Source: an optimization exercise on an open RTL-to-GDS flow (aim: small area). Production flows keep margins and buffers that such runs may drop.
RTL that was checked went through simulation tests only; none was proved equivalent to the original.
Some runs may be left out. An edit can pass the tests and still lose a function that they never use.
For runs 3, 5 and 6, only the layout was checked, not whether the RTL still works.
Power and IR drop assume default switching activity.

--- flow/design.v ---
`timescale 1ns/1ns 
module CRC32(rst_n, clk, sof, eof, data_v, data, full, err);
    parameter BUS_WIDTH = 8;
	 parameter CRC_BITS = 32;
    input rst_n;
    input clk;
	 input sof;
	 input eof;
	 input data_v;
	 input [BUS_WIDTH-1:0] data;
	 output reg full;
	 output reg err;
	 parameter [1:0] INITIAL = 2'b00;
	 parameter [1:0] READY = 2'b01;
	 parameter [1:0] CALCULATE = 2'b11;
	 parameter [1:0] DONE = 2'b10;
	 reg crc_check;
	 reg [2:0] counter_full; 
	 reg [1:0] state_now, state_next;
	 always @ (posedge clk or negedge rst_n) begin
	     if (!rst_n)
		      begin
				    state_now <= INITIAL;
				end
		  else 
		      begin
				    state_now <= state_next;
			   end
  	end
	 always @ (*) begin
	     case (state_now)
		      INITIAL:
				    if (sof)
		              begin
				            state_next = CALCULATE;
						      crc_check = 1'b0;		
					     end			
				    else begin
					     state_next = state_now;
						  crc_check = 1'b0;	
					 end
			   READY:
				    if(sof) 
					     begin
								state_next = CALCULATE;
								crc_check = 1'b0;
					     end 
					 else begin
					     state_next = state_now;
						  crc_check = 1'b0;	
					 end
				CALCULATE:
					 if (eof)
					     begin
					         state_next = DONE;
								crc_check = 1'b0;	
						  end	
				    else begin
						  state_next = state_now;
						  crc_check = 1'b0;	
					 end
				DONE:
		          if (sof)
					     begin
					         state_next = CALCULATE;
								crc_check = 1'b1;	
				        end
				    else begin
					     state_next = READY;
						  crc_check = 1'b1;	
					 end
				default:
		          begin
					     state_next = state_now;
						  crc_check = 1'b0;
				    end	 
	     endcase    
	 end
	 always @(posedge clk or negedge rst_n) begin
		  if(!rst_n)
			   begin
				    counter_full <= 3'd0;
				    full <= 1'b0;
			   end
		  else
			   begin
				    counter_full <= counter_full+ 3'd1;					
				    if (counter_full== 3'd3)
					     full <= 1'b1;
				    else
					     full <= 1'b0;
			   end
    end    
    parameter INITIAL_CRC = 32'hffffffff;
	 parameter INITIAL_IN_DATA = 8'h00;
	 reg [(BUS_WIDTH*4)-1:0] in_data;
	 reg [(CRC_BITS*4)-1:0] crc_shift_last_4;
	 reg [CRC_BITS-1:0] crc_now;
	 wire [CRC_BITS-1:0] crc_reflected;
	 wire [CRC_BITS-1:0] crc_next;
	 wire [BUS_WIDTH-1:0] in_data_reflected; 
	 wire compare;
	 assign compare = (crc_shift_last_4[(CRC_BITS*4)-1:(CRC_BITS*3)] == in_data) ? 1'b1 : 1'b0;	 
	 assign in_data_reflected[BUS_WIDTH-1] = in_data[(BUS_WIDTH-8)];
	 assign in_data_reflected[BUS_WIDTH-2] = in_data[(BUS_WIDTH-7)];
	 assign in_data_reflected[BUS_WIDTH-3] = in_data[(BUS_WIDTH-6)];
	 assign in_data_reflected[BUS_WIDTH-4] = in_data[(BUS_WIDTH-5)];
	 assign in_data_reflected[BUS_WIDTH-5] = in_data[(BUS_WIDTH-4)];
	 assign in_data_reflected[BUS_WIDTH-6] = in_data[(BUS_WIDTH-3)];
	 assign in_data_reflected[BUS_WIDTH-7] = in_data[(BUS_WIDTH-2)];
	 assign in_data_reflected[BUS_WIDTH-8] = in_data[(BUS_WIDTH-1)];
    assign crc_next[CRC_BITS-32] = in_data_reflected[6] ^ in_data_reflected[0] ^ crc_now[24] ^ crc_now[30];
    assign crc_next[CRC_BITS-31] = in_data_reflected[7] ^ in_data_reflected[6] ^ in_data_reflected[1] ^ in_data_reflected[0] ^ crc_now[24] ^ crc_now[25] ^ crc_now[30] ^ crc_now[31];
    assign crc_next[CRC_BITS-30] = in_data_reflected[7] ^ in_data_reflected[6] ^ in_data_reflected[2] ^ in_data_reflected[1] ^ in_data_reflected[0] ^ crc_now[24] ^ crc_now[25] ^ crc_now[26] ^ crc_now[30] ^ crc_now[31];
    assign crc_next[CRC_BITS-29] = in_data_reflected[7] ^ in_data_reflected[3] ^ in_data_reflected[2] ^ in_data_reflected[1] ^ crc_now[25] ^ crc_now[26] ^ crc_now[27] ^ crc_now[31];
    assign crc_next[CRC_BITS-28] = in_data_reflected[6] ^ in_data_reflected[4] ^ in_data_reflected[3] ^ in_data_reflected[2] ^ in_data_reflected[0] ^ crc_now[24] ^ crc_now[26] ^ crc_now[27] ^ crc_now[28] ^ crc_now[30];
    assign crc_next[CRC_BITS-27] = in_data_reflected[7] ^ in_data_reflected[6] ^ in_data_reflected[5] ^ in_data_reflected[4] ^ in_data_reflected[3] ^ in_data_reflected[1] ^ in_data_reflected[0] ^ crc_now[24] ^ crc_now[25] ^ crc_now[27] ^ crc_now[28] ^ crc_now[29] ^ crc_now[30] ^ crc_now[31];
    assign crc_next[CRC_BITS-26] = in_data_reflected[7] ^ in_data_reflected[6] ^ in_data_reflected[5] ^ in_data_reflected[4] ^ in_data_reflected[2] ^ in_data_reflected[1] ^ crc_now[25] ^ crc_now[26] ^ crc_now[28] ^ crc_now[29] ^ crc_now[30] ^ crc_now[31];
    assign crc_next[CRC_BITS-25] = in_data_reflected[7] ^ in_data_reflected[5] ^ in_data_reflected[3] ^ in_data_reflected[2] ^ in_data_reflected[0] ^ crc_now[24] ^ crc_now[26] ^ crc_now[27] ^ crc_now[29] ^ crc_now[31];
    assign crc_next[CRC_BITS-24] = in_data_reflected[4] ^ in_data_reflected[3] ^ in_data_reflected[1] ^ in_data_reflected[0] ^ crc_now[0] ^ crc_now[24] ^ crc_now[25] ^ crc_now[27] ^ crc_now[28];
    assign crc_next[CRC_BITS-23] = in_data_reflected[5] ^ in_data_reflected[4] ^ in_data_reflected[2] ^ in_data_reflected[1] ^ crc_now[1] ^ crc_now[25] ^ crc_now[26] ^ crc_now[28] ^ crc_now[29];
    assign crc_next[CRC_BITS-22] = in_data_reflected[5] ^ in_data_reflected[3] ^ in_data_reflected[2] ^ in_data_reflected[0] ^ crc_now[2] ^ crc_now[24] ^ crc_now[26] ^ crc_now[27] ^ crc_now[29];
    assign crc_next[CRC_BITS-21] = in_data_reflected[4] ^ in_data_reflected[3] ^ in_data_reflected[1] ^ in_data_reflected[0] ^ crc_now[3] ^ crc_now[24] ^ crc_now[25] ^ crc_now[27] ^ crc_now[28];
    assign crc_next[CRC_BITS-20] = in_data_reflected[6] ^ in_data_reflected[5] ^ in_data_reflected[4] ^ in_data_reflected[2] ^ in_data_reflected[1] ^ in_data_reflected[0] ^ crc_now[4] ^ crc_now[24] ^ crc_now[25] ^ crc_now[26] ^ crc_now[28] ^ crc_now[29] ^ crc_now[30];
    assign crc_next[CRC_BITS-19] = in_data_reflected[7] ^ in_data_reflected[6] ^ in_data_reflected[5] ^ in_data_reflected[3] ^ in_data_reflected[2] ^ in_data_reflected[1] ^ crc_now[5] ^ crc_now[25] ^ crc_now[26] ^ crc_now[27] ^ crc_now[29] ^ crc_now[30] ^ crc_now[31];
    assign crc_next[CRC_BITS-18] = in_data_reflected[7] ^ in_data_reflected[6] ^ in_data_reflected[4] ^ in_data_reflected[3] ^ in_data_reflected[2] ^ crc_now[6] ^ crc_now[26] ^ crc_now[27] ^ crc_now[28] ^ crc_now[30] ^ crc_now[31];
	 assign crc_next[CRC_BITS-17] = in_data_reflected[7] ^ in_data_reflected[5] ^ in_data_reflected[4] ^ in_data_reflected[3] ^ crc_now[7] ^ crc_now[27] ^ crc_now[28] ^ crc_now[29] ^ crc_now[31];
    assign crc_next[CRC_BITS-16] = in_data_reflected[5] ^ in_data_reflected[4] ^ in_data_reflected[0] ^ crc_now[8] ^ crc_now[24] ^ crc_now[28] ^ crc_now[29];
    assign crc_next[CRC_BITS-15] = in_data_reflected[6] ^ in_data_reflected[5] ^ in_data_reflected[1] ^ crc_now[9] ^ crc_now[25] ^ crc_now[29] ^ crc_now[30];
    assign crc_next[CRC_BITS-14] = in_data_reflected[7] ^ in_data_reflected[6] ^ in_data_reflected[2] ^ crc_now[10] ^ crc_now[26] ^ crc_now[30] ^ crc_now[31];
    assign crc_next[CRC_BITS-13] = in_data_reflected[7] ^ in_data_reflected[3] ^ crc_now[11] ^ crc_now[27] ^ crc_now[31];
    assign crc_next[CRC_BITS-12] = in_data_reflected[4] ^ crc_now[12] ^ crc_now[28];
    assign crc_next[CRC_BITS-11] = in_data_reflected[5] ^ crc_now[13] ^ crc_now[29];
    assign crc_next[CRC_BITS-10] = in_data_reflected[0] ^ crc_now[14] ^ crc_now[24];
    assign crc_next[CRC_BITS-9] = in_data_reflected[6] ^ in_data_reflected[1] ^ in_data_reflected[0] ^ crc_now[15] ^ crc_now[24] ^ crc_now[25] ^ crc_now[30];
    assign crc_next[CRC_BITS-8] = in_data_reflected[7] ^ in_data_reflected[2] ^ in_data_reflected[1] ^ crc_now[16] ^ crc_now[25] ^ crc_now[26] ^ crc_now[31];
    assign crc_next[CRC_BITS-7] = in_data_reflected[3] ^ in_data_reflected[2] ^ crc_now[17] ^ crc_now[26] ^ crc_now[27];
    assign crc_next[CRC_BITS-6] = in_data_reflected[6] ^ in_data_reflected[4] ^ in_data_reflected[3] ^ in_data_reflected[0] ^ crc_now[18] ^ crc_now[24] ^ crc_now[27] ^ crc_now[28] ^ crc_now[30];
    assign crc_next[CRC_BITS-5] = in_data_reflected[7] ^ in_data_reflected[5] ^ in_data_reflected[4] ^ in_data_reflected[1] ^ crc_now[19] ^ crc_now[25] ^ crc_now[28] ^ crc_now[29] ^ crc_now[31];
    assign crc_next[CRC_BITS-4] = in_data_reflected[6] ^ in_data_reflected[5] ^ in_data_reflected[2] ^ crc_now[20] ^ crc_now[26] ^ crc_now[29] ^ crc_now[30];
    assign crc_next[CRC_BITS-3] = in_data_reflected[7] ^ in_data_reflected[6] ^ in_data_reflected[3] ^ crc_now[21] ^ crc_now[27] ^ crc_now[30] ^ crc_now[31];
    assign crc_next[CRC_BITS-2] = in_data_reflected[7] ^ in_data_reflected[4] ^ crc_now[22] ^ crc_now[28] ^ crc_now[31];
    assign crc_next[CRC_BITS-1] = in_data_reflected[5] ^ crc_now[23] ^ crc_now[29];
	 assign crc_reflected[CRC_BITS-1] = crc_next[CRC_BITS-32] ^ 1'b1;
  	 assign crc_reflected[CRC_BITS-2] = crc_next[CRC_BITS-31] ^ 1'b1;
	 assign crc_reflected[CRC_BITS-3] = crc_next[CRC_BITS-30] ^ 1'b1;
	 assign crc_reflected[CRC_BITS-4] = crc_next[CRC_BITS-29] ^ 1'b1;
	 assign crc_reflected[CRC_BITS-5] = crc_next[CRC_BITS-28] ^ 1'b1;
	 assign crc_reflected[CRC_BITS-6] = crc_next[CRC_BITS-27] ^ 1'b1;
	 assign crc_reflected[CRC_BITS-7] = crc_next[CRC_BITS-26] ^ 1'b1;
	 assign crc_reflected[CRC_BITS-8] = crc_next[CRC_BITS-25] ^ 1'b1;
    assign crc_reflected[CRC_BITS-9] = crc_next[CRC_BITS-24] ^ 1'b1;
	 assign crc_reflected[CRC_BITS-10] = crc_next[CRC_BITS-23] ^ 1'b1;
	 assign crc_reflected[CRC_BITS-11] = crc_next[CRC_BITS-22] ^ 1'b1;
	 assign crc_reflected[CRC_BITS-12] = crc_next[CRC_BITS-21] ^ 1'b1;
	 assign crc_reflected[CRC_BITS-13] = crc_next[CRC_BITS-20] ^ 1'b1;
	 assign crc_reflected[CRC_BITS-14] = crc_next[CRC_BITS-19] ^ 1'b1;
	 assign crc_reflected[CRC_BITS-15] = crc_next[CRC_BITS-18] ^ 1'b1;
	 assign crc_reflected[CRC_BITS-16] = crc_next[CRC_BITS-17] ^ 1'b1;	
	 assign crc_reflected[CRC_BITS-17] = crc_next[CRC_BITS-16] ^ 1'b1;
	 assign crc_reflected[CRC_BITS-18] = crc_next[CRC_BITS-15] ^ 1'b1;
	 assign crc_reflected[CRC_BITS-19] = crc_next[CRC_BITS-14] ^ 1'b1;
	 assign crc_reflected[CRC_BITS-20] = crc_next[CRC_BITS-13] ^ 1'b1;
	 assign crc_reflected[CRC_BITS-21] = crc_next[CRC_BITS-12] ^ 1'b1;
	 assign crc_reflected[CRC_BITS-22] = crc_next[CRC_BITS-11] ^ 1'b1;
	 assign crc_reflected[CRC_BITS-23] = crc_next[CRC_BITS-10] ^ 1'b1;
	 assign crc_reflected[CRC_BITS-24] = crc_next[CRC_BITS-9] ^ 1'b1;
	 assign crc_reflected[CRC_BITS-25] = crc_next[CRC_BITS-8] ^ 1'b1;
	 assign crc_reflected[CRC_BITS-26] = crc_next[CRC_BITS-7] ^ 1'b1;
	 assign crc_reflected[CRC_BITS-27] = crc_next[CRC_BITS-6] ^ 1'b1;
	 assign crc_reflected[CRC_BITS-28] = crc_next[CRC_BITS-5] ^ 1'b1;
	 assign crc_reflected[CRC_BITS-29] = crc_next[CRC_BITS-4] ^ 1'b1;
	 assign crc_reflected[CRC_BITS-30] = crc_next[CRC_BITS-3] ^ 1'b1;
	 assign crc_reflected[CRC_BITS-31] = crc_next[CRC_BITS-2] ^ 1'b1;
	 assign crc_reflected[CRC_BITS-32] = crc_next[CRC_BITS-1] ^ 1'b1;
	 always @ (posedge clk or negedge rst_n)
	     begin
		      if(!rst_n)
			      begin
			  	       err <= 1'b0;
			      end
		  else if (crc_check)
		      begin
				    if (compare)
					     err <= 1'b0;
					 else
					     err <= 1'b1;    
			   end			
		  else begin
		      err <= 1'b0;
		  end
    end 
	 always @ (posedge clk or negedge rst_n) begin
	     if (!rst_n)
		      begin
				    in_data[((BUS_WIDTH*4)-1):0] <= 32'b0;
				end
		  else if ((sof) && (data_v))
		      begin
					 in_data[((BUS_WIDTH*4)-1):0] <= {in_data[((BUS_WIDTH*3)-1):0], data[(BUS_WIDTH-1):0]};
			   end
		  else if ((sof == 1'b0) && (data_v))
		      begin
					 in_data[((BUS_WIDTH*4)-1):0] <= {in_data[((BUS_WIDTH*3)-1):0], data[(BUS_WIDTH-1):0]};
		      end
		  else if ((eof) && (data_v))
		      begin
					 in_data[((BUS_WIDTH*4)-1):0] <= {in_data[((BUS_WIDTH*3)-1):0], data[(BUS_WIDTH-1):0]};
			   end
		  else begin
		      in_data <= in_data;			
		  end
	 end
	 always @ (posedge clk) begin
	     if (!rst_n)
		      begin
				end
		  else if ((sof) && (data_v))
		      begin
                crc_now <= INITIAL_CRC;
			   end
		  else if ((sof == 1'b0) && (data_v))
		      begin
                crc_now <= crc_next;
		      end
		  else if ((eof) && (data_v))
		      begin
                crc_now <= crc_next;
			   end
		  else begin
		  end
	 end
	 always @ (posedge clk or negedge rst_n) begin
	     if (!rst_n)
		      begin
					 crc_shift_last_4[(CRC_BITS*4)-1:0] <= 128'b0;
				end
		  else if ((sof) && (data_v))
		      begin
					 crc_shift_last_4[(CRC_BITS*4)-1:0] <= {crc_shift_last_4[95:0], crc_reflected[7:0], crc_reflected[15:8], crc_reflected[23:16], crc_reflected[31:24]};
			   end
		  else if ((sof == 1'b0) && (data_v))
		      begin
					 crc_shift_last_4[(CRC_BITS*4)-1:0] <= {crc_shift_last_4[95:0], crc_reflected[7:0], crc_reflected[15:8], crc_reflected[23:16], crc_reflected[31:24]};
		      end
		  else if ((eof) && (data_v))
		      begin
					 crc_shift_last_4[(CRC_BITS*4)-1:0] <= {crc_shift_last_4[95:0], crc_reflected[7:0], crc_reflected[15:8], crc_reflected[23:16], crc_reflected[31:24]};
			   end
		  else begin
            crc_shift_last_4 <= crc_shift_last_4;				
		  end
	 end
endmodule
--- flow/run.sh ---
#!/bin/bash
# synth_recipe.tcl (not shown) runs the flow's synth.tcl, then flattens the netlist and writes it again
# the make line also repeats each setting of config.mk as NAME=value (left out here)
make -C /OpenROAD-flow-scripts/flow DESIGN_CONFIG=/design/flow/config.mk WORK_HOME=/design/flow/orfs CLKGATE_MAP_FILE= SYNTH_SCRIPT=/design/flow/synth_recipe.tcl finish
--- flow/config.mk ---
export PLATFORM = sky130hd
export DESIGN_NAME = CRC32
export DESIGN_NICKNAME = CRC32
export VERILOG_FILES = /design/flow/design.v
export SDC_FILE = /design/flow/constraint.sdc
export NUM_CORES = 4
export LEC_CHECK = 0
export CAP_MARGIN = 20
export CORE_MARGIN = 2
export CORE_UTILIZATION = 40
export SLEW_MARGIN = 20
--- flow/constraint.sdc ---
create_clock -name core_clock -period 5.0 [get_ports {clk}]
set_input_delay 1.0000 -clock core_clock [delete_from_list [all_inputs] [get_ports {clk}]]
set_output_delay 1.0000 -clock core_clock [all_outputs]
set_load 0.01 [all_outputs]
==> reports/results.tsv, run 1 <==
metric	value	unit
status	finished clean	
power_frac_clock	0.216	
worst_skew_pair.late_latency	0.43	ns
setup.worst_path.class	input pin to flip-flop	
port_buffers	14	
dr_total_vias	4250	
hold_path_end	counter_full[0]	
worst-path-stages	4	
startpoint	data_v	
fin_nets	586	
top_layer	met4	
min-delay-start	counter_full[0]	
clock_skew	0.00814	ns
p_clk	0.00137	W
synth_area	8480	um2
async_flop_share	0.839	
yosys_most_used_dff	dfrtp_1	
drv_slew	0	
worst_hold_slack	0.431	ns
seq-power	0.00279	W
detail-route-antenna-nets	0	
synth_mux_area_frac	0.187	
ios	15	
clockBufferDepth	2	
clock.fmax	0.377	GHz
intPower	0.00441	W
power.total	0.00635	W
leakagePower	3.84	nW
final.setup.tns	0	ns
crit_slowest_cell	buf_4	
cts_root_buffer	clkbuf_16	
cp_top_family	buffers and inverters	
wirelength	15000	um
avgSynthCellArea	15.2	um2
fill_cells	1850	
switching_share	0.306	
cts_tree	done	
vias_per_cell	4.95	
numClockSinks	199	
cts_max_level	4	
reg2reg_from	in_data[3]	
max-slew-margin-rel	0.370	
ir_drop	283	uV
synth_cells	558	
crit_end	crc_now[9]	
largest_reg_flops	128	
synth-edff-count	32	
drt-initial-drc-count	209	
synth_compound_area_frac	0.0246	
p_sw	0.00194	W
final_common_cell	dfrtp_1	
hold_depth	1	
fin_cells	859	
rsz0062_at_grt	no	
comb_power_share	0.345	
cts_buffers	17	
power_density	669	nW/um2
top_power_group	registers	
worst_pin_slew	0.944	ns
critPathLaunchType	input pin	
num_rows	53	
r2r_end	crc_shift_last_4[2]	
path_cells	buf_6 > buf_4 > nand2_1 > nand2b_1	
ff2ff_setup_slack	2.54	ns
hpwl	9990	um
post-cts-setup-buffers	0	
ff2ff_path_depth	4	
cp_data_arrival_time	2.93	ns
pre_cts_slack	1.90	ns
synth_top_family_by_area	multiplexers	
grt_pass1_vias	4446	
synth_fp_nets	573	
crit_buf_inv	2	
top_register	crc_shift_last_4	
finalHoldViolations	0	
grt_remaining_overflow	0	
critical_path.endpoint_type	flip-flop	
maxCapViolCount	0	
critical_path.max_fanout	58	
fp.dieW	150	um
yosysWarnings	1	
ys_types	25	
drive_gt1_frac	0.327	
synth-seq-area-share	0.606	
grt_pass1_wl	24800	um
design_area	9500	um2
cp_slowest_stage_delay	0.63	ns
synth_seq_cells	199	
period_share	0.531	
finalSetupViolations	0	
ctsHoldBuffers	0	
start_util	0.406	
core_area	20900	um2
seqPwrFrac	0.439	
p_comb	0.00219	W
syn_to_final_growth	12.0	%
die_h	150	um
antenna_found_initial	0	
min_path_type	flip-flop to flip-flop	
dr.pass1.iters	4	
top_regs	crc_shift_last_4 x128, crc_now x32, in_data x32	
synth_xor_area_frac	0.137	
clkTransAtPathRegs	0.07	ns
post_synth_fa_ha_maj_area_fraction	0.00295	
postPlaceCellArea	8910	um2
cts_resized	0	
synthSimpleGateAreaFrac	0.0299	
place_congestion	0.766	
antenna_cells	0	
met3WireLength	401	um
met1_length	6990	um
grt_max_degree	85	
cp.required	5.27	ns
dp_cells	827	
fp.dieArea	22400	um2
route.met2.wl	7420	um
==> run 1: synth_stat cells (2+ instances only) <==
master | instances | share of area
a21oi_1 | 21 | 0.012
a21o_1 | 13 | 0.012
inv_1 | 3 | 0.0013
xor2_1 | 10 | 0.010
mux2_4 | 2 | 0.0035
xnor2_1 | 68 | 0.070
edfxtp_1 | 32 | 0.11
xnor2_2 | 6 | 0.012
nand4_1 | 8 | 0.0059
ha_1 | 2 | 0.0029
clkbuf_1 | 24 | 0.011
xnor2_4 | 3 | 0.0097
nand2b_1 | 9 | 0.0066
dfrtp_1 | 167 | 0.49
nor4_1 | 2 | 0.0015
nand2_1 | 13 | 0.0058
mux2_2 | 138 | 0.18
xnor3_1 | 9 | 0.024
nor2_1 | 20 | 0.0088
xnor3_4 | 2 | 0.0062
xnor3_2 | 2 | 0.0056
==> run 1: layout make-up <==
class | count | area [um2] | area share
flip-flops and latches | 199 | 5140 | 0.541
multi-input cells | 331 | 3240 | 0.341
clock buffers | 19 | 443 | 0.0466
well taps | 275 | 344 | 0.0362
repair buffers | 19 | 180 | 0.0190
clock inverters | 13 | 141 | 0.0149
inverters | 3 | 11.3 | 0.00119
run_1/route_heat.png
Scale: 2 px per um. The die is cut into 30 by 30 equal tiles; dark blue is low, red is high, scaled to the fullest tile. Values are wire area over tile area, all layers added.
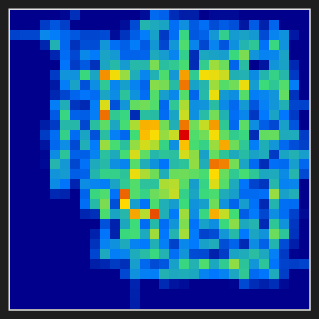
fullest tile: 0.41
nearly empty tiles: 29%
emptiest ninth of the die: south-west
mean over tiles: 0.10
tiles over half the peak: 14%
routed length per placed instance: 17.4 um
GRT Util Overall: 0.146

run_1/port_trees.png
Scale: 2 px per um.
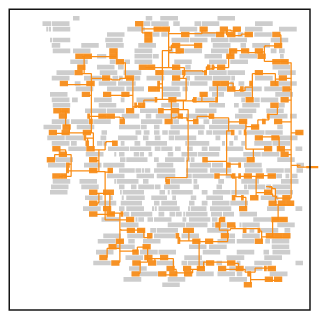
legend:
  orange:
    port: data_v
    direction: input
    end_cells: 194
    buffers: 3
    wire: 1590 um

run_1/critical_path.png
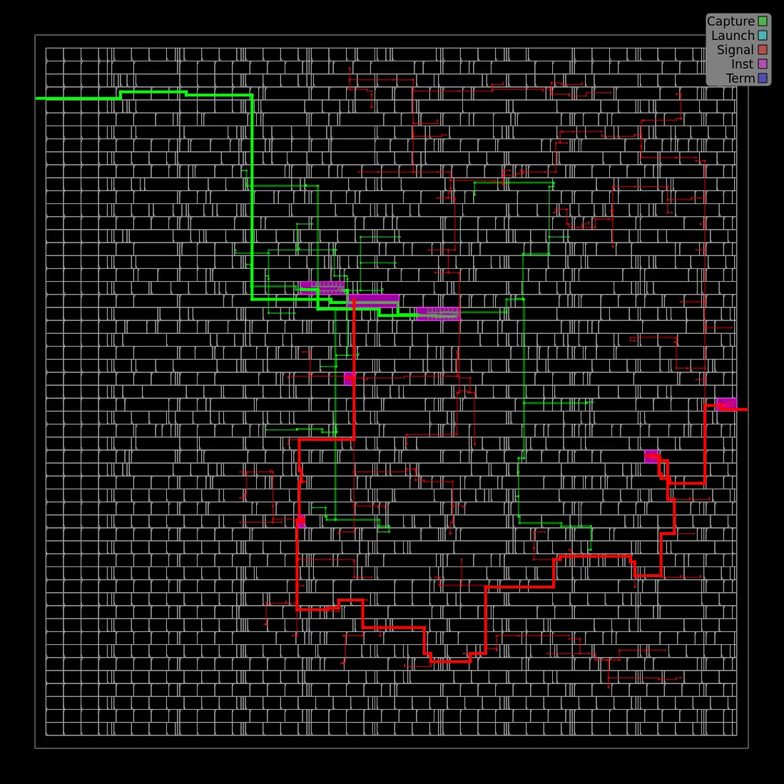
Util after Layout: 0.455
worst setup margin: 2.35 ns
final worst path period need: 2.65 ns

run_1/congestion_map.png
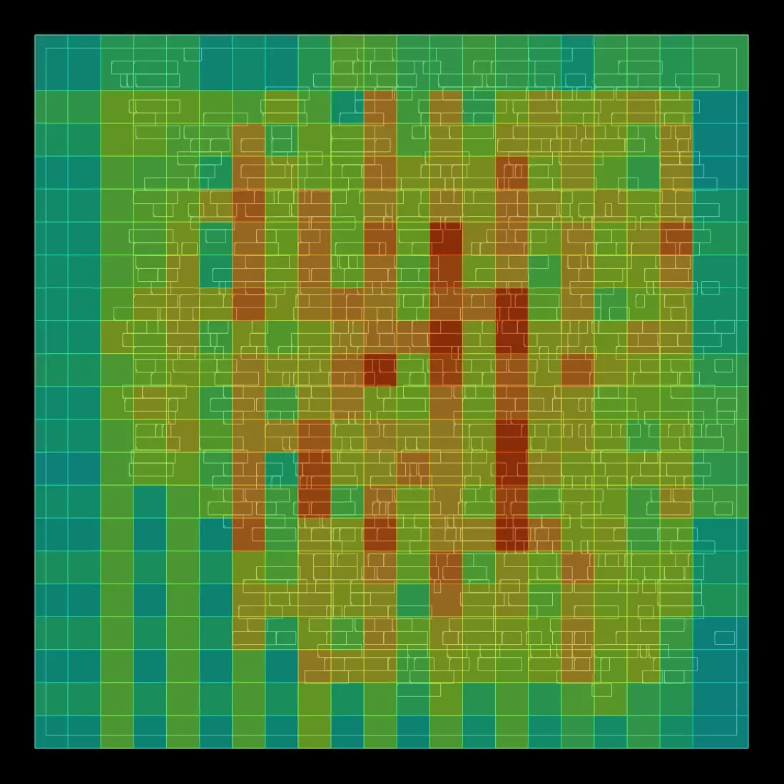
global routing's busiest layer: met2
met2 Use GR: 0.237
grt met1 use: 0.198
met3 global-route usage: 0.0311

--- run 2 (diff from run 1) ---
==> flow/design.v (replaced) <==
module CRC32(rst_n, clk, sof, eof, data_v, data, full, err);
    input rst_n;
    input clk;
    input sof;
    input eof;
    input data_v;
    input [7:0] data;
    output full;
    output err;
    reg [31:0] crc;
    reg        pend;
    reg        err;
    reg [2:0]  cnt;
    function [31:0] crc_byte(input [31:0] c, input [7:0] d);
        integer k;
        reg [31:0] r;
        begin
            r = c ^ {24'd0, d};
            for (k = 0; k < 8; k = k + 1)
                r = r[0] ? ((r >> 1) ^ 32'hEDB88320) : (r >> 1);
            crc_byte = r;
        end
    endfunction
    wire [31:0] crc_in = sof ? 32'hFFFFFFFF : crc;
    always @(posedge clk)
        if (data_v) crc <= crc_byte(crc_in, data);
    always @(posedge clk or negedge rst_n)
        if (!rst_n) begin
            pend <= 1'b0;
            err  <= 1'b0;
            cnt  <= 3'd0;
        end else begin
            pend <= eof;
            err  <= pend & (crc != 32'hDEBB20E3);
            cnt  <= cnt + 3'd1;
        end
    assign full = (cnt == 3'd4);
endmodule
run_2/route_heat.png
Scale: 4 px per um. The die is cut into 17 by 17 equal tiles; dark blue is low, red is high, scaled to the fullest tile. Values are wire area over tile area, all layers added.
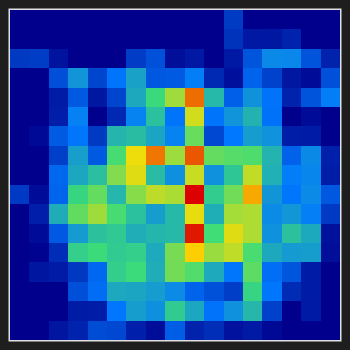
mean over tiles: 0.12
nearly empty tiles: 24%
fullest tile: 0.49
densest ninth of the die: centre

run_2/ff_map.png
Scale: 6 px per um. Other sequential cells in the stronger grey, the rest of the logic in the fainter grey.
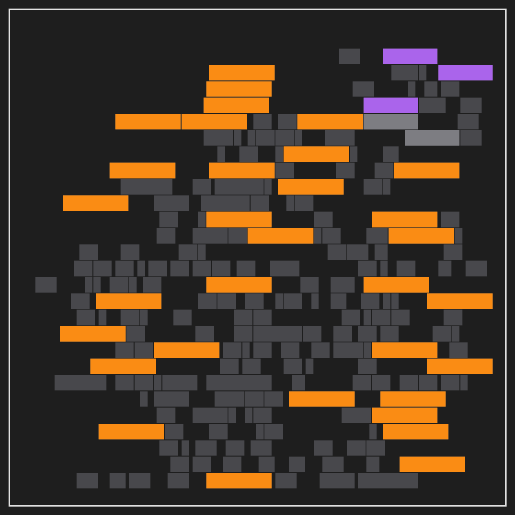
legend:
  orange:
    name_in_the_netlist: crc
    sequential_cells: 32
  purple:
    name_in_the_netlist: cnt
    sequential_cells: 3
not coloured: 2
Util after Layout: 0.463
Seq. cell area: 1090 um2
sequential cell area share: 0.394

==> reports/results.tsv, run 2 <==
metric	value	unit
yosys_most_used_dff	edfxtp_1	
post-cts-setup-buffers	0	
clkTransAtPathRegs	0.07	ns
wirelength	5010	um
ios	15	
largest_reg_flops	32	
synth_mux_area_frac	0	
cp_top_family	XOR/XNOR gates	
critPathLaunchType	input pin	
clockBufferDepth	2	
synth_cells	207	
cts_root_buffer	clkbuf_8	
async_flop_share	0.135	
post_drt_wl_per_cell	17.2	um
rsz0062_at_grt	no	
synth_compound_area_frac	0.00304	
cts_max_level	2	
place_congestion	0.790	
synth_seq_cells	37	
grt_use_total	0.169	
syn_to_final_growth	11.9	%
route.met2.wl	2240	um
ir_drop	249	uV
crit_slowest_cell	clkdlybuf4s50_1	
finalSetupViolations	0	
cp_data_arrival_time	2.93	ns
cts_buffers	5	
crit_buf_inv	1	
cts_tree	done	
synth_xor_area_frac	0.417	
crit_end	crc[20]	
drv_slew	0	
power_density	750	nW/um2
top_register	crc	
ctsHoldBuffers	0	
use_met1	0.239	
design_area	2760	um2
top_layer	met4	
synth_fp_nets	222	
avgSynthCellArea	11.9	um2
final_common_cell	xnor2_1	
synth_top_family_by_area	XOR/XNOR gates	
cts_resized	0	
hpwl	3730	um
clock_skew	0.00439	ns
layout_common_cells	xnor2_1, nor2_1, edfxtp_1, xor2_1, clkdlybuf4s50_1	
synth_area	2470	um2
met1_length	2400	um
worst_hold_slack	0.449	ns
finalHoldViolations	0	
timing.critical_path.mode_cell	xnor2_1	
setup.worst_path.class	input pin to flip-flop	
cp_slowest_stage_delay	0.60	ns
ff2ff_path_depth	5	
critical_path.max_fanout	5	
top_regs	crc x32, cnt x3	
reg2reg_from	crc[5]	
worst-path-stages	5	
met3_usage	0.0424	
fill_cells	543	
drive_gt1_frac	0.0829	
drc	0	
dr.pass1.iters	4	
grt_pass1_wl	7970	um
worst_pin_slew	0.615	ns
core_area	5960	um2
dr_total_vias	1414	
grt_remaining_overflow	0	
critical_path.endpoint_type	flip-flop	
start_util	0.414	
startpoint	data[0]	
synthSimpleGateAreaFrac	0.0923	
leakagePower	0.993	nW
yosysMostFrequentCell	xnor2_1	
fp.dieArea	6810	um2
clock.fmax	0.346	GHz
r2r_end	crc[22]	
dp_cells	284	
synth-edff-count	32	
synth-seq-area-share	0.440	
numClockSinks	37	
power.total	0.00207	W
use_met2	0.254	
die_h	82.5	um
met3WireLength	274	um
cp.required	5.04	ns
post_synth_fa_ha_maj_area_fraction	0.0101	
synth_top_cell_area_share	0.390	
status	finished clean	
period_share	0.579	
max-slew-margin-rel	0.589	
synth_common_cells	xnor2_1, nor2_1, edfxtp_1, xor2_1	
fp.dieW	82.5	um
num_rows	28	
worst_skew_pair.late_latency	0.29	ns
vias_per_cell	4.84	
port_buffers	14	
detail-route-antenna-nets	0	
ys_types	27	
yosys.area.top_type	edfxtp_1	
maxCapViolCount	0	
pre_cts_slack	1.79	ns
synth.area.top_cells	edfxtp_1, xnor2_1, xor2_1, nor2_1, dfrtp_1	
postPlaceCellArea	2640	um2
yosysWarnings	1	
antenna_cells	0	
min_path_type	flip-flop to flip-flop	
drt-initial-drc-count	133	
antenna_found_initial	0	
grt.busiest_layer	met2	
fin_nets	231	
grt_pass1_vias	1417	
grt_max_degree	33	
path_cells	clkdlybuf4s50_1 > xor2_1 > xnor2_1 > xnor2_1 > xnor3_1	
ff2ff_setup_slack	2.75	ns
run_2/critical_path.png
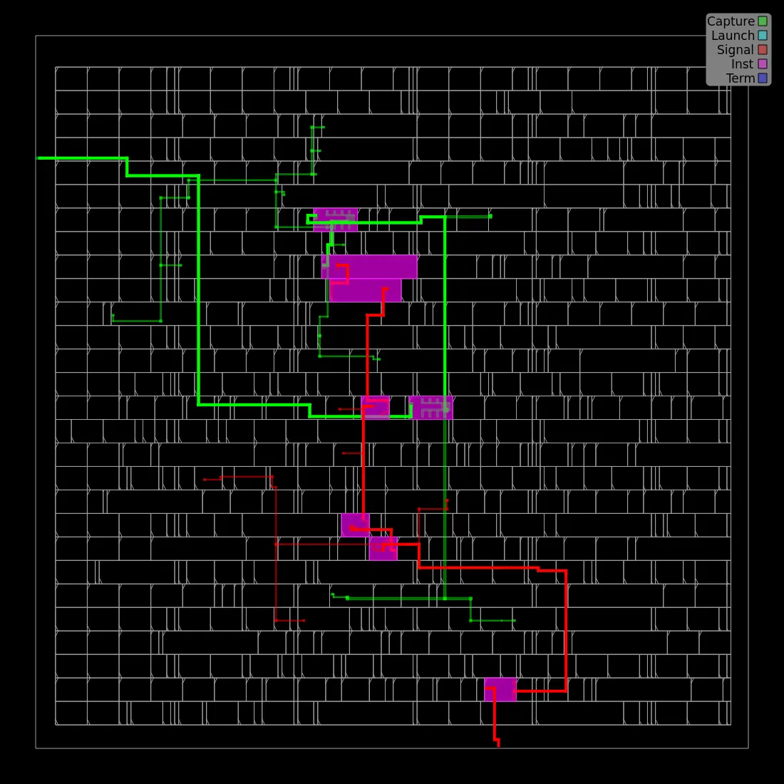
final worst path period need: 2.89 ns
worst setup margin: 2.11 ns
Cell Count, Final, Fillers Out: 292
TNS Setup: 0 ns

-- run 2: report_power, final --
part	internal [W]	leakage, nW	switching [W]
combinational	0.000593	0.561	0.000454
sequential	0.000588	0.374	0.000165
clock	0.000163	0.0585	0.000107
-- run 2: worst min-delay path by stage --
stage                      start  endpoint  slack, ns  depth (start not counted)
after floorplan           cnt[0]    cnt[0]       0.42                          1
final                     cnt[0]    cnt[0]       0.45                          1
after global placement    cnt[0]    cnt[0]       0.43                          1
after detailed placement  cnt[0]    cnt[0]       0.44                          1
after CTS                 cnt[0]    cnt[0]       0.45                          1
after global routing      cnt[0]    cnt[0]       0.48                          1
-- run 2: layout make-up --
type	count	area (um2)	share of cell area
Timing Repair Buffer	17	163	0.0590
Sequential cell	37	1090	0.394
Inverter	3	11.3	0.00408
Multi-Input combinational cell	152	1290	0.467
Clock inverter	1	30.0	0.0109
Clock buffer	7	86.3	0.0313
Tap cell	75	93.8	0.0340
==> run 3: a larger rewrite; changed files in full <==
removed: flow/run.sh
==> flow/design.v <==
module CRC32(rst_n, clk, sof, eof, data_v, data, full, err);
    input rst_n;
    input clk;
    input sof;
    input eof;
    input data_v;
    input [7:0] data;
    output full;
    output err;
    reg [31:0] s;      
    reg        pend;   
    reg        err;
    reg [2:0]  c;      
    wire ld = data_v & ~sof;
    wire st = data_v & sof;
    wire nv = ~data_v;
    wire [7:0] fs;
    assign fs[0] = s[2] ^ s[9] ^ s[14] ^ s[15] ^ s[16] ^ s[18] ^ s[19] ^ s[20] ^ s[24] ^ s[26] ^ s[28] ^ s[29] ^ s[31];
    assign fs[1] = s[0] ^ s[3] ^ s[15] ^ s[16] ^ s[17] ^ s[19] ^ s[20] ^ s[21] ^ s[24] ^ s[25] ^ s[26] ^ s[27] ^ s[29] ^ s[30];
    assign fs[2] = s[0] ^ s[1] ^ s[4] ^ s[10] ^ s[16] ^ s[17] ^ s[18] ^ s[20] ^ s[21] ^ s[22] ^ s[24] ^ s[25] ^ s[26] ^ s[27] ^ s[28] ^ s[30] ^ s[31];
    assign fs[3] = s[1] ^ s[2] ^ s[5] ^ s[11] ^ s[17] ^ s[18] ^ s[19] ^ s[21] ^ s[22] ^ s[23] ^ s[25] ^ s[27] ^ s[28] ^ s[29] ^ s[31];
    assign fs[4] = s[0] ^ s[2] ^ s[3] ^ s[6] ^ s[8] ^ s[12] ^ s[19] ^ s[20] ^ s[22] ^ s[23] ^ s[24] ^ s[28] ^ s[29] ^ s[30];
    assign fs[5] = s[1] ^ s[3] ^ s[4] ^ s[7] ^ s[8] ^ s[9] ^ s[13] ^ s[18] ^ s[20] ^ s[21] ^ s[23] ^ s[24] ^ s[25] ^ s[29] ^ s[30] ^ s[31];
    assign fs[6] = s[4] ^ s[5] ^ s[9] ^ s[10] ^ s[14] ^ s[18] ^ s[19] ^ s[21] ^ s[22] ^ s[24] ^ s[25] ^ s[30] ^ s[31];
    assign fs[7] = s[0] ^ s[5] ^ s[6] ^ s[10] ^ s[11] ^ s[15] ^ s[19] ^ s[20] ^ s[22] ^ s[23] ^ s[25] ^ s[31];
    wire [7:0] dd;
    assign dd[0] = data[0];
    assign dd[1] = data[1];
    assign dd[2] = data[2];
    assign dd[3] = data[3];
    assign dd[4] = data[4];
    assign dd[5] = data[5];
    assign dd[6] = data[6];
    assign dd[7] = data[7];
    wire [7:0] hd = dd ^ (sof ? 8'h26 : (fs ^ 8'h33));
    always @(posedge clk)
        if (data_v) s[7:0] <= hd;
    always @(posedge clk)
        s[31:8] <= (s[23:0] & {24{ld}}) | (24'h584900 & {24{st}}) | (s[31:8] & {24{nv}});
    always @(posedge clk or negedge rst_n)
        if (!rst_n) begin
            pend <= 1'b0;
            err  <= 1'b0;
            c    <= 3'd0;
        end else begin
            pend <= eof;
            err  <= pend & (s != 32'h26ABD934);
            c    <= {c[1], c[2] ^ c[0], ~(c[1] ? c[0] : c[2])};
        end
    assign full = &c;
endmodule
==> flow/flow/run.sh <==
#!/bin/bash
# Standard synthesis, then the hand-mapped netlist (flow/net.v, generated by gen/gen3.py) in its
# place when it holds the same flip-flops, then the standard layout with small port buffers and
# no CTS dummy loads.
set -uo pipefail
R=orfs/results/${FLOW_PLATFORM}/CRC32/base
bash standard.sh synth > synth.log 2>&1 || exit 1
cp $R/1_2_yosys.v std_1_2_yosys.v
if python3 flow/swap.py $R/1_2_yosys.v flow/net.v > swap.log 2>&1; then
  rm -f $R/1_synth.odb $R/1_synth.sdc
  bash standard.sh synth > synth_odb.log 2>&1 || exit 1
fi
bash standard.sh \
  BUFFER_PORTS_ARGS="-buffer_cell sky130_fd_sc_hd__buf_1" \
  CTS_ARGS="-sink_clustering_enable -repair_clock_nets -dont_use_dummy_load" \
  finish > finish.log 2>&1 || exit 1
==> flow/flow/net.v <==
module CRC32(rst_n, clk, sof, eof, data_v, data, full, err);
  input rst_n;
  input clk;
  input sof;
  input eof;
  input data_v;
  input [7:0] data;
  output full;
  output err;
  wire pend;
  wire \s[0] ;
  wire \s[1] ;
  wire \s[2] ;
  wire \s[3] ;
  wire \s[4] ;
  wire \s[5] ;
  wire \s[6] ;
  wire \s[7] ;
  wire \s[8] ;
  wire \s[9] ;
  wire \s[10] ;
  wire \s[11] ;
  wire \s[12] ;
  wire \s[13] ;
  wire \s[14] ;
  wire \s[15] ;
  wire \s[16] ;
  wire \s[17] ;
  wire \s[18] ;
  wire \s[19] ;
  wire \s[20] ;
  wire \s[21] ;
  wire \s[22] ;
  wire \s[23] ;
  wire \s[24] ;
  wire \s[25] ;
  wire \s[26] ;
  wire \s[27] ;
  wire \s[28] ;
  wire \s[29] ;
  wire \s[30] ;
  wire \s[31] ;
  wire \c[0] ;
  wire \c[1] ;
  wire \c[2] ;
  wire e225;
  wire n1;
  wire n11;
  wire n13;
  wire n15;
  wire n17;
  wire n173;
  wire n175;
  wire n177;
  wire n179;
  wire n181;
  wire n183;
  wire n185;
  wire n187;
  wire n189;
  wire n19;
  wire n191;
  wire n193;
  wire n195;
  wire n197;
  wire n199;
  wire n2;
  wire n201;
  wire n203;
  wire n21;
  wire n229;
  wire n23;
  wire n230;
  wire n25;
  wire n27;
  wire n29;
  wire n31;
  wire n33;
  wire n35;
  wire n37;
  wire n39;
  wire n41;
  wire n43;
  wire n45;
  wire n47;
  wire n49;
  wire n5;
  wire n51;
  wire n53;
  wire n7;
  wire n9;
  wire q205;
  wire q207;
  wire q209;
  wire q211;
  wire q213;
  wire q215;
  wire q217;
  wire q219;
  wire r221;
  wire r223;
  wire r226;
  wire x101;
  wire x103;
  wire x105;
  wire x107;
  wire x109;
  wire x111;
  wire x113;
  wire x115;
  wire x117;
  wire x119;
  wire x121;
  wire x123;
  wire x125;
  wire x127;
  wire x129;
  wire x131;
  wire x133;
  wire x135;
  wire x137;
  wire x139;
  wire x141;
  wire x143;
  wire x145;
  wire x147;
  wire x149;
  wire x151;
  wire x153;
  wire x155;
  wire x157;
  wire x159;
  wire x161;
  wire x163;
  wire x165;
  wire x167;
  wire x169;
  wire x171;
  wire x55;
  wire x57;
  wire x59;
  wire x61;
  wire x63;
  wire x65;
  wire x67;
  wire x69;
  wire x71;
  wire x73;
  wire x75;
  wire x77;
  wire x79;
  wire x81;
  wire x83;
  wire x85;
  wire x87;
  wire x89;
  wire x91;
  wire x93;
  wire x95;
  wire x97;
  wire x99;
  sky130_fd_sc_hd__edfxtp_1 \s[0]$_DFFE_PP_  (.CLK(clk), .D(n175), .DE(data_v), .Q(\s[0] ));
  sky130_fd_sc_hd__edfxtp_1 \s[1]$_DFFE_PP_  (.CLK(clk), .D(n179), .DE(data_v), .Q(\s[1] ));
  sky130_fd_sc_hd__edfxtp_1 \s[2]$_DFFE_PP_  (.CLK(clk), .D(n183), .DE(data_v), .Q(\s[2] ));
  sky130_fd_sc_hd__edfxtp_1 \s[3]$_DFFE_PP_  (.CLK(clk), .D(n187), .DE(data_v), .Q(\s[3] ));
  sky130_fd_sc_hd__edfxtp_1 \s[4]$_DFFE_PP_  (.CLK(clk), .D(n191), .DE(data_v), .Q(\s[4] ));
  sky130_fd_sc_hd__edfxtp_1 \s[5]$_DFFE_PP_  (.CLK(clk), .D(n195), .DE(data_v), .Q(\s[5] ));
  sky130_fd_sc_hd__edfxtp_1 \s[6]$_DFFE_PP_  (.CLK(clk), .D(n199), .DE(data_v), .Q(\s[6] ));
  sky130_fd_sc_hd__edfxtp_1 \s[7]$_DFFE_PP_  (.CLK(clk), .D(n203), .DE(data_v), .Q(\s[7] ));
  sky130_fd_sc_hd__dfxtp_1 \s[8]$_DFF_P_  (.CLK(clk), .D(n7), .Q(\s[8] ));
  sky130_fd_sc_hd__dfxtp_1 \s[9]$_DFF_P_  (.CLK(clk), .D(n9), .Q(\s[9] ));
  sky130_fd_sc_hd__dfxtp_1 \s[10]$_DFF_P_  (.CLK(clk), .D(n11), .Q(\s[10] ));
  sky130_fd_sc_hd__dfxtp_1 \s[11]$_DFF_P_  (.CLK(clk), .D(n13), .Q(\s[11] ));
  sky130_fd_sc_hd__dfxtp_1 \s[12]$_DFF_P_  (.CLK(clk), .D(n15), .Q(\s[12] ));
  sky130_fd_sc_hd__dfxtp_1 \s[13]$_DFF_P_  (.CLK(clk), .D(n17), .Q(\s[13] ));
  sky130_fd_sc_hd__dfxtp_1 \s[14]$_DFF_P_  (.CLK(clk), .D(n19), .Q(\s[14] ));
  sky130_fd_sc_hd__dfxtp_1 \s[15]$_DFF_P_  (.CLK(clk), .D(n21), .Q(\s[15] ));
  sky130_fd_sc_hd__dfxtp_1 \s[16]$_DFF_P_  (.CLK(clk), .D(n23), .Q(\s[16] ));
  sky130_fd_sc_hd__dfxtp_1 \s[17]$_DFF_P_  (.CLK(clk), .D(n25), .Q(\s[17] ));
  sky130_fd_sc_hd__dfxtp_1 \s[18]$_DFF_P_  (.CLK(clk), .D(n27), .Q(\s[18] ));
  sky130_fd_sc_hd__dfxtp_1 \s[19]$_DFF_P_  (.CLK(clk), .D(n29), .Q(\s[19] ));
  sky130_fd_sc_hd__dfxtp_1 \s[20]$_DFF_P_  (.CLK(clk), .D(n31), .Q(\s[20] ));
  sky130_fd_sc_hd__dfxtp_1 \s[21]$_DFF_P_  (.CLK(clk), .D(n33), .Q(\s[21] ));
  sky130_fd_sc_hd__dfxtp_1 \s[22]$_DFF_P_  (.CLK(clk), .D(n35), .Q(\s[22] ));
  sky130_fd_sc_hd__dfxtp_1 \s[23]$_DFF_P_  (.CLK(clk), .D(n37), .Q(\s[23] ));
  sky130_fd_sc_hd__dfxtp_1 \s[24]$_DFF_P_  (.CLK(clk), .D(n39), .Q(\s[24] ));
  sky130_fd_sc_hd__dfxtp_1 \s[25]$_DFF_P_  (.CLK(clk), .D(n41), .Q(\s[25] ));
  sky130_fd_sc_hd__dfxtp_1 \s[26]$_DFF_P_  (.CLK(clk), .D(n43), .Q(\s[26] ));
  sky130_fd_sc_hd__dfxtp_1 \s[27]$_DFF_P_  (.CLK(clk), .D(n45), .Q(\s[27] ));
  sky130_fd_sc_hd__dfxtp_1 \s[28]$_DFF_P_  (.CLK(clk), .D(n47), .Q(\s[28] ));
  sky130_fd_sc_hd__dfxtp_1 \s[29]$_DFF_P_  (.CLK(clk), .D(n49), .Q(\s[29] ));
  sky130_fd_sc_hd__dfxtp_1 \s[30]$_DFF_P_  (.CLK(clk), .D(n51), .Q(\s[30] ));
  sky130_fd_sc_hd__dfxtp_1 \s[31]$_DFF_P_  (.CLK(clk), .D(n53), .Q(\s[31] ));
  sky130_fd_sc_hd__dfrtp_1 \c[0]$_DFF_PN0_  (.CLK(clk), .D(n230), .Q(\c[0] ), .RESET_B(rst_n));
  sky130_fd_sc_hd__dfrtp_1 \c[1]$_DFF_PN0_  (.CLK(clk), .D(n229), .Q(\c[1] ), .RESET_B(rst_n));
  sky130_fd_sc_hd__dfrtp_1 \c[2]$_DFF_PN0_  (.CLK(clk), .D(\c[1] ), .Q(\c[2] ), .RESET_B(rst_n));
  sky130_fd_sc_hd__dfrtp_1 \pend$_DFF_PN0_  (.CLK(clk), .D(eof), .Q(pend), .RESET_B(rst_n));
  sky130_fd_sc_hd__dfrtp_1 \err$_DFF_PN0_  (.CLK(clk), .D(e225), .Q(err), .RESET_B(rst_n));
  sky130_fd_sc_hd__nor2b_1 g3 (.A(sof), .B_N(data_v), .Y(n1));
  sky130_fd_sc_hd__inv_1 g4 (.A(data_v), .Y(n2));
  sky130_fd_sc_hd__and2_1 g6 (.A(data_v), .B(sof), .X(n5));
  sky130_fd_sc_hd__a22o_1 g8 (.A1(n1), .A2(\s[0] ), .B1(n2), .B2(\s[8] ), .X(n7));
  sky130_fd_sc_hd__a22o_1 g10 (.A1(n1), .A2(\s[1] ), .B1(n2), .B2(\s[9] ), .X(n9));
  sky130_fd_sc_hd__a22o_1 g12 (.A1(n1), .A2(\s[2] ), .B1(n2), .B2(\s[10] ), .X(n11));
  sky130_fd_sc_hd__a22o_1 g14 (.A1(n1), .A2(\s[3] ), .B1(n2), .B2(\s[11] ), .X(n13));
  sky130_fd_sc_hd__a22o_1 g16 (.A1(n1), .A2(\s[4] ), .B1(n2), .B2(\s[12] ), .X(n15));
  sky130_fd_sc_hd__a22o_1 g18 (.A1(n1), .A2(\s[5] ), .B1(n2), .B2(\s[13] ), .X(n17));
  sky130_fd_sc_hd__a22o_1 g20 (.A1(n1), .A2(\s[6] ), .B1(n2), .B2(\s[14] ), .X(n19));
  sky130_fd_sc_hd__a22o_1 g22 (.A1(n1), .A2(\s[7] ), .B1(n2), .B2(\s[15] ), .X(n21));
  sky130_fd_sc_hd__a221o_1 g24 (.A1(n1), .A2(\s[8] ), .B1(n2), .B2(\s[16] ), .C1(n5), .X(n23));
  sky130_fd_sc_hd__a22o_1 g26 (.A1(n1), .A2(\s[9] ), .B1(n2), .B2(\s[17] ), .X(n25));
  sky130_fd_sc_hd__a22o_1 g28 (.A1(n1), .A2(\s[10] ), .B1(n2), .B2(\s[18] ), .X(n27));
  sky130_fd_sc_hd__a221o_1 g30 (.A1(n1), .A2(\s[11] ), .B1(n2), .B2(\s[19] ), .C1(n5), .X(n29));
  sky130_fd_sc_hd__a22o_1 g32 (.A1(n1), .A2(\s[12] ), .B1(n2), .B2(\s[20] ), .X(n31));
  sky130_fd_sc_hd__a22o_1 g34 (.A1(n1), .A2(\s[13] ), .B1(n2), .B2(\s[21] ), .X(n33));
  sky130_fd_sc_hd__a221o_1 g36 (.A1(n1), .A2(\s[14] ), .B1(n2), .B2(\s[22] ), .C1(n5), .X(n35));
  sky130_fd_sc_hd__a22o_1 g38 (.A1(n1), .A2(\s[15] ), .B1(n2), .B2(\s[23] ), .X(n37));
  sky130_fd_sc_hd__a22o_1 g40 (.A1(n1), .A2(\s[16] ), .B1(n2), .B2(\s[24] ), .X(n39));
  sky130_fd_sc_hd__a22o_1 g42 (.A1(n1), .A2(\s[17] ), .B1(n2), .B2(\s[25] ), .X(n41));
  sky130_fd_sc_hd__a22o_1 g44 (.A1(n1), .A2(\s[18] ), .B1(n2), .B2(\s[26] ), .X(n43));
  sky130_fd_sc_hd__a221o_1 g46 (.A1(n1), .A2(\s[19] ), .B1(n2), .B2(\s[27] ), .C1(n5), .X(n45));
  sky130_fd_sc_hd__a221o_1 g48 (.A1(n1), .A2(\s[20] ), .B1(n2), .B2(\s[28] ), .C1(n5), .X(n47));
  sky130_fd_sc_hd__a22o_1 g50 (.A1(n1), .A2(\s[21] ), .B1(n2), .B2(\s[29] ), .X(n49));
  sky130_fd_sc_hd__a221o_1 g52 (.A1(n1), .A2(\s[22] ), .B1(n2), .B2(\s[30] ), .C1(n5), .X(n51));
  sky130_fd_sc_hd__a22o_1 g54 (.A1(n1), .A2(\s[23] ), .B1(n2), .B2(\s[31] ), .X(n53));
  sky130_fd_sc_hd__xor2_1 g56 (.A(\s[18] ), .B(\s[31] ), .X(x55));
  sky130_fd_sc_hd__xor2_1 g58 (.A(\s[24] ), .B(\s[30] ), .X(x57));
  sky130_fd_sc_hd__xor2_1 g60 (.A(\s[21] ), .B(\s[25] ), .X(x59));
  sky130_fd_sc_hd__xor2_1 g62 (.A(\s[0] ), .B(\s[20] ), .X(x61));
  sky130_fd_sc_hd__xor2_1 g64 (.A(\s[19] ), .B(\s[22] ), .X(x63));
  sky130_fd_sc_hd__xor2_1 g66 (.A(x55), .B(x59), .X(x65));
  sky130_fd_sc_hd__xor2_1 g68 (.A(\s[29] ), .B(x57), .X(x67));
  sky130_fd_sc_hd__xor2_1 g70 (.A(\s[1] ), .B(x65), .X(x69));
  sky130_fd_sc_hd__xor2_1 g72 (.A(\s[2] ), .B(\s[28] ), .X(x71));
  sky130_fd_sc_hd__xor2_1 g74 (.A(\s[3] ), .B(x67), .X(x73));
  sky130_fd_sc_hd__xor2_1 g76 (.A(\s[17] ), .B(\s[27] ), .X(x75));
  sky130_fd_sc_hd__xor2_1 g78 (.A(\s[5] ), .B(x63), .X(x77));
  sky130_fd_sc_hd__xor2_1 g80 (.A(\s[16] ), .B(\s[26] ), .X(x79));
  sky130_fd_sc_hd__xor2_1 g82 (.A(\s[8] ), .B(\s[23] ), .X(x81));
  sky130_fd_sc_hd__xor2_1 g84 (.A(x73), .B(x81), .X(x83));
  sky130_fd_sc_hd__xor2_1 g86 (.A(\s[10] ), .B(x57), .X(x85));
  sky130_fd_sc_hd__xor2_1 g88 (.A(x69), .B(x75), .X(x87));
  sky130_fd_sc_hd__xor2_1 g90 (.A(\s[19] ), .B(x79), .X(x89));
  sky130_fd_sc_hd__xor2_1 g92 (.A(\s[11] ), .B(x77), .X(x91));
  sky130_fd_sc_hd__xor2_1 g94 (.A(\s[9] ), .B(\s[20] ), .X(x93));
  sky130_fd_sc_hd__xor2_1 g96 (.A(\s[6] ), .B(x61), .X(x95));
  sky130_fd_sc_hd__xor2_1 g98 (.A(\s[29] ), .B(x71), .X(x97));
  sky130_fd_sc_hd__xor2_1 g100 (.A(\s[15] ), .B(x89), .X(x99));
  sky130_fd_sc_hd__xor2_1 g102 (.A(\s[4] ), .B(x85), .X(x101));
  sky130_fd_sc_hd__xor2_1 g104 (.A(\s[23] ), .B(x91), .X(x103));
  sky130_fd_sc_hd__xor2_1 g106 (.A(\s[24] ), .B(x55), .X(x105));
  sky130_fd_sc_hd__xor2_1 g108 (.A(x83), .B(x93), .X(x107));
  sky130_fd_sc_hd__xor2_1 g110 (.A(\s[28] ), .B(x87), .X(x109));
  sky130_fd_sc_hd__xor2_1 g112 (.A(\s[13] ), .B(x69), .X(x111));
  sky130_fd_sc_hd__xor2_1 g114 (.A(\s[25] ), .B(\s[31] ), .X(x113));
  sky130_fd_sc_hd__xor2_1 g116 (.A(\s[4] ), .B(\s[7] ), .X(x115));
  sky130_fd_sc_hd__xor2_1 g118 (.A(x87), .B(x103), .X(x117));
  sky130_fd_sc_hd__xor2_1 g120 (.A(x59), .B(x75), .X(x119));
  sky130_fd_sc_hd__xor2_1 g122 (.A(x93), .B(x97), .X(x121));
  sky130_fd_sc_hd__xor2_1 g124 (.A(x65), .B(x77), .X(x123));
  sky130_fd_sc_hd__xor2_1 g126 (.A(\s[15] ), .B(x103), .X(x125));
  sky130_fd_sc_hd__xor2_1 g128 (.A(\s[14] ), .B(x121), .X(x127));
  sky130_fd_sc_hd__xor2_1 g130 (.A(x71), .B(x83), .X(x129));
  sky130_fd_sc_hd__xor2_1 g132 (.A(x111), .B(x115), .X(x131));
  sky130_fd_sc_hd__xor2_1 g134 (.A(\s[22] ), .B(x109), .X(x133));
  sky130_fd_sc_hd__xor2_1 g136 (.A(x61), .B(x133), .X(x135));
  sky130_fd_sc_hd__xnor2_1 g138 (.A(x97), .B(x117), .Y(x137));
  sky130_fd_sc_hd__xor2_1 g140 (.A(\s[10] ), .B(x125), .X(x139));
  sky130_fd_sc_hd__xor2_1 g142 (.A(x63), .B(x129), .X(x141));
  sky130_fd_sc_hd__xor2_1 g144 (.A(\s[12] ), .B(x95), .X(x143));
  sky130_fd_sc_hd__xor2_1 g146 (.A(\s[9] ), .B(x123), .X(x145));
  sky130_fd_sc_hd__xor2_1 g148 (.A(x101), .B(x135), .X(x147));
  sky130_fd_sc_hd__xor2_1 g150 (.A(x73), .B(x99), .X(x149));
  sky130_fd_sc_hd__xor2_1 g152 (.A(x61), .B(x119), .X(x151));
  sky130_fd_sc_hd__xor2_1 g154 (.A(x141), .B(x143), .X(x153));
  sky130_fd_sc_hd__xor2_1 g156 (.A(x95), .B(x139), .X(x155));
  sky130_fd_sc_hd__xnor2_1 g158 (.A(x113), .B(x155), .Y(x157));
  sky130_fd_sc_hd__xor2_1 g160 (.A(x99), .B(x127), .X(x159));
  sky130_fd_sc_hd__xor2_1 g162 (.A(x79), .B(x147), .X(x161));
  sky130_fd_sc_hd__xor2_1 g164 (.A(x105), .B(x159), .X(x163));
  sky130_fd_sc_hd__xor2_1 g166 (.A(\s[14] ), .B(x145), .X(x165));
  sky130_fd_sc_hd__xnor2_1 g168 (.A(x149), .B(x151), .Y(x167));
  sky130_fd_sc_hd__xnor2_1 g170 (.A(x107), .B(x131), .Y(x169));
  sky130_fd_sc_hd__xnor2_1 g172 (.A(x101), .B(x165), .Y(x171));
  sky130_fd_sc_hd__nor2_1 g174 (.A(x163), .B(sof), .Y(n173));
  sky130_fd_sc_hd__xor2_1 g176 (.A(data[0]), .B(n173), .X(n175));
  sky130_fd_sc_hd__nor2_1 g178 (.A(x167), .B(sof), .Y(n177));
  sky130_fd_sc_hd__xnor2_1 g180 (.A(data[1]), .B(n177), .Y(n179));
  sky130_fd_sc_hd__nor2_1 g182 (.A(x161), .B(sof), .Y(n181));
  sky130_fd_sc_hd__xnor2_1 g184 (.A(data[2]), .B(n181), .Y(n183));
  sky130_fd_sc_hd__nor2_1 g186 (.A(x137), .B(sof), .Y(n185));
  sky130_fd_sc_hd__xor2_1 g188 (.A(data[3]), .B(n185), .X(n187));
  sky130_fd_sc_hd__nor2_1 g190 (.A(x153), .B(sof), .Y(n189));
  sky130_fd_sc_hd__xor2_1 g192 (.A(data[4]), .B(n189), .X(n191));
  sky130_fd_sc_hd__nor2_1 g194 (.A(x169), .B(sof), .Y(n193));
  sky130_fd_sc_hd__xnor2_1 g196 (.A(data[5]), .B(n193), .Y(n195));
  sky130_fd_sc_hd__nor2_1 g198 (.A(x171), .B(sof), .Y(n197));
  sky130_fd_sc_hd__xor2_1 g200 (.A(data[6]), .B(n197), .X(n199));
  sky130_fd_sc_hd__nor2_1 g202 (.A(x157), .B(sof), .Y(n201));
  sky130_fd_sc_hd__xor2_1 g204 (.A(data[7]), .B(n201), .X(n203));
  sky130_fd_sc_hd__nand4_1 g206 (.A(\s[2] ), .B(\s[4] ), .C(\s[5] ), .D(\s[8] ), .Y(q205));
  sky130_fd_sc_hd__nand4_1 g208 (.A(\s[11] ), .B(\s[12] ), .C(\s[14] ), .D(\s[15] ), .Y(q207));
  sky130_fd_sc_hd__nand4_1 g210 (.A(\s[16] ), .B(\s[17] ), .C(\s[19] ), .D(\s[21] ), .Y(q209));
  sky130_fd_sc_hd__nand4_1 g212 (.A(\s[23] ), .B(\s[25] ), .C(\s[26] ), .D(\s[29] ), .Y(q211));
  sky130_fd_sc_hd__nor4_1 g214 (.A(\s[0] ), .B(\s[1] ), .C(\s[3] ), .D(\s[6] ), .Y(q213));
  sky130_fd_sc_hd__nor4_1 g216 (.A(\s[7] ), .B(\s[9] ), .C(\s[10] ), .D(\s[13] ), .Y(q215));
  sky130_fd_sc_hd__nor4_1 g218 (.A(\s[18] ), .B(\s[20] ), .C(\s[22] ), .D(\s[24] ), .Y(q217));
  sky130_fd_sc_hd__nor4_1 g220 (.A(\s[27] ), .B(\s[28] ), .C(\s[30] ), .D(\s[31] ), .Y(q219));
  sky130_fd_sc_hd__nand4_1 g222 (.A(q213), .B(q215), .C(q217), .D(q219), .Y(r221));
  sky130_fd_sc_hd__nor4_1 g224 (.A(q205), .B(q207), .C(q209), .D(q211), .Y(r223));
  sky130_fd_sc_hd__nor2b_1 g227 (.A(r221), .B_N(r223), .Y(r226));
  sky130_fd_sc_hd__nor2b_1 g228 (.A(r226), .B_N(pend), .Y(e225));
  sky130_fd_sc_hd__xor2_1 g231 (.A(\c[2] ), .B(\c[0] ), .X(n229));
  sky130_fd_sc_hd__mux2i_1 g232 (.A0(\c[2] ), .A1(\c[0] ), .S(\c[1] ), .Y(n230));
  sky130_fd_sc_hd__and3_1 g233 (.A(\c[2] ), .B(\c[1] ), .C(\c[0] ), .X(full));
endmodule
==> flow/flow/swap.py <==
# Put the hand-mapped netlist in place of the standard synthesis netlist, if both hold the same
# flip-flops (instance names and cell types) and the same ports; otherwise leave it as it is.
import re, sys
std_path, mine_path = sys.argv[1], sys.argv[2]
std = open(std_path).read()
mine = open(mine_path).read()
FF = re.compile(r'^\s*(sky130_fd_sc_hd__\w*df\w*)\s+(\\\S+\s|\w+)\s*\(', re.M)
def flops(t):
    return sorted((m.group(1), m.group(2).strip()) for m in FF.finditer(t))
def header(t):
    m = re.search(r'module\s+CRC32\s*\(([^)]*)\)', t)
    return re.sub(r'\s+', '', m.group(1)) if m else None
fs, fm = flops(std), flops(mine)
print('standard flops:', len(fs), 'hand netlist flops:', len(fm))
if fs != fm or header(std) != header(mine):
    print('MISMATCH; keeping the standard netlist')
    for a, b in zip(fs, fm):
        if a != b: print(' ', a, b)
    sys.exit(1)
open(std_path, 'w').write(mine)
print('hand netlist in place')
==> flow/standard.sh <==
#!/bin/bash
# synth_recipe.tcl (not shown) runs the flow's synth.tcl, then flattens the netlist and writes it again
# the make line also repeats each setting of config.mk as NAME=value (left out here)
make -C /OpenROAD-flow-scripts/flow DESIGN_CONFIG=/design/flow/config.mk WORK_HOME=/design/flow/orfs CLKGATE_MAP_FILE= SYNTH_SCRIPT=/design/flow/synth_recipe.tcl "${@:-finish}"
run_3/port_trees.png
Scale: 6 px per um.
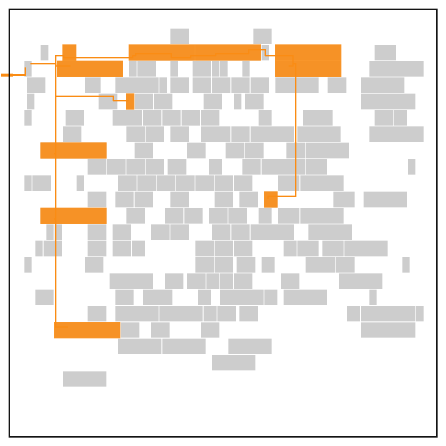
legend:
  orange:
    port: data_v
    direction: input
    end_cells: 11
    buffers: 1
    wire: 144 um

run_3/m2.png
Scale: 8 px per um. Cells faint in the background.
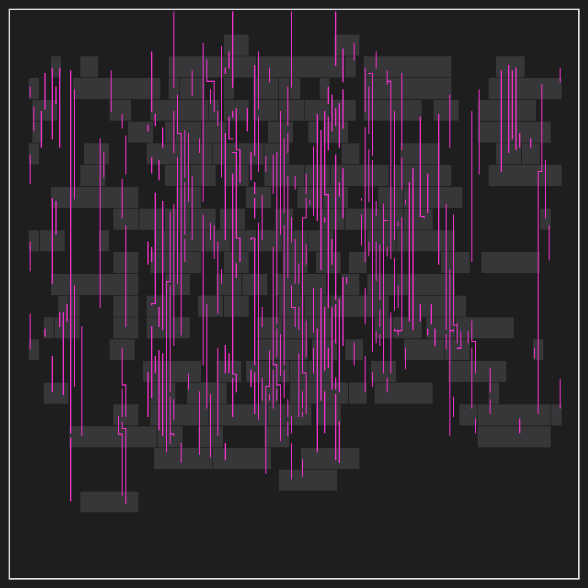
wire length on this layer: 1830 um
main direction: vertical

==> reports/results.tsv, run 3 <==
metric	value	unit
status	finished clean	
grt.busiest_layer	met2	
power.total	0.00149	W
intPower	0.000877	W
die_h	71.0	um
antenna_found_initial	0	
hpwl	2830	um
avgSynthCellArea	11.7	um2
place_congestion	0.880	
drive_gt1_frac	0.0345	
synth_fp_nets	167	
layout_setup_ws	2.02	ns
seq-power	0.000511	W
max-slew-margin-rel	0.472	
use_met1	0.230	
detail-route-antenna-nets	0	
grt_use_total	0.170	
drt-initial-drc-count	99	
ios	15	
cts_max_level	2	
met3_usage	0.0570	
cp_data_arrival_time	3.01	ns
setup.worst_path.class	flip-flop to flip-flop	
top_layer	met4	
grt_pass1_wl	6470	um
fill_cells	415	
post-cts-setup-buffers	0	
synth_area	1800	um2
seqPwrFrac	0.344	
design_area	1990	um2
top_regs	s x32, c x3	
maxCapViolCount	0	
postPlaceCellArea	1920	um2
largest_reg_flops	32	
finalSetupViolations	0	
core_area	4350	um2
grt_max_degree	25	
worst_hold_slack	0.427	ns
comb_power_share	0.532	
clock.fmax	0.335	GHz
p_comb	0.000791	W
yosysWarnings	1	
use_met2	0.269	
numClockSinks	37	
syn_to_final_growth	10.8	%
vias_per_cell	5.31	
synth_cells	154	
layout_common_cells	xor2_1, dfxtp_1, a22o_1, buf_1	
fin_nets	189	
dr.pass1.iters	4	
grt_pass1_vias	1234	
power_density	746	nW/um2
final_common_cell	xor2_1	
clockBufferDepth	2	
fin_cells	226	
postLayoutCoreUtil	0.457	
start_util	0.413	
post-route-min-period	2.98	ns
drv_slew	0	
dp_cells	221	
critPathLaunchType	flip-flop	
num_rows	24	
worst_pin_slew	0.791	ns
clock_skew	0.0136	ns
top_register	s	
power_frac_clock	0.123	
met1_length	1890	um
p_clk	0.000183	W
clkTransAtPathRegs	0.07	ns
cts_buffers	5	
critical_path.endpoint_type	flip-flop	
drc	0	
ctsHoldBuffers	0	
min_path_type	flip-flop to flip-flop	
post_drt_wl_per_cell	17.4	um
cts_root_buffer	clkbuf_8	
fp.dieW	71.0	um
period_share	0.596	
grt_remaining_overflow	0	
fp.dieArea	5040	um2
p_sw	0.000609	W
final.setup.tns	0	ns
finalHoldViolations	0	
cts_resized	0	
antenna_cells	0	
rsz0062_at_grt	no	
route.met2.wl	1830	um
worst_skew_pair.late_latency	0.29	ns
pre_cts_slack	2.10	ns
port_buffers	14	
ir_drop	371	uV
met3WireLength	175	um
switching_share	0.410	
top_power_group	combinational logic	
leakagePower	0.848	nW
cp.required	5.03	ns
critical_path.max_fanout	4	
cts_tree	done	
run_3/route_heat.png
Scale: 6 px per um. The die is cut into 14 by 14 equal tiles; dark blue is low, red is high, scaled to the fullest tile. Values are wire area over tile area, all layers added.
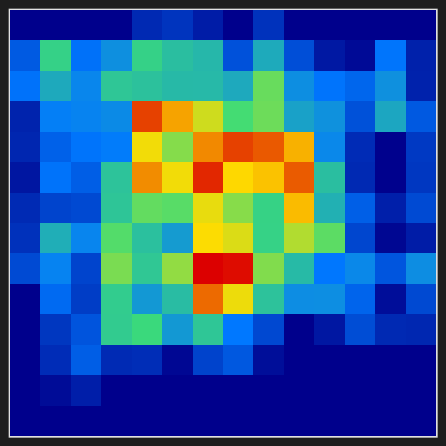
densest ninth of the die: centre
emptiest ninth of the die: south-east
tiles over half the peak: 18%
nearly empty tiles: 25%
total number of vias: 1200
DRT Wirelength: 3930 um

-- run 3: cell count changes in the layout (fill, tap and decap cells not counted), sizes merged, moves of 18 or more --
cell	previous run	this run
xnor2	74	8
dfxtp	0	24
edfxtp	32	8
nor2	36	8
xor2	23	60
a22o	0	18
-- run 3: cell type report --
type,instances,area (um2),area share
repair buffers,15,60.1,0.0302
flip-flops and latches,37,846,0.425
multi-input cells,116,947,0.476
clock buffers,5,68.8,0.0346
inverters,1,3.75,0.00189
well taps,52,65.1,0.0327
-- run 3: worst max-delay path, stage by stage (launching register included) --
cell	delay, ns
dfxtp_1	0.41
xor2_1	0.28
xor2_1	0.27
xor2_1	0.28
xor2_1	0.29
xor2_1	0.21
xor2_1	0.19
xor2_1	0.21
xor2_1	0.20
xor2_1	0.17
nor2_1	0.08
xnor2_1	0.14
-- run 3: final timing paths --
path	end	slack (ns)	startpoint	cells after the start
setup / recovery	s[2]	2.02	s[31]	11
hold / removal	c[2]	0.43	c[1]	0
setup reg to reg	s[2]	2.02	s[31]	11
hold reg to reg	c[2]	0.43	c[1]	0
max in group asynchronous	err	4.24	rst_n	1
min in group asynchronous	c[0]	0.55	rst_n	1
==> run 4: a larger rewrite; changed files in full <==
==> flow/design.v <==
module CRC32(rst_n, clk, sof, eof, data_v, data, full, err);
    input rst_n;
    input clk;
    input sof;
    input eof;
    input data_v;
    input [7:0] data;
    output full;
    output err;
    reg [31:0] s;      
    reg        pend;   
    reg        err;
    reg [2:0]  c;      
    wire ld = data_v & ~sof;
    wire st = data_v & sof;
    wire nv = ~data_v;
    wire [7:0] fs;
    assign fs[0] = s[0] ^ s[5] ^ s[6] ^ s[7] ^ s[8] ^ s[22] ^ s[23] ^ s[26] ^ s[28] ^ s[30];
    assign fs[1] = s[4] ^ s[11] ^ s[14] ^ s[16] ^ s[19] ^ s[27] ^ s[28] ^ s[29];
    assign fs[2] = s[0] ^ s[1] ^ s[2] ^ s[10] ^ s[11] ^ s[12] ^ s[14] ^ s[15] ^ s[18] ^ s[20] ^ s[21] ^ s[22] ^ s[23] ^ s[24] ^ s[29] ^ s[30];
    assign fs[3] = s[2] ^ s[3] ^ s[5] ^ s[7] ^ s[14] ^ s[18] ^ s[20] ^ s[21] ^ s[22] ^ s[25] ^ s[26] ^ s[28] ^ s[29] ^ s[30];
    assign fs[4] = s[1] ^ s[2] ^ s[5] ^ s[12] ^ s[20] ^ s[21] ^ s[22] ^ s[24] ^ s[30];
    assign fs[5] = s[3] ^ s[5] ^ s[7] ^ s[8] ^ s[10] ^ s[11] ^ s[16] ^ s[17] ^ s[18] ^ s[22] ^ s[26] ^ s[30];
    assign fs[6] = s[3] ^ s[14] ^ s[15] ^ s[23] ^ s[29] ^ s[31];
    assign fs[7] = s[0] ^ s[1] ^ s[2] ^ s[5] ^ s[8] ^ s[11] ^ s[14] ^ s[16] ^ s[19] ^ s[20] ^ s[21] ^ s[26] ^ s[28] ^ s[29];
    wire [7:0] dd;
    assign dd[0] = data[2] ^ data[3];
    assign dd[1] = data[0];
    assign dd[2] = data[1] ^ data[4] ^ data[5] ^ data[7];
    assign dd[3] = data[0] ^ data[4];
    assign dd[4] = data[2];
    assign dd[5] = data[5] ^ data[7];
    assign dd[6] = data[0] ^ data[1] ^ data[4] ^ data[6] ^ data[7];
    assign dd[7] = data[1] ^ data[3] ^ data[6];
    wire [7:0] hd = dd ^ (sof ? 8'hF8 : (fs ^ 8'h33));
    always @(posedge clk)
        s[7:0] <= ((dd ^ fs ^ 8'h33) & {8{ld}}) | ((dd ^ 8'hF8) & {8{st}}) | (s[7:0] & {8{nv}});
    always @(posedge clk)
        s[31:8] <= (s[23:0] & {24{ld}}) | (24'h040209 & {24{st}}) | (s[31:8] & {24{nv}});
    always @(posedge clk or negedge rst_n)
        if (!rst_n) begin
            pend <= 1'b0;
            err  <= 1'b0;
            c    <= 3'd0;
        end else begin
            pend <= eof;
            err  <= pend & (s != 32'hF8462A70);
            c    <= {c[1], c[2] ^ c[0], ~(c[1] ? c[0] : c[2])};
        end
    assign full = &c;
endmodule
==> flow/flow/run.sh <==
#!/bin/bash
# Standard synthesis, then the hand-mapped netlist (flow/net.v, generated by gen/gen3.py) in its
# place when it holds the same flip-flops, then the standard layout with small port buffers and
# clock tree built from clkbuf_4 without dummy loads.
set -uo pipefail
R=orfs/results/${FLOW_PLATFORM}/CRC32/base
bash standard.sh synth > synth.log 2>&1 || exit 1
cp $R/1_2_yosys.v std_1_2_yosys.v
if python3 flow/swap.py $R/1_2_yosys.v flow/net.v > swap.log 2>&1; then
  rm -f $R/1_synth.odb $R/1_synth.sdc
  bash standard.sh synth > synth_odb.log 2>&1 || exit 1
fi
bash standard.sh \
  BUFFER_PORTS_ARGS="-buffer_cell sky130_fd_sc_hd__buf_1" \
  CTS_ARGS="-sink_clustering_enable -sink_clustering_size 20 -sink_clustering_max_diameter 500 -root_buf sky130_fd_sc_hd__clkbuf_4 -buf_list sky130_fd_sc_hd__clkbuf_4 -repair_clock_nets -dont_use_dummy_load" \
  finish > finish.log 2>&1 || exit 1
==> flow/flow/net.v <==
module CRC32(rst_n, clk, sof, eof, data_v, data, full, err);
  input rst_n;
  input clk;
  input sof;
  input eof;
  input data_v;
  input [7:0] data;
  output full;
  output err;
  wire pend;
  wire \s[0] ;
  wire \s[1] ;
  wire \s[2] ;
  wire \s[3] ;
  wire \s[4] ;
  wire \s[5] ;
  wire \s[6] ;
  wire \s[7] ;
  wire \s[8] ;
  wire \s[9] ;
  wire \s[10] ;
  wire \s[11] ;
  wire \s[12] ;
  wire \s[13] ;
  wire \s[14] ;
  wire \s[15] ;
  wire \s[16] ;
  wire \s[17] ;
  wire \s[18] ;
  wire \s[19] ;
  wire \s[20] ;
  wire \s[21] ;
  wire \s[22] ;
  wire \s[23] ;
  wire \s[24] ;
  wire \s[25] ;
  wire \s[26] ;
  wire \s[27] ;
  wire \s[28] ;
  wire \s[29] ;
  wire \s[30] ;
  wire \s[31] ;
  wire \c[0] ;
  wire \c[1] ;
  wire \c[2] ;
  wire e229;
  wire n1;
  wire n11;
  wire n13;
  wire n15;
  wire n161;
  wire n163;
  wire n164;
  wire n167;
  wire n169;
  wire n17;
  wire n170;
  wire n173;
  wire n175;
  wire n176;
  wire n179;
  wire n181;
  wire n182;
  wire n185;
  wire n187;
  wire n188;
  wire n19;
  wire n191;
  wire n193;
  wire n194;
  wire n197;
  wire n199;
  wire n2;
  wire n200;
  wire n203;
  wire n205;
  wire n206;
  wire n21;
  wire n23;
  wire n231;
  wire n232;
  wire n25;
  wire n27;
  wire n29;
  wire n31;
  wire n33;
  wire n35;
  wire n37;
  wire n39;
  wire n41;
  wire n43;
  wire n45;
  wire n47;
  wire n49;
  wire n5;
  wire n51;
  wire n53;
  wire n7;
  wire n9;
  wire q209;
  wire q211;
  wire q213;
  wire q215;
  wire q217;
  wire q219;
  wire q221;
  wire q223;
  wire r225;
  wire r227;
  wire x101;
  wire x103;
  wire x105;
  wire x107;
  wire x109;
  wire x111;
  wire x113;
  wire x115;
  wire x117;
  wire x119;
  wire x121;
  wire x123;
  wire x125;
  wire x127;
  wire x129;
  wire x131;
  wire x133;
  wire x135;
  wire x137;
  wire x139;
  wire x141;
  wire x143;
  wire x145;
  wire x147;
  wire x149;
  wire x151;
  wire x153;
  wire x155;
  wire x157;
  wire x159;
  wire x55;
  wire x57;
  wire x59;
  wire x61;
  wire x63;
  wire x65;
  wire x67;
  wire x69;
  wire x71;
  wire x73;
  wire x75;
  wire x77;
  wire x79;
  wire x81;
  wire x83;
  wire x85;
  wire x87;
  wire x89;
  wire x91;
  wire x93;
  wire x95;
  wire x97;
  wire x99;
  sky130_fd_sc_hd__dfxtp_1 \s[0]$_DFF_P_  (.CLK(clk), .D(n163), .Q(\s[0] ));
  sky130_fd_sc_hd__dfxtp_1 \s[1]$_DFF_P_  (.CLK(clk), .D(n169), .Q(\s[1] ));
  sky130_fd_sc_hd__dfxtp_1 \s[2]$_DFF_P_  (.CLK(clk), .D(n175), .Q(\s[2] ));
  sky130_fd_sc_hd__dfxtp_1 \s[3]$_DFF_P_  (.CLK(clk), .D(n181), .Q(\s[3] ));
  sky130_fd_sc_hd__dfxtp_1 \s[4]$_DFF_P_  (.CLK(clk), .D(n187), .Q(\s[4] ));
  sky130_fd_sc_hd__dfxtp_1 \s[5]$_DFF_P_  (.CLK(clk), .D(n193), .Q(\s[5] ));
  sky130_fd_sc_hd__dfxtp_1 \s[6]$_DFF_P_  (.CLK(clk), .D(n199), .Q(\s[6] ));
  sky130_fd_sc_hd__dfxtp_1 \s[7]$_DFF_P_  (.CLK(clk), .D(n205), .Q(\s[7] ));
  sky130_fd_sc_hd__dfxtp_1 \s[8]$_DFF_P_  (.CLK(clk), .D(n7), .Q(\s[8] ));
  sky130_fd_sc_hd__dfxtp_1 \s[9]$_DFF_P_  (.CLK(clk), .D(n9), .Q(\s[9] ));
  sky130_fd_sc_hd__dfxtp_1 \s[10]$_DFF_P_  (.CLK(clk), .D(n11), .Q(\s[10] ));
  sky130_fd_sc_hd__dfxtp_1 \s[11]$_DFF_P_  (.CLK(clk), .D(n13), .Q(\s[11] ));
  sky130_fd_sc_hd__dfxtp_1 \s[12]$_DFF_P_  (.CLK(clk), .D(n15), .Q(\s[12] ));
  sky130_fd_sc_hd__dfxtp_1 \s[13]$_DFF_P_  (.CLK(clk), .D(n17), .Q(\s[13] ));
  sky130_fd_sc_hd__dfxtp_1 \s[14]$_DFF_P_  (.CLK(clk), .D(n19), .Q(\s[14] ));
  sky130_fd_sc_hd__dfxtp_1 \s[15]$_DFF_P_  (.CLK(clk), .D(n21), .Q(\s[15] ));
  sky130_fd_sc_hd__dfxtp_1 \s[16]$_DFF_P_  (.CLK(clk), .D(n23), .Q(\s[16] ));
  sky130_fd_sc_hd__dfxtp_1 \s[17]$_DFF_P_  (.CLK(clk), .D(n25), .Q(\s[17] ));
  sky130_fd_sc_hd__dfxtp_1 \s[18]$_DFF_P_  (.CLK(clk), .D(n27), .Q(\s[18] ));
  sky130_fd_sc_hd__dfxtp_1 \s[19]$_DFF_P_  (.CLK(clk), .D(n29), .Q(\s[19] ));
  sky130_fd_sc_hd__dfxtp_1 \s[20]$_DFF_P_  (.CLK(clk), .D(n31), .Q(\s[20] ));
  sky130_fd_sc_hd__dfxtp_1 \s[21]$_DFF_P_  (.CLK(clk), .D(n33), .Q(\s[21] ));
  sky130_fd_sc_hd__dfxtp_1 \s[22]$_DFF_P_  (.CLK(clk), .D(n35), .Q(\s[22] ));
  sky130_fd_sc_hd__dfxtp_1 \s[23]$_DFF_P_  (.CLK(clk), .D(n37), .Q(\s[23] ));
  sky130_fd_sc_hd__dfxtp_1 \s[24]$_DFF_P_  (.CLK(clk), .D(n39), .Q(\s[24] ));
  sky130_fd_sc_hd__dfxtp_1 \s[25]$_DFF_P_  (.CLK(clk), .D(n41), .Q(\s[25] ));
  sky130_fd_sc_hd__dfxtp_1 \s[26]$_DFF_P_  (.CLK(clk), .D(n43), .Q(\s[26] ));
  sky130_fd_sc_hd__dfxtp_1 \s[27]$_DFF_P_  (.CLK(clk), .D(n45), .Q(\s[27] ));
  sky130_fd_sc_hd__dfxtp_1 \s[28]$_DFF_P_  (.CLK(clk), .D(n47), .Q(\s[28] ));
  sky130_fd_sc_hd__dfxtp_1 \s[29]$_DFF_P_  (.CLK(clk), .D(n49), .Q(\s[29] ));
  sky130_fd_sc_hd__dfxtp_1 \s[30]$_DFF_P_  (.CLK(clk), .D(n51), .Q(\s[30] ));
  sky130_fd_sc_hd__dfxtp_1 \s[31]$_DFF_P_  (.CLK(clk), .D(n53), .Q(\s[31] ));
  sky130_fd_sc_hd__dfrtp_1 \c[0]$_DFF_PN0_  (.CLK(clk), .D(n232), .Q(\c[0] ), .RESET_B(rst_n));
  sky130_fd_sc_hd__dfrtp_1 \c[1]$_DFF_PN0_  (.CLK(clk), .D(n231), .Q(\c[1] ), .RESET_B(rst_n));
  sky130_fd_sc_hd__dfrtp_1 \c[2]$_DFF_PN0_  (.CLK(clk), .D(\c[1] ), .Q(\c[2] ), .RESET_B(rst_n));
  sky130_fd_sc_hd__dfrtp_1 \pend$_DFF_PN0_  (.CLK(clk), .D(eof), .Q(pend), .RESET_B(rst_n));
  sky130_fd_sc_hd__dfrtp_1 \err$_DFF_PN0_  (.CLK(clk), .D(e229), .Q(err), .RESET_B(rst_n));
  sky130_fd_sc_hd__nor2b_1 g3 (.A(sof), .B_N(data_v), .Y(n1));
  sky130_fd_sc_hd__inv_1 g4 (.A(data_v), .Y(n2));
  sky130_fd_sc_hd__and2_1 g6 (.A(data_v), .B(sof), .X(n5));
  sky130_fd_sc_hd__a221o_1 g8 (.A1(n1), .A2(\s[0] ), .B1(n2), .B2(\s[8] ), .C1(n5), .X(n7));
  sky130_fd_sc_hd__a22o_1 g10 (.A1(n1), .A2(\s[1] ), .B1(n2), .B2(\s[9] ), .X(n9));
  sky130_fd_sc_hd__a22o_1 g12 (.A1(n1), .A2(\s[2] ), .B1(n2), .B2(\s[10] ), .X(n11));
  sky130_fd_sc_hd__a221o_1 g14 (.A1(n1), .A2(\s[3] ), .B1(n2), .B2(\s[11] ), .C1(n5), .X(n13));
  sky130_fd_sc_hd__a22o_1 g16 (.A1(n1), .A2(\s[4] ), .B1(n2), .B2(\s[12] ), .X(n15));
  sky130_fd_sc_hd__a22o_1 g18 (.A1(n1), .A2(\s[5] ), .B1(n2), .B2(\s[13] ), .X(n17));
  sky130_fd_sc_hd__a22o_1 g20 (.A1(n1), .A2(\s[6] ), .B1(n2), .B2(\s[14] ), .X(n19));
  sky130_fd_sc_hd__a22o_1 g22 (.A1(n1), .A2(\s[7] ), .B1(n2), .B2(\s[15] ), .X(n21));
  sky130_fd_sc_hd__a22o_1 g24 (.A1(n1), .A2(\s[8] ), .B1(n2), .B2(\s[16] ), .X(n23));
  sky130_fd_sc_hd__a221o_1 g26 (.A1(n1), .A2(\s[9] ), .B1(n2), .B2(\s[17] ), .C1(n5), .X(n25));
  sky130_fd_sc_hd__a22o_1 g28 (.A1(n1), .A2(\s[10] ), .B1(n2), .B2(\s[18] ), .X(n27));
  sky130_fd_sc_hd__a22o_1 g30 (.A1(n1), .A2(\s[11] ), .B1(n2), .B2(\s[19] ), .X(n29));
  sky130_fd_sc_hd__a22o_1 g32 (.A1(n1), .A2(\s[12] ), .B1(n2), .B2(\s[20] ), .X(n31));
  sky130_fd_sc_hd__a22o_1 g34 (.A1(n1), .A2(\s[13] ), .B1(n2), .B2(\s[21] ), .X(n33));
  sky130_fd_sc_hd__a22o_1 g36 (.A1(n1), .A2(\s[14] ), .B1(n2), .B2(\s[22] ), .X(n35));
  sky130_fd_sc_hd__a22o_1 g38 (.A1(n1), .A2(\s[15] ), .B1(n2), .B2(\s[23] ), .X(n37));
  sky130_fd_sc_hd__a22o_1 g40 (.A1(n1), .A2(\s[16] ), .B1(n2), .B2(\s[24] ), .X(n39));
  sky130_fd_sc_hd__a22o_1 g42 (.A1(n1), .A2(\s[17] ), .B1(n2), .B2(\s[25] ), .X(n41));
  sky130_fd_sc_hd__a221o_1 g44 (.A1(n1), .A2(\s[18] ), .B1(n2), .B2(\s[26] ), .C1(n5), .X(n43));
  sky130_fd_sc_hd__a22o_1 g46 (.A1(n1), .A2(\s[19] ), .B1(n2), .B2(\s[27] ), .X(n45));
  sky130_fd_sc_hd__a22o_1 g48 (.A1(n1), .A2(\s[20] ), .B1(n2), .B2(\s[28] ), .X(n47));
  sky130_fd_sc_hd__a22o_1 g50 (.A1(n1), .A2(\s[21] ), .B1(n2), .B2(\s[29] ), .X(n49));
  sky130_fd_sc_hd__a22o_1 g52 (.A1(n1), .A2(\s[22] ), .B1(n2), .B2(\s[30] ), .X(n51));
  sky130_fd_sc_hd__a22o_1 g54 (.A1(n1), .A2(\s[23] ), .B1(n2), .B2(\s[31] ), .X(n53));
  sky130_fd_sc_hd__xor2_1 g56 (.A(\s[14] ), .B(\s[29] ), .X(x55));
  sky130_fd_sc_hd__xor2_1 g58 (.A(\s[22] ), .B(\s[30] ), .X(x57));
  sky130_fd_sc_hd__xor2_1 g60 (.A(\s[2] ), .B(\s[20] ), .X(x59));
  sky130_fd_sc_hd__xor2_1 g62 (.A(\s[21] ), .B(x59), .X(x61));
  sky130_fd_sc_hd__xor2_1 g64 (.A(\s[5] ), .B(\s[26] ), .X(x63));
  sky130_fd_sc_hd__xor2_1 g66 (.A(\s[28] ), .B(x55), .X(x65));
  sky130_fd_sc_hd__xor2_1 g68 (.A(x57), .B(x63), .X(x67));
  sky130_fd_sc_hd__xor2_1 g70 (.A(\s[1] ), .B(x61), .X(x69));
  sky130_fd_sc_hd__xor2_1 g72 (.A(\s[11] ), .B(\s[16] ), .X(x71));
  sky130_fd_sc_hd__xor2_1 g74 (.A(\s[7] ), .B(x67), .X(x73));
  sky130_fd_sc_hd__xor2_1 g76 (.A(\s[23] ), .B(x55), .X(x75));
  sky130_fd_sc_hd__xor2_1 g78 (.A(x65), .B(x71), .X(x77));
  sky130_fd_sc_hd__xor2_1 g80 (.A(\s[24] ), .B(x69), .X(x79));
  sky130_fd_sc_hd__xor2_1 g82 (.A(\s[15] ), .B(x75), .X(x81));
  sky130_fd_sc_hd__xor2_1 g84 (.A(\s[12] ), .B(x57), .X(x83));
  sky130_fd_sc_hd__xor2_1 g86 (.A(\s[19] ), .B(x77), .X(x85));
  sky130_fd_sc_hd__xor2_1 g88 (.A(\s[18] ), .B(x73), .X(x87));
  sky130_fd_sc_hd__xor2_1 g90 (.A(\s[0] ), .B(\s[8] ), .X(x89));
  sky130_fd_sc_hd__xor2_1 g92 (.A(x79), .B(x83), .X(x91));
  sky130_fd_sc_hd__xor2_1 g94 (.A(\s[3] ), .B(x87), .X(x93));
  sky130_fd_sc_hd__xor2_1 g96 (.A(\s[0] ), .B(x81), .X(x95));
  sky130_fd_sc_hd__xor2_1 g98 (.A(x63), .B(x89), .X(x97));
  sky130_fd_sc_hd__xor2_1 g100 (.A(x61), .B(x65), .X(x99));
  sky130_fd_sc_hd__xor2_1 g102 (.A(\s[17] ), .B(x71), .X(x101));
  sky130_fd_sc_hd__xor2_1 g104 (.A(\s[11] ), .B(x95), .X(x103));
  sky130_fd_sc_hd__xor2_1 g106 (.A(x73), .B(x89), .X(x105));
  sky130_fd_sc_hd__xor2_1 g108 (.A(x91), .B(x103), .X(x107));
  sky130_fd_sc_hd__xor2_1 g110 (.A(x69), .B(x97), .X(x109));
  sky130_fd_sc_hd__xor2_1 g112 (.A(\s[27] ), .B(x85), .X(x111));
  sky130_fd_sc_hd__xor2_1 g114 (.A(\s[8] ), .B(x93), .X(x113));
  sky130_fd_sc_hd__xor2_1 g116 (.A(\s[28] ), .B(x105), .X(x115));
  sky130_fd_sc_hd__xor2_1 g118 (.A(\s[3] ), .B(\s[31] ), .X(x117));
  sky130_fd_sc_hd__xor2_1 g120 (.A(\s[6] ), .B(x115), .X(x119));
  sky130_fd_sc_hd__xor2_1 g122 (.A(\s[18] ), .B(x107), .X(x121));
  sky130_fd_sc_hd__xor2_1 g124 (.A(\s[10] ), .B(x113), .X(x123));
  sky130_fd_sc_hd__xor2_1 g126 (.A(\s[4] ), .B(x111), .X(x125));
  sky130_fd_sc_hd__xnor2_1 g128 (.A(x101), .B(x123), .Y(x127));
  sky130_fd_sc_hd__xnor2_1 g130 (.A(\s[10] ), .B(x121), .Y(x129));
  sky130_fd_sc_hd__xor2_1 g132 (.A(\s[25] ), .B(x99), .X(x131));
  sky130_fd_sc_hd__xor2_1 g134 (.A(\s[23] ), .B(x119), .X(x133));
  sky130_fd_sc_hd__xor2_1 g136 (.A(x85), .B(x109), .X(x135));
  sky130_fd_sc_hd__xor2_1 g138 (.A(x93), .B(x131), .X(x137));
  sky130_fd_sc_hd__xnor2_1 g140 (.A(\s[5] ), .B(x91), .Y(x139));
  sky130_fd_sc_hd__xor2_1 g142 (.A(x81), .B(x117), .X(x141));
  sky130_fd_sc_hd__xor2_1 g144 (.A(data[5]), .B(data[7]), .X(x143));
  sky130_fd_sc_hd__xor2_1 g146 (.A(data[1]), .B(data[6]), .X(x145));
  sky130_fd_sc_hd__xor2_1 g148 (.A(data[0]), .B(data[4]), .X(x147));
  sky130_fd_sc_hd__xor2_1 g150 (.A(x145), .B(x147), .X(x149));
  sky130_fd_sc_hd__xor2_1 g152 (.A(data[3]), .B(x145), .X(x151));
  sky130_fd_sc_hd__xor2_1 g154 (.A(data[2]), .B(data[3]), .X(x153));
  sky130_fd_sc_hd__xor2_1 g156 (.A(data[1]), .B(x143), .X(x155));
  sky130_fd_sc_hd__xor2_1 g158 (.A(data[7]), .B(x149), .X(x157));
  sky130_fd_sc_hd__xor2_1 g160 (.A(data[4]), .B(x155), .X(x159));
  sky130_fd_sc_hd__nor2_1 g162 (.A(x133), .B(sof), .Y(n161));
  sky130_fd_sc_hd__xor2_1 g165 (.A(x153), .B(n161), .X(n164));
  sky130_fd_sc_hd__a22o_1 g166 (.A1(data_v), .A2(n164), .B1(n2), .B2(\s[0] ), .X(n163));
  sky130_fd_sc_hd__nor2_1 g168 (.A(x125), .B(sof), .Y(n167));
  sky130_fd_sc_hd__xor2_1 g171 (.A(data[0]), .B(n167), .X(n170));
  sky130_fd_sc_hd__a22o_1 g172 (.A1(data_v), .A2(n170), .B1(n2), .B2(\s[1] ), .X(n169));
  sky130_fd_sc_hd__nor2_1 g174 (.A(x129), .B(sof), .Y(n173));
  sky130_fd_sc_hd__xor2_1 g177 (.A(x159), .B(n173), .X(n176));
  sky130_fd_sc_hd__a22o_1 g178 (.A1(data_v), .A2(n176), .B1(n2), .B2(\s[2] ), .X(n175));
  sky130_fd_sc_hd__nor2_1 g180 (.A(x137), .B(sof), .Y(n179));
  sky130_fd_sc_hd__xnor2_1 g183 (.A(x147), .B(n179), .Y(n182));
  sky130_fd_sc_hd__a22o_1 g184 (.A1(data_v), .A2(n182), .B1(n2), .B2(\s[3] ), .X(n181));
  sky130_fd_sc_hd__nor2_1 g186 (.A(x139), .B(sof), .Y(n185));
  sky130_fd_sc_hd__xnor2_1 g189 (.A(data[2]), .B(n185), .Y(n188));
  sky130_fd_sc_hd__a22o_1 g190 (.A1(data_v), .A2(n188), .B1(n2), .B2(\s[4] ), .X(n187));
  sky130_fd_sc_hd__nor2_1 g192 (.A(x127), .B(sof), .Y(n191));
  sky130_fd_sc_hd__xnor2_1 g195 (.A(x143), .B(n191), .Y(n194));
  sky130_fd_sc_hd__a22o_1 g196 (.A1(data_v), .A2(n194), .B1(n2), .B2(\s[5] ), .X(n193));
  sky130_fd_sc_hd__nor2_1 g198 (.A(x141), .B(sof), .Y(n197));
  sky130_fd_sc_hd__xnor2_1 g201 (.A(x157), .B(n197), .Y(n200));
  sky130_fd_sc_hd__a22o_1 g202 (.A1(data_v), .A2(n200), .B1(n2), .B2(\s[6] ), .X(n199));
  sky130_fd_sc_hd__nor2_1 g204 (.A(x135), .B(sof), .Y(n203));
  sky130_fd_sc_hd__xnor2_1 g207 (.A(x151), .B(n203), .Y(n206));
  sky130_fd_sc_hd__a22o_1 g208 (.A1(data_v), .A2(n206), .B1(n2), .B2(\s[7] ), .X(n205));
  sky130_fd_sc_hd__nand4_1 g210 (.A(\s[4] ), .B(\s[5] ), .C(\s[6] ), .D(\s[9] ), .Y(q209));
  sky130_fd_sc_hd__nand4_1 g212 (.A(\s[11] ), .B(\s[13] ), .C(\s[17] ), .D(\s[18] ), .Y(q211));
  sky130_fd_sc_hd__nand4_1 g214 (.A(\s[22] ), .B(\s[27] ), .C(\s[28] ), .D(\s[29] ), .Y(q213));
  sky130_fd_sc_hd__nor4_1 g216 (.A(\s[0] ), .B(\s[1] ), .C(\s[2] ), .D(\s[3] ), .Y(q215));
  sky130_fd_sc_hd__nor4_1 g218 (.A(\s[7] ), .B(\s[8] ), .C(\s[10] ), .D(\s[12] ), .Y(q217));
  sky130_fd_sc_hd__nor4_1 g220 (.A(\s[14] ), .B(\s[15] ), .C(\s[16] ), .D(\s[19] ), .Y(q219));
  sky130_fd_sc_hd__nor4_1 g222 (.A(\s[20] ), .B(\s[21] ), .C(\s[23] ), .D(\s[24] ), .Y(q221));
  sky130_fd_sc_hd__nor4bb_1 g224 (.A(\s[25] ), .B(\s[26] ), .C_N(\s[30] ), .D_N(\s[31] ), .Y(q223));
  sky130_fd_sc_hd__nand4_1 g226 (.A(q215), .B(q217), .C(q219), .D(q221), .Y(r225));
  sky130_fd_sc_hd__nor4_1 g228 (.A(q209), .B(q211), .C(q213), .D(r225), .Y(r227));
  sky130_fd_sc_hd__a21boi_0 g230 (.A1(q223), .A2(r227), .B1_N(pend), .Y(e229));
  sky130_fd_sc_hd__xor2_1 g233 (.A(\c[2] ), .B(\c[0] ), .X(n231));
  sky130_fd_sc_hd__mux2i_1 g234 (.A0(\c[2] ), .A1(\c[0] ), .S(\c[1] ), .Y(n232));
  sky130_fd_sc_hd__and3_1 g235 (.A(\c[2] ), .B(\c[1] ), .C(\c[0] ), .X(full));
endmodule
run_4/m2.png
Scale: 8 px per um. Cells faint in the background.
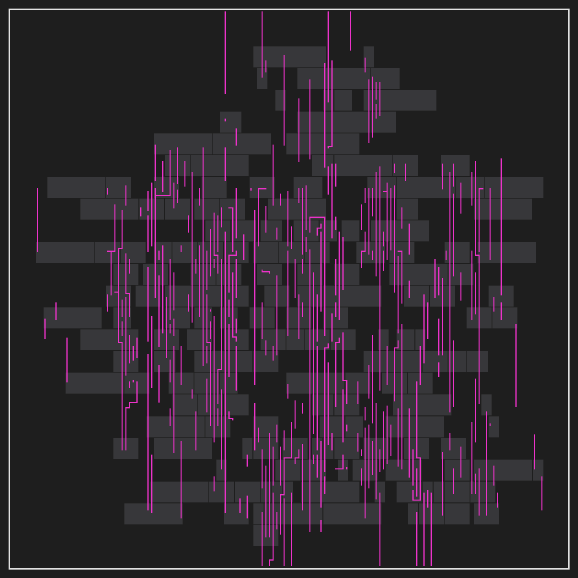
wire length on this layer: 1700 um
main direction: vertical
longest straight run: 35.2 um
nets with wire on the layer: 157

run_4/congestion_map.png
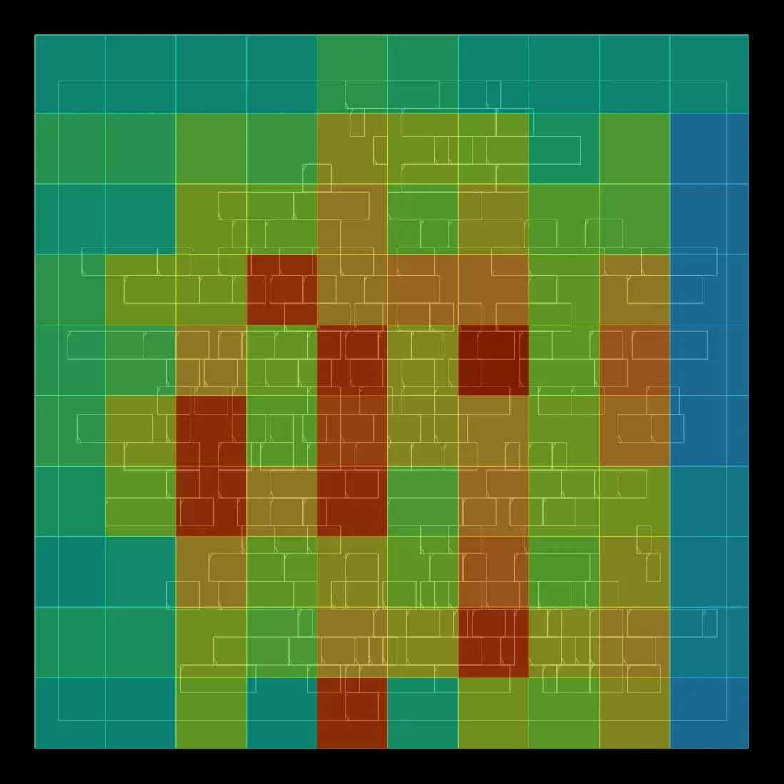
grt met1 use: 0.226
Util after Layout: 0.463

==> reports/results.tsv, run 4 <==
metric	value	unit
final.setup.tns	0	ns
setup.worst_path.class	flip-flop to flip-flop	
place_congestion	0.827	
post-route-min-period	2.87	ns
avgSynthCellArea	11.2	um2
crit_slowest_cell	dfxtp_1	
timing.critical_path.mode_cell	xor2_1	
cts_tree	done	
cts_max_level	2	
fin_cells	225	
clock.fmax	0.349	GHz
final_common_cell	xor2_1	
top_register	s	
die_h	69.8	um
cts_buffers	5	
fill_cells	384	
hold_path_end	c[2]	
ir_drop	213	uV
hpwl	2770	um
start_util	0.423	
ios	15	
post-cts-setup-buffers	0	
design_area	1890	um2
min-delay-start	c[1]	
critical_path.max_fanout	5	
antenna_cells	0	
dr.pass1.iters	4	
ff2ff_path_depth	11	
cp_data_arrival_time	3.10	ns
r2r_end	s[5]	
critical_path.endpoint_type	flip-flop	
power_density	696	nW/um2
largest_reg_flops	32	
startpoint	s[5]	
reg2reg_from	s[5]	
drc	0	
drv_slew	0	
power.total	0.00132	W
min_path_type	flip-flop to flip-flop	
ff2ff_setup_slack	2.13	ns
clock_skew	0.0141	ns
fp.dieArea	4870	um2
detail-route-antenna-nets	0	
clkTransAtPathRegs	0.11	ns
cp_slowest_stage_delay	0.48	ns
drt-initial-drc-count	64	
crit_end	s[5]	
synth_cells	155	
port_buffers	14	
synth_fp_nets	168	
fp.dieW	69.8	um
period_share	0.574	
worst_pin_slew	0.986	ns
grt_remaining_overflow	0	
worst_skew_pair.late_latency	0.34	ns
top_regs	s x32, c x3	
numClockSinks	37	
clockBufferDepth	2	
vias_per_cell	5.58	
syn_to_final_growth	9.26	%
grt_pass1_wl	6420	um
core_area	4090	um2
leakagePower	0.825	nW
hold_depth	0	
critPathLaunchType	flip-flop	
path_cells	xor2_1 > xor2_1 > xor2_1 > xor2_1 > xor2_1 > xor2_1 > xor2_1 > xnor2_1 > nor2_1 > xnor2_1 > a22o_1	
worst_hold_slack	0.443	ns
maxCapViolCount	0	
cts_root_buffer	clkbuf_4	
num_rows	23	
antenna_found_initial	0	
grt_max_degree	33	
cts_resized	0	
rsz0062_at_grt	no	
postPlaceCellArea	1850	um2
finalHoldViolations	0	
layout_setup_ws	2.13	ns
status	finished clean	
layout_common_cells	xor2_1, dfxtp_1, a22o_1, buf_1	
drive_gt1_frac	0.0343	
ctsHoldBuffers	0	
grt_pass1_vias	1285	
pre_cts_slack	2.17	ns
cp.required	5.23	ns
finalSetupViolations	0	
max-slew-margin-rel	0.342	
run_4/route_heat.png
Scale: 6 px per um. The die is cut into 14 by 14 equal tiles; dark blue is low, red is high, scaled to the fullest tile. Values are wire area over tile area, all layers added.
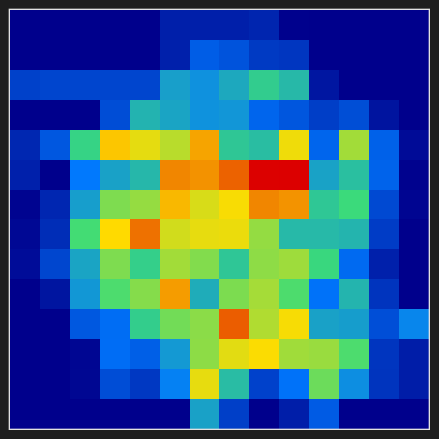
densest ninth of the die: centre
tiles over half the peak: 25%
emptiest ninth of the die: north-east
fullest tile: 0.42
DRT Wirelength: 3770 um
total number of vias: 1256
GRT Util Overall: 0.167
routed length per placed instance: 16.8 um

[run 4: critical path, delay by kind of cell (launching register included)]
| kind | cells | cell delay [ns] |
|---|---|---|
| simple gates | 1 | 0.08 |
| xor+xnor | 9 | 2.00 |
| compound gates | 1 | 0.22 |
| flops | 1 | 0.48 |
[run 4: area by class of cell]
| cell class | count | area (um2) | area share |
|---|---|---|---|
| Clock buffer | 5 | 37.5 | 0.0199 |
| Inverter | 1 | 3.75 | 0.00199 |
| Multi-Input combinational cell | 117 | 961 | 0.508 |
| Sequential cell | 37 | 766 | 0.405 |
| Tap cell | 50 | 62.6 | 0.0331 |
| Timing Repair Buffer | 15 | 60.1 | 0.0318 |
[run 4: power by group]
part	internal (W)	switching, W
Sequential	0.000364	0.0000998
Combinational	0.000356	0.000362
Clock	0.0000470	0.0000883
Total	0.000767	0.000550
[run 4: metal layers]
metal	wire length [um]	global-route usage	up-vias
met2	1700	0.251	25
met1	1870	0.226	617
met5	0	0	-
li1	-	-	605
met3	129	0.0523	9
met4	75	0.0620	0
--- run 5: outline of the changes from run 4 ---
flow/design.v: 51 -> 51 lines; modules unchanged: 0
  CRC32: edited, 51 -> 51 lines
==> module CRC32 as of run 5 <==
module CRC32(rst_n, clk, sof, eof, data_v, data, full, err);
    input rst_n;
    input clk;
    input sof;
    input eof;
    input data_v;
    input [7:0] data;
    output full;
    output err;
    reg [31:0] s;      
    reg        pend;   
    reg        err;
    reg [2:0]  c;      
    wire ld = data_v & ~sof;
    wire st = data_v & sof;
    wire nv = ~data_v;
    wire [7:0] fs;
    assign fs[0] = s[2] ^ s[3] ^ s[4] ^ s[6] ^ s[8] ^ s[16] ^ s[20] ^ s[30];
    assign fs[1] = s[0] ^ s[3] ^ s[10] ^ s[12] ^ s[16] ^ s[19] ^ s[20] ^ s[25] ^ s[29] ^ s[31];
    assign fs[2] = s[0] ^ s[1] ^ s[3] ^ s[5] ^ s[6] ^ s[8] ^ s[10] ^ s[18] ^ s[23] ^ s[24] ^ s[25] ^ s[27];
    assign fs[3] = s[1] ^ s[3] ^ s[6] ^ s[10] ^ s[17] ^ s[21] ^ s[23] ^ s[24] ^ s[25] ^ s[27] ^ s[31];
    assign fs[4] = s[1] ^ s[7] ^ s[10] ^ s[12] ^ s[13] ^ s[19] ^ s[23] ^ s[24] ^ s[28];
    assign fs[5] = s[1] ^ s[3] ^ s[6] ^ s[7] ^ s[10] ^ s[13] ^ s[16] ^ s[19] ^ s[20] ^ s[21] ^ s[23] ^ s[24] ^ s[26] ^ s[27] ^ s[28] ^ s[29];
    assign fs[6] = s[0] ^ s[3] ^ s[4] ^ s[6] ^ s[8] ^ s[10] ^ s[15] ^ s[16] ^ s[20] ^ s[23] ^ s[29];
    assign fs[7] = s[3] ^ s[4] ^ s[6] ^ s[8] ^ s[14] ^ s[16] ^ s[18] ^ s[20] ^ s[21] ^ s[23] ^ s[24] ^ s[26] ^ s[27] ^ s[29];
    wire [7:0] dd;
    assign dd[0] = data[2] ^ data[3];
    assign dd[1] = data[4];
    assign dd[2] = data[2] ^ data[7];
    assign dd[3] = data[0] ^ data[6];
    assign dd[4] = data[0] ^ data[2] ^ data[4] ^ data[7];
    assign dd[5] = data[1] ^ data[3] ^ data[6];
    assign dd[6] = data[0] ^ data[2] ^ data[5] ^ data[6];
    assign dd[7] = data[0] ^ data[1] ^ data[3] ^ data[5];
    wire [7:0] hd = dd ^ (sof ? 8'h35 : (fs ^ 8'hAA));
    always @(posedge clk)
        if (data_v) s[7:0] <= hd;
    always @(posedge clk)
        s[31:8] <= (s[23:0] & {24{ld}}) | (24'hDB1100 & {24{st}}) | (s[31:8] & {24{nv}});
    always @(posedge clk or negedge rst_n)
        if (!rst_n) begin
            pend <= 1'b0;
            err  <= 1'b0;
            c    <= 3'd0;
        end else begin
            pend <= eof;
            err  <= pend & (s != 32'h350D1787);
            c    <= {c[1], c[2] ^ c[0], ~(c[1] ? c[0] : c[2])};
        end
    assign full = &c;
endmodule
changed, not shown: flow/flow/run.sh
changed, not shown: flow/flow/net.v
run_5/route_heat.png
Scale: 6 px per um. The die is cut into 14 by 14 equal tiles; dark blue is low, red is high, scaled to the fullest tile. Values are wire area over tile area, all layers added.
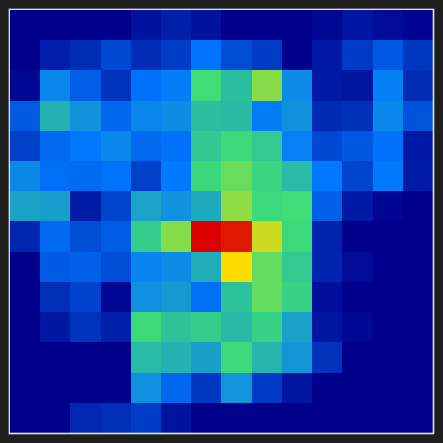
fullest tile: 0.63
emptiest ninth of the die: south-east
tiles over half the peak: 6.1%
densest ninth of the die: centre
GRT Util Overall: 0.163
total number of vias: 1209
DRT Wirelength: 3830 um
routed length per placed instance: 17.3 um

run_5/critical_path.png
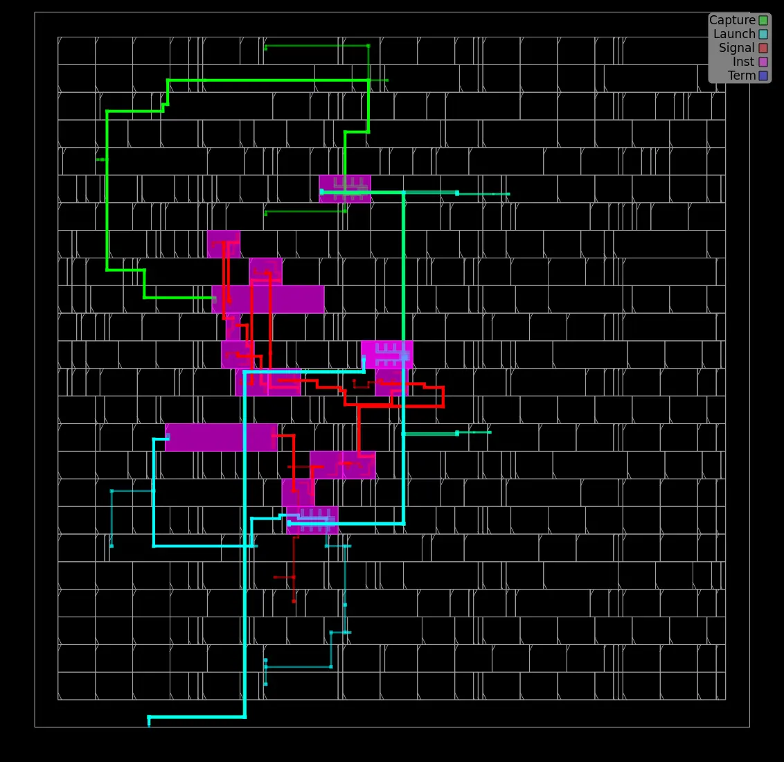
Cell Count, Final, Fillers Out: 222
final worst path period need: 2.84 ns
Util after Layout: 0.457

==> reports/results.tsv, run 5 <==
metric	value	unit
max-slew-margin-rel	0.511	
met1_length	1730	um
use_met2	0.265	
ctsHoldBuffers	0	
final.setup.tns	0	ns
fp.dieW	70.5	um
detail-route-antenna-nets	0	
design.seq.count	37	
core_area	4290	um2
status	finished clean	
drc	0	
synth_fp_nets	163	
min-delay-start	c[1]	
grt_remaining_overflow	0	
clock.fmax	0.352	GHz
port_buffers	14	
setup.worst_path.class	flip-flop to flip-flop	
taps	52	
synth_cells	150	
buffers	15	
worst_pin_slew	0.733	ns
dp_cells	217	
antenna_found_initial	0	
clock_skew	0.0158	ns
drive_gt1_frac	0.0353	
antenna_cells	0	
num_rows	24	
buffer_area_frac	0.0306	
clock_buffer_count	5	
min_path_type	flip-flop to flip-flop	
met3WireLength	172	um
fp.dieArea	4960	um2
route.met2.wl	1840	um
worst_hold_slack	0.429	ns
startpoint	s[3]	
hold_depth	0	
worst_skew_pair.late_latency	0.29	ns
synth_area	1770	um2
clockBufferDepth	2	
use_met1	0.201	
finalHoldViolations	0	
timing.critical_path.mode_cell	xor2_1	
top_regs	s x32, c x3	
cp_data_arrival_time	2.87	ns
postPlaceCellArea	1890	um2
syn_to_final_growth	11.0	%
ir_drop	263	uV
multi_input_area_share	0.468	
reg2reg_from	s[3]	
path_cells	xor2_1 > xor2_1 > xor2_1 > xor2_1 > xor2_1 > xor2_1 > xor2_1 > xor2_1 > nor2_1 > xor2_1	
cts_resized	0	
dr.pass1.iters	4	
grt_pass1_wl	6150	um
critical_path.endpoint_type	flip-flop	
die_h	70.5	um
leakagePower	0.808	nW
grt.busiest_layer	met2	
top_layer	met4	
critical_path.max_fanout	4	
design_area	1960	um2
cts_tree	done	
avgSynthCellArea	11.8	um2
crit_buf_inv	0	
run_5/ff_map.png
Scale: 8 px per um. Other sequential cells in the stronger grey, the rest of the logic in the fainter grey.
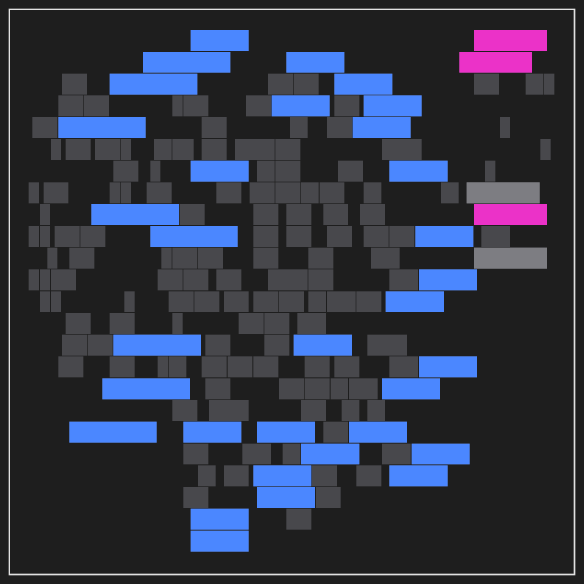
legend:
  magenta:
    name_in_the_netlist: c
    sequential_cells: 3
  blue:
    name_in_the_netlist: s
    sequential_cells: 32
sequential cell area share: 0.431
Sequential Power: 0.000504 W
Seq. cell area: 846 um2

==> run 5: per-stage QoR <==
stage	utilization	total power, W	setup slack, ns
floorplan	-	0.00107	2.43
global placement	0.441	0.00123	2.30
detailed placement	0.441	0.00123	2.22
CTS	0.457	0.00143	2.19
global route	0.457	0.00152	1.94
finish	0.457	0.00143	2.16
==> run 5: worst register-to-register path, cell delays in order, from the launching register on <==
cell and delay, ns:
edfxtp_1 0.45, xor2_1 0.28, xor2_1 0.19, xor2_1 0.30, xor2_1 0.30, xor2_1 0.28, xor2_1 0.22, xor2_1 0.19
xor2_1 0.16, nor2_1 0.07, xor2_1 0.15
==> run 5: power by group <==
group | total (W) | internal (W) | switching (W)
clock | 0.000182 | 0.0000897 | 0.0000921
combinational | 0.000741 | 0.000326 | 0.000415
sequential | 0.000504 | 0.000414 | 0.0000900
total | 0.00143 | 0.000829 | 0.000597
==> run 5: worst paths after layout <==
path	endpoint	slack, ns
max	s[7]	2.16
min	c[2]	0.43
max reg2reg	s[7]	2.16
min reg2reg	c[2]	0.43
max in group asynchronous	c[0]	4.25
min in group asynchronous	pend	0.55
--- run 6 (diff from run 5) ---
--- a/flow/flow/run.sh
+++ b/flow/flow/run.sh
@@ -12,5 +12,5 @@
 fi
 bash standard.sh \
   BUFFER_PORTS_ARGS="-buffer_cell sky130_fd_sc_hd__buf_1" \
-  CTS_ARGS="-sink_clustering_enable -sink_clustering_size 50 -sink_clustering_max_diameter 500 -root_buf sky130_fd_sc_hd__clkbuf_8 -buf_list sky130_fd_sc_hd__clkbuf_8 -repair_clock_nets -dont_use_dummy_load" \
+  CTS_ARGS="-sink_clustering_enable -sink_clustering_size 20 -sink_clustering_max_diameter 500 -root_buf sky130_fd_sc_hd__clkbuf_4 -buf_list sky130_fd_sc_hd__clkbuf_4 -repair_clock_nets -dont_use_dummy_load" \
   finish > finish.log 2>&1 || exit 1
run_6/congestion_map.png
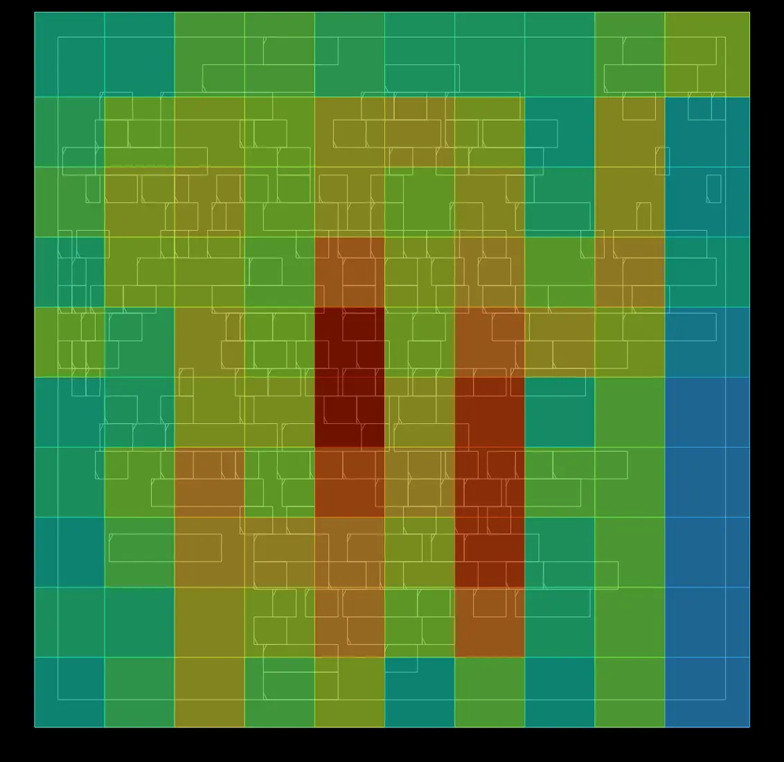
met3 global-route usage: 0.0418
GRT Util Overall: 0.162

run_6/critical_path.png
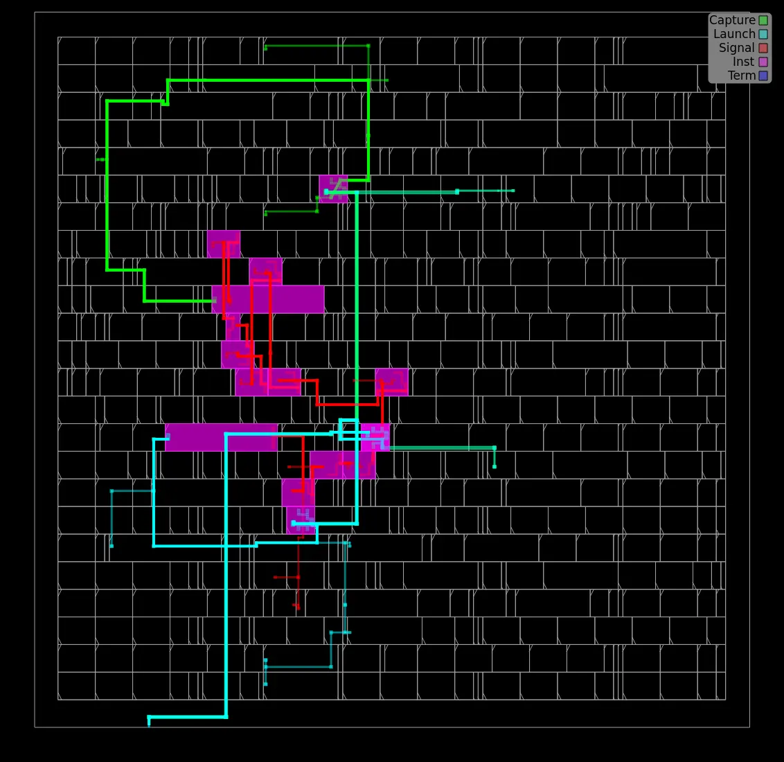
Util after Layout: 0.449
final worst path period need: 2.80 ns
worst setup margin: 2.20 ns

==> reports/results.tsv, run 6 <==
metric	value	unit
status	finished clean	
path_cells	xor2_1 > xor2_1 > xor2_1 > xor2_1 > xor2_1 > xor2_1 > xor2_1 > xor2_1 > nor2_1 > xor2_1	
comb_power_share	0.535	
cp_data_arrival_time	2.89	ns
grt_pass1_vias	1190	
clock.fmax	0.357	GHz
post-cts-setup-buffers	0	
finalSetupViolations	0	
route.met2.wl	1830	um
cts_buffers	5	
final_common_cell	xor2_1	
antenna_found_initial	0	
critical_path.max_fanout	4	
ctsHoldBuffers	0	
avgSynthCellArea	11.8	um2
cts_resized	0	
fp.dieW	70.5	um
ff2ff_setup_slack	2.20	ns
drv_slew	0	
clkTransAtPathRegs	0.12	ns
worst_pin_slew	0.749	ns
use_met2	0.264	
hpwl	2760	um
drc	0	
critPathLaunchType	flip-flop	
dr.pass1.iters	4	
p_sw	0.000585	W
cts_root_buffer	clkbuf_4	
drt-initial-drc-count	64	
syn_to_final_growth	9.21	%
place_congestion	0.917	
timing.critical_path.mode_cell	xor2_1	
start_util	0.411	
final.setup.tns	0	ns
rsz0062_at_grt	no	
setup.worst_path.class	flip-flop to flip-flop	
antenna_cells	0	
seq-power	0.000503	W
layout_common_cells	xor2_1, dfxtp_1, a22o_1, buf_1	
top_regs	s x32, c x3	
clockBufferDepth	2	
period_share	0.560	
clock_skew	0.0317	ns
synth_area	1770	um2
power.total	0.00137	W
ios	15	
min_path_type	flip-flop to flip-flop	
vias_per_cell	5.47	
grt_pass1_wl	6110	um
wirelength	3780	um
use_met1	0.200	
die_h	70.5	um
maxCapViolCount	0	
leakagePower	0.795	nW
switching_share	0.427	
num_rows	24	
port_buffers	14	
synth_cells	150	
cp_top_family	XOR/XNOR gates	
core_area	4290	um2
top_layer	met4	
met1_length	1680	um
synth_fp_nets	163	
finalHoldViolations	0	
grt_remaining_overflow	0	
cts_tree	done	
numClockSinks	37	
cts_max_level	2	
top_register	s	
p_clk	0.000134	W
p_comb	0.000734	W
top_power_group	combinational logic	
dr_total_vias	1214	
max-slew-margin-rel	0.500	
cp_slowest_stage_delay	0.46	ns
crit_buf_inv	0	
run_6/port_trees.png
Scale: 6 px per um.
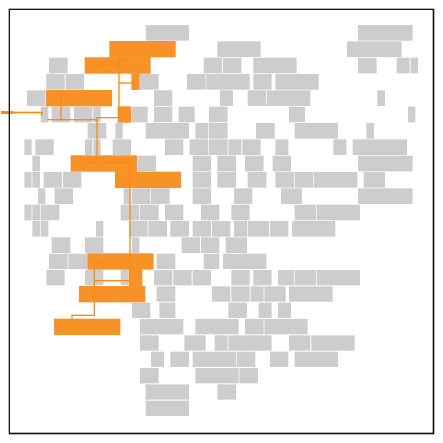
legend:
  orange:
    port: data_v
    direction: input
    end_cells: 11
    buffers: 1
    wire: 97.6 um

run 6: cell type report:
cell class | instances | area, um2 | area share
inverter | 1 | 3.75 | 0.00195
multi-input combinational | 112 | 917 | 0.475
timing repair buffer | 15 | 60.1 | 0.0311
tap | 52 | 65.1 | 0.0337
sequential | 37 | 846 | 0.438
clock buffer | 5 | 37.5 | 0.0195
run 6: through the flow:
step | worst slack [ns] | std cells | hold WS (ns) | cell area (um2) | util
3_3_place_gp | 2.30 | 217 | 0.400 | 1890 | 0.441
3_5_place_dp | 2.22 | 217 | 0.424 | 1890 | 0.441
5_1_grt | 1.95 | 222 | 0.465 | 1930 | 0.449
4_1_cts | 2.19 | 222 | 0.451 | 1930 | 0.449
2_1_floorplan | 2.43 | 150 | 0.387 | 1770 | -
6_report | 2.20 | 222 | 0.440 | 1930 | 0.449
run 6: worst paths after layout:
check | from | cells past startpoint | to
hold reg to reg | c[1] | 0 | c[2]
hold / removal | c[1] | 0 | c[2]
max in group asynchronous | rst_n | 1 | err
setup / recovery | s[3] | 10 | s[7]
setup reg to reg | s[3] | 10 | s[7]
min in group asynchronous | rst_n | 1 | pend

## Gallery

Sequential cells coloured by netlist name.
picture 1
Scale: 8 px per um. Other sequential cells in the stronger grey, the rest of the logic in the fainter grey.
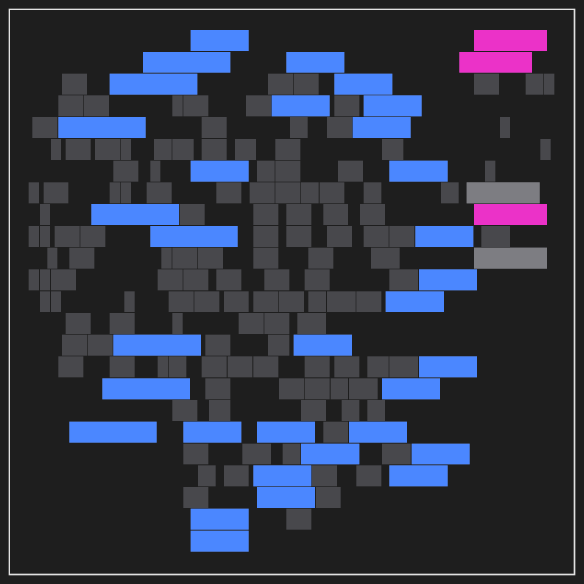
picture 2
Scale: 8 px per um. Other sequential cells in the stronger grey, the rest of the logic in the fainter grey.
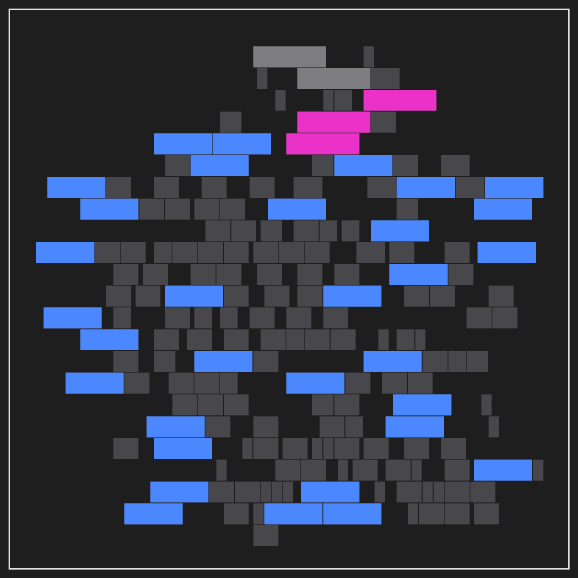
picture 3
Scale: 8 px per um. Other sequential cells in the stronger grey, the rest of the logic in the fainter grey.
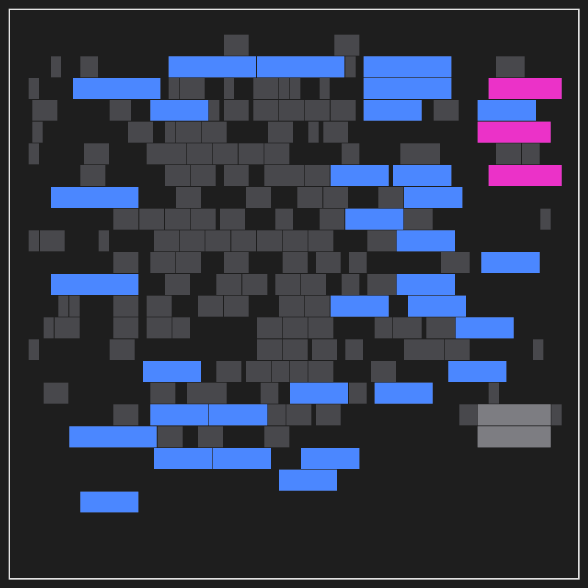
picture 4
Scale: 4 px per um. Other sequential cells in the stronger grey, the rest of the logic in the fainter grey.
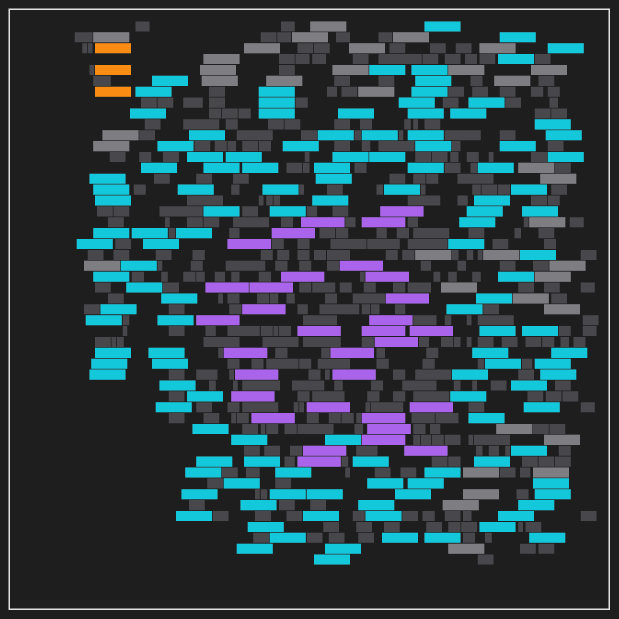
- most sequential cells: picture 4
- largest die: picture 4
| from | picture |
|---|---|
| run 4 | picture 2 |
| run 3 | picture 3 |
| run 1 | picture 4 |
| run 6 | picture 1 |


## Gallery

Track usage over the die.
shot_01.png
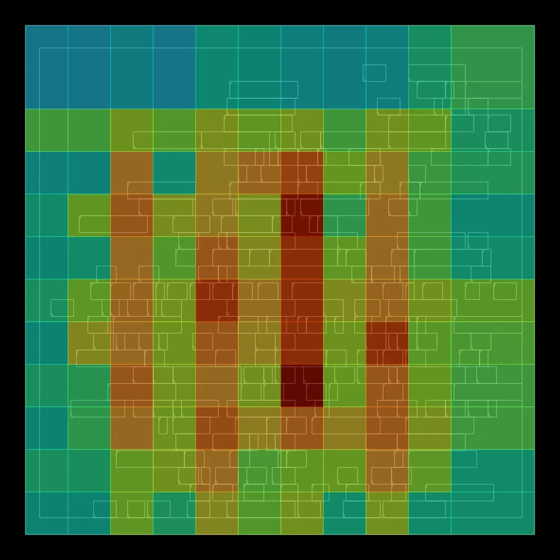
shot_02.png
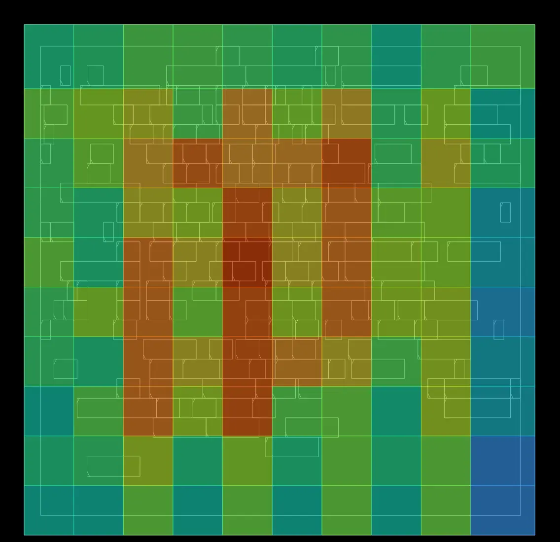
shot_03.png
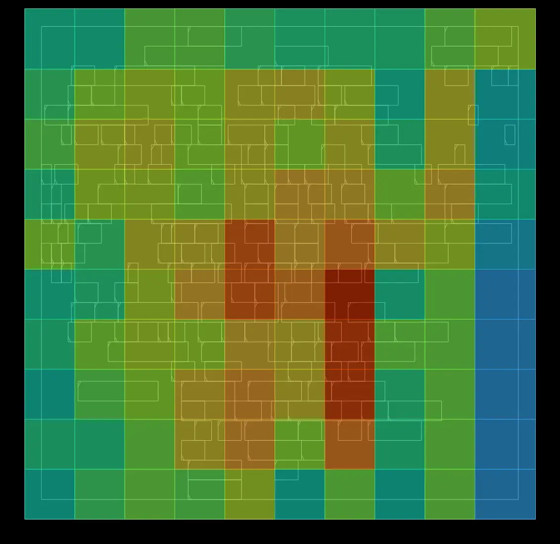
shot_03.png comes from run 5.
shot_01.png comes from run 2.
shot_02.png comes from run 3.

re-timing with driven ports:
In the flow no input, the clock included, has a driving cell. The finished layouts below were timed again as built, in two steps. Step 1 sets driving cells, clkbuf_16 on the clock port and buf_2 on the other inputs (assumed; they add their load-dependent delay and slew). Step 2 times the ports against the registers' clock, not the clock port: input delays grow and output delays shrink by t, the midpoint of the rising clock arrivals with the driver on. Slacks: ideal ports / drivers / drivers and shift; pairs: ideal ports / drivers.
run | t (ns) | setup slack, ns | worst hold slack (ns) | pins driven straight from the clock port
run 1 | 0.470 | 2.345 / 2.350 / 1.881 | 0.431 / 0.431 / 0.431 | 1
run 2 | 0.320 | 2.107 / 2.114 / 1.795 | 0.449 / 0.449 / 0.449 | 1
run 3 | 0.306 | 2.018 / 2.018 / 2.018 | 0.427 / 0.427 / 0.427 | 1
run 4 | 0.354 | 2.131 / 2.131 / 2.131 | 0.443 / 0.443 / 0.443 | 1
run 5 | 0.304 | 2.162 / 2.162 / 2.162 | 0.429 / 0.429 / 0.429 | 1
run 6 | 0.352 | 2.202 / 2.202 / 2.202 | 0.440 / 0.440 / 0.440 | 1
After both steps setup and hold are still met in every run listed. For run 1, which loses most, drivers alone change the setup slack by +0.005 ns; drivers and shift together by -0.464 ns.
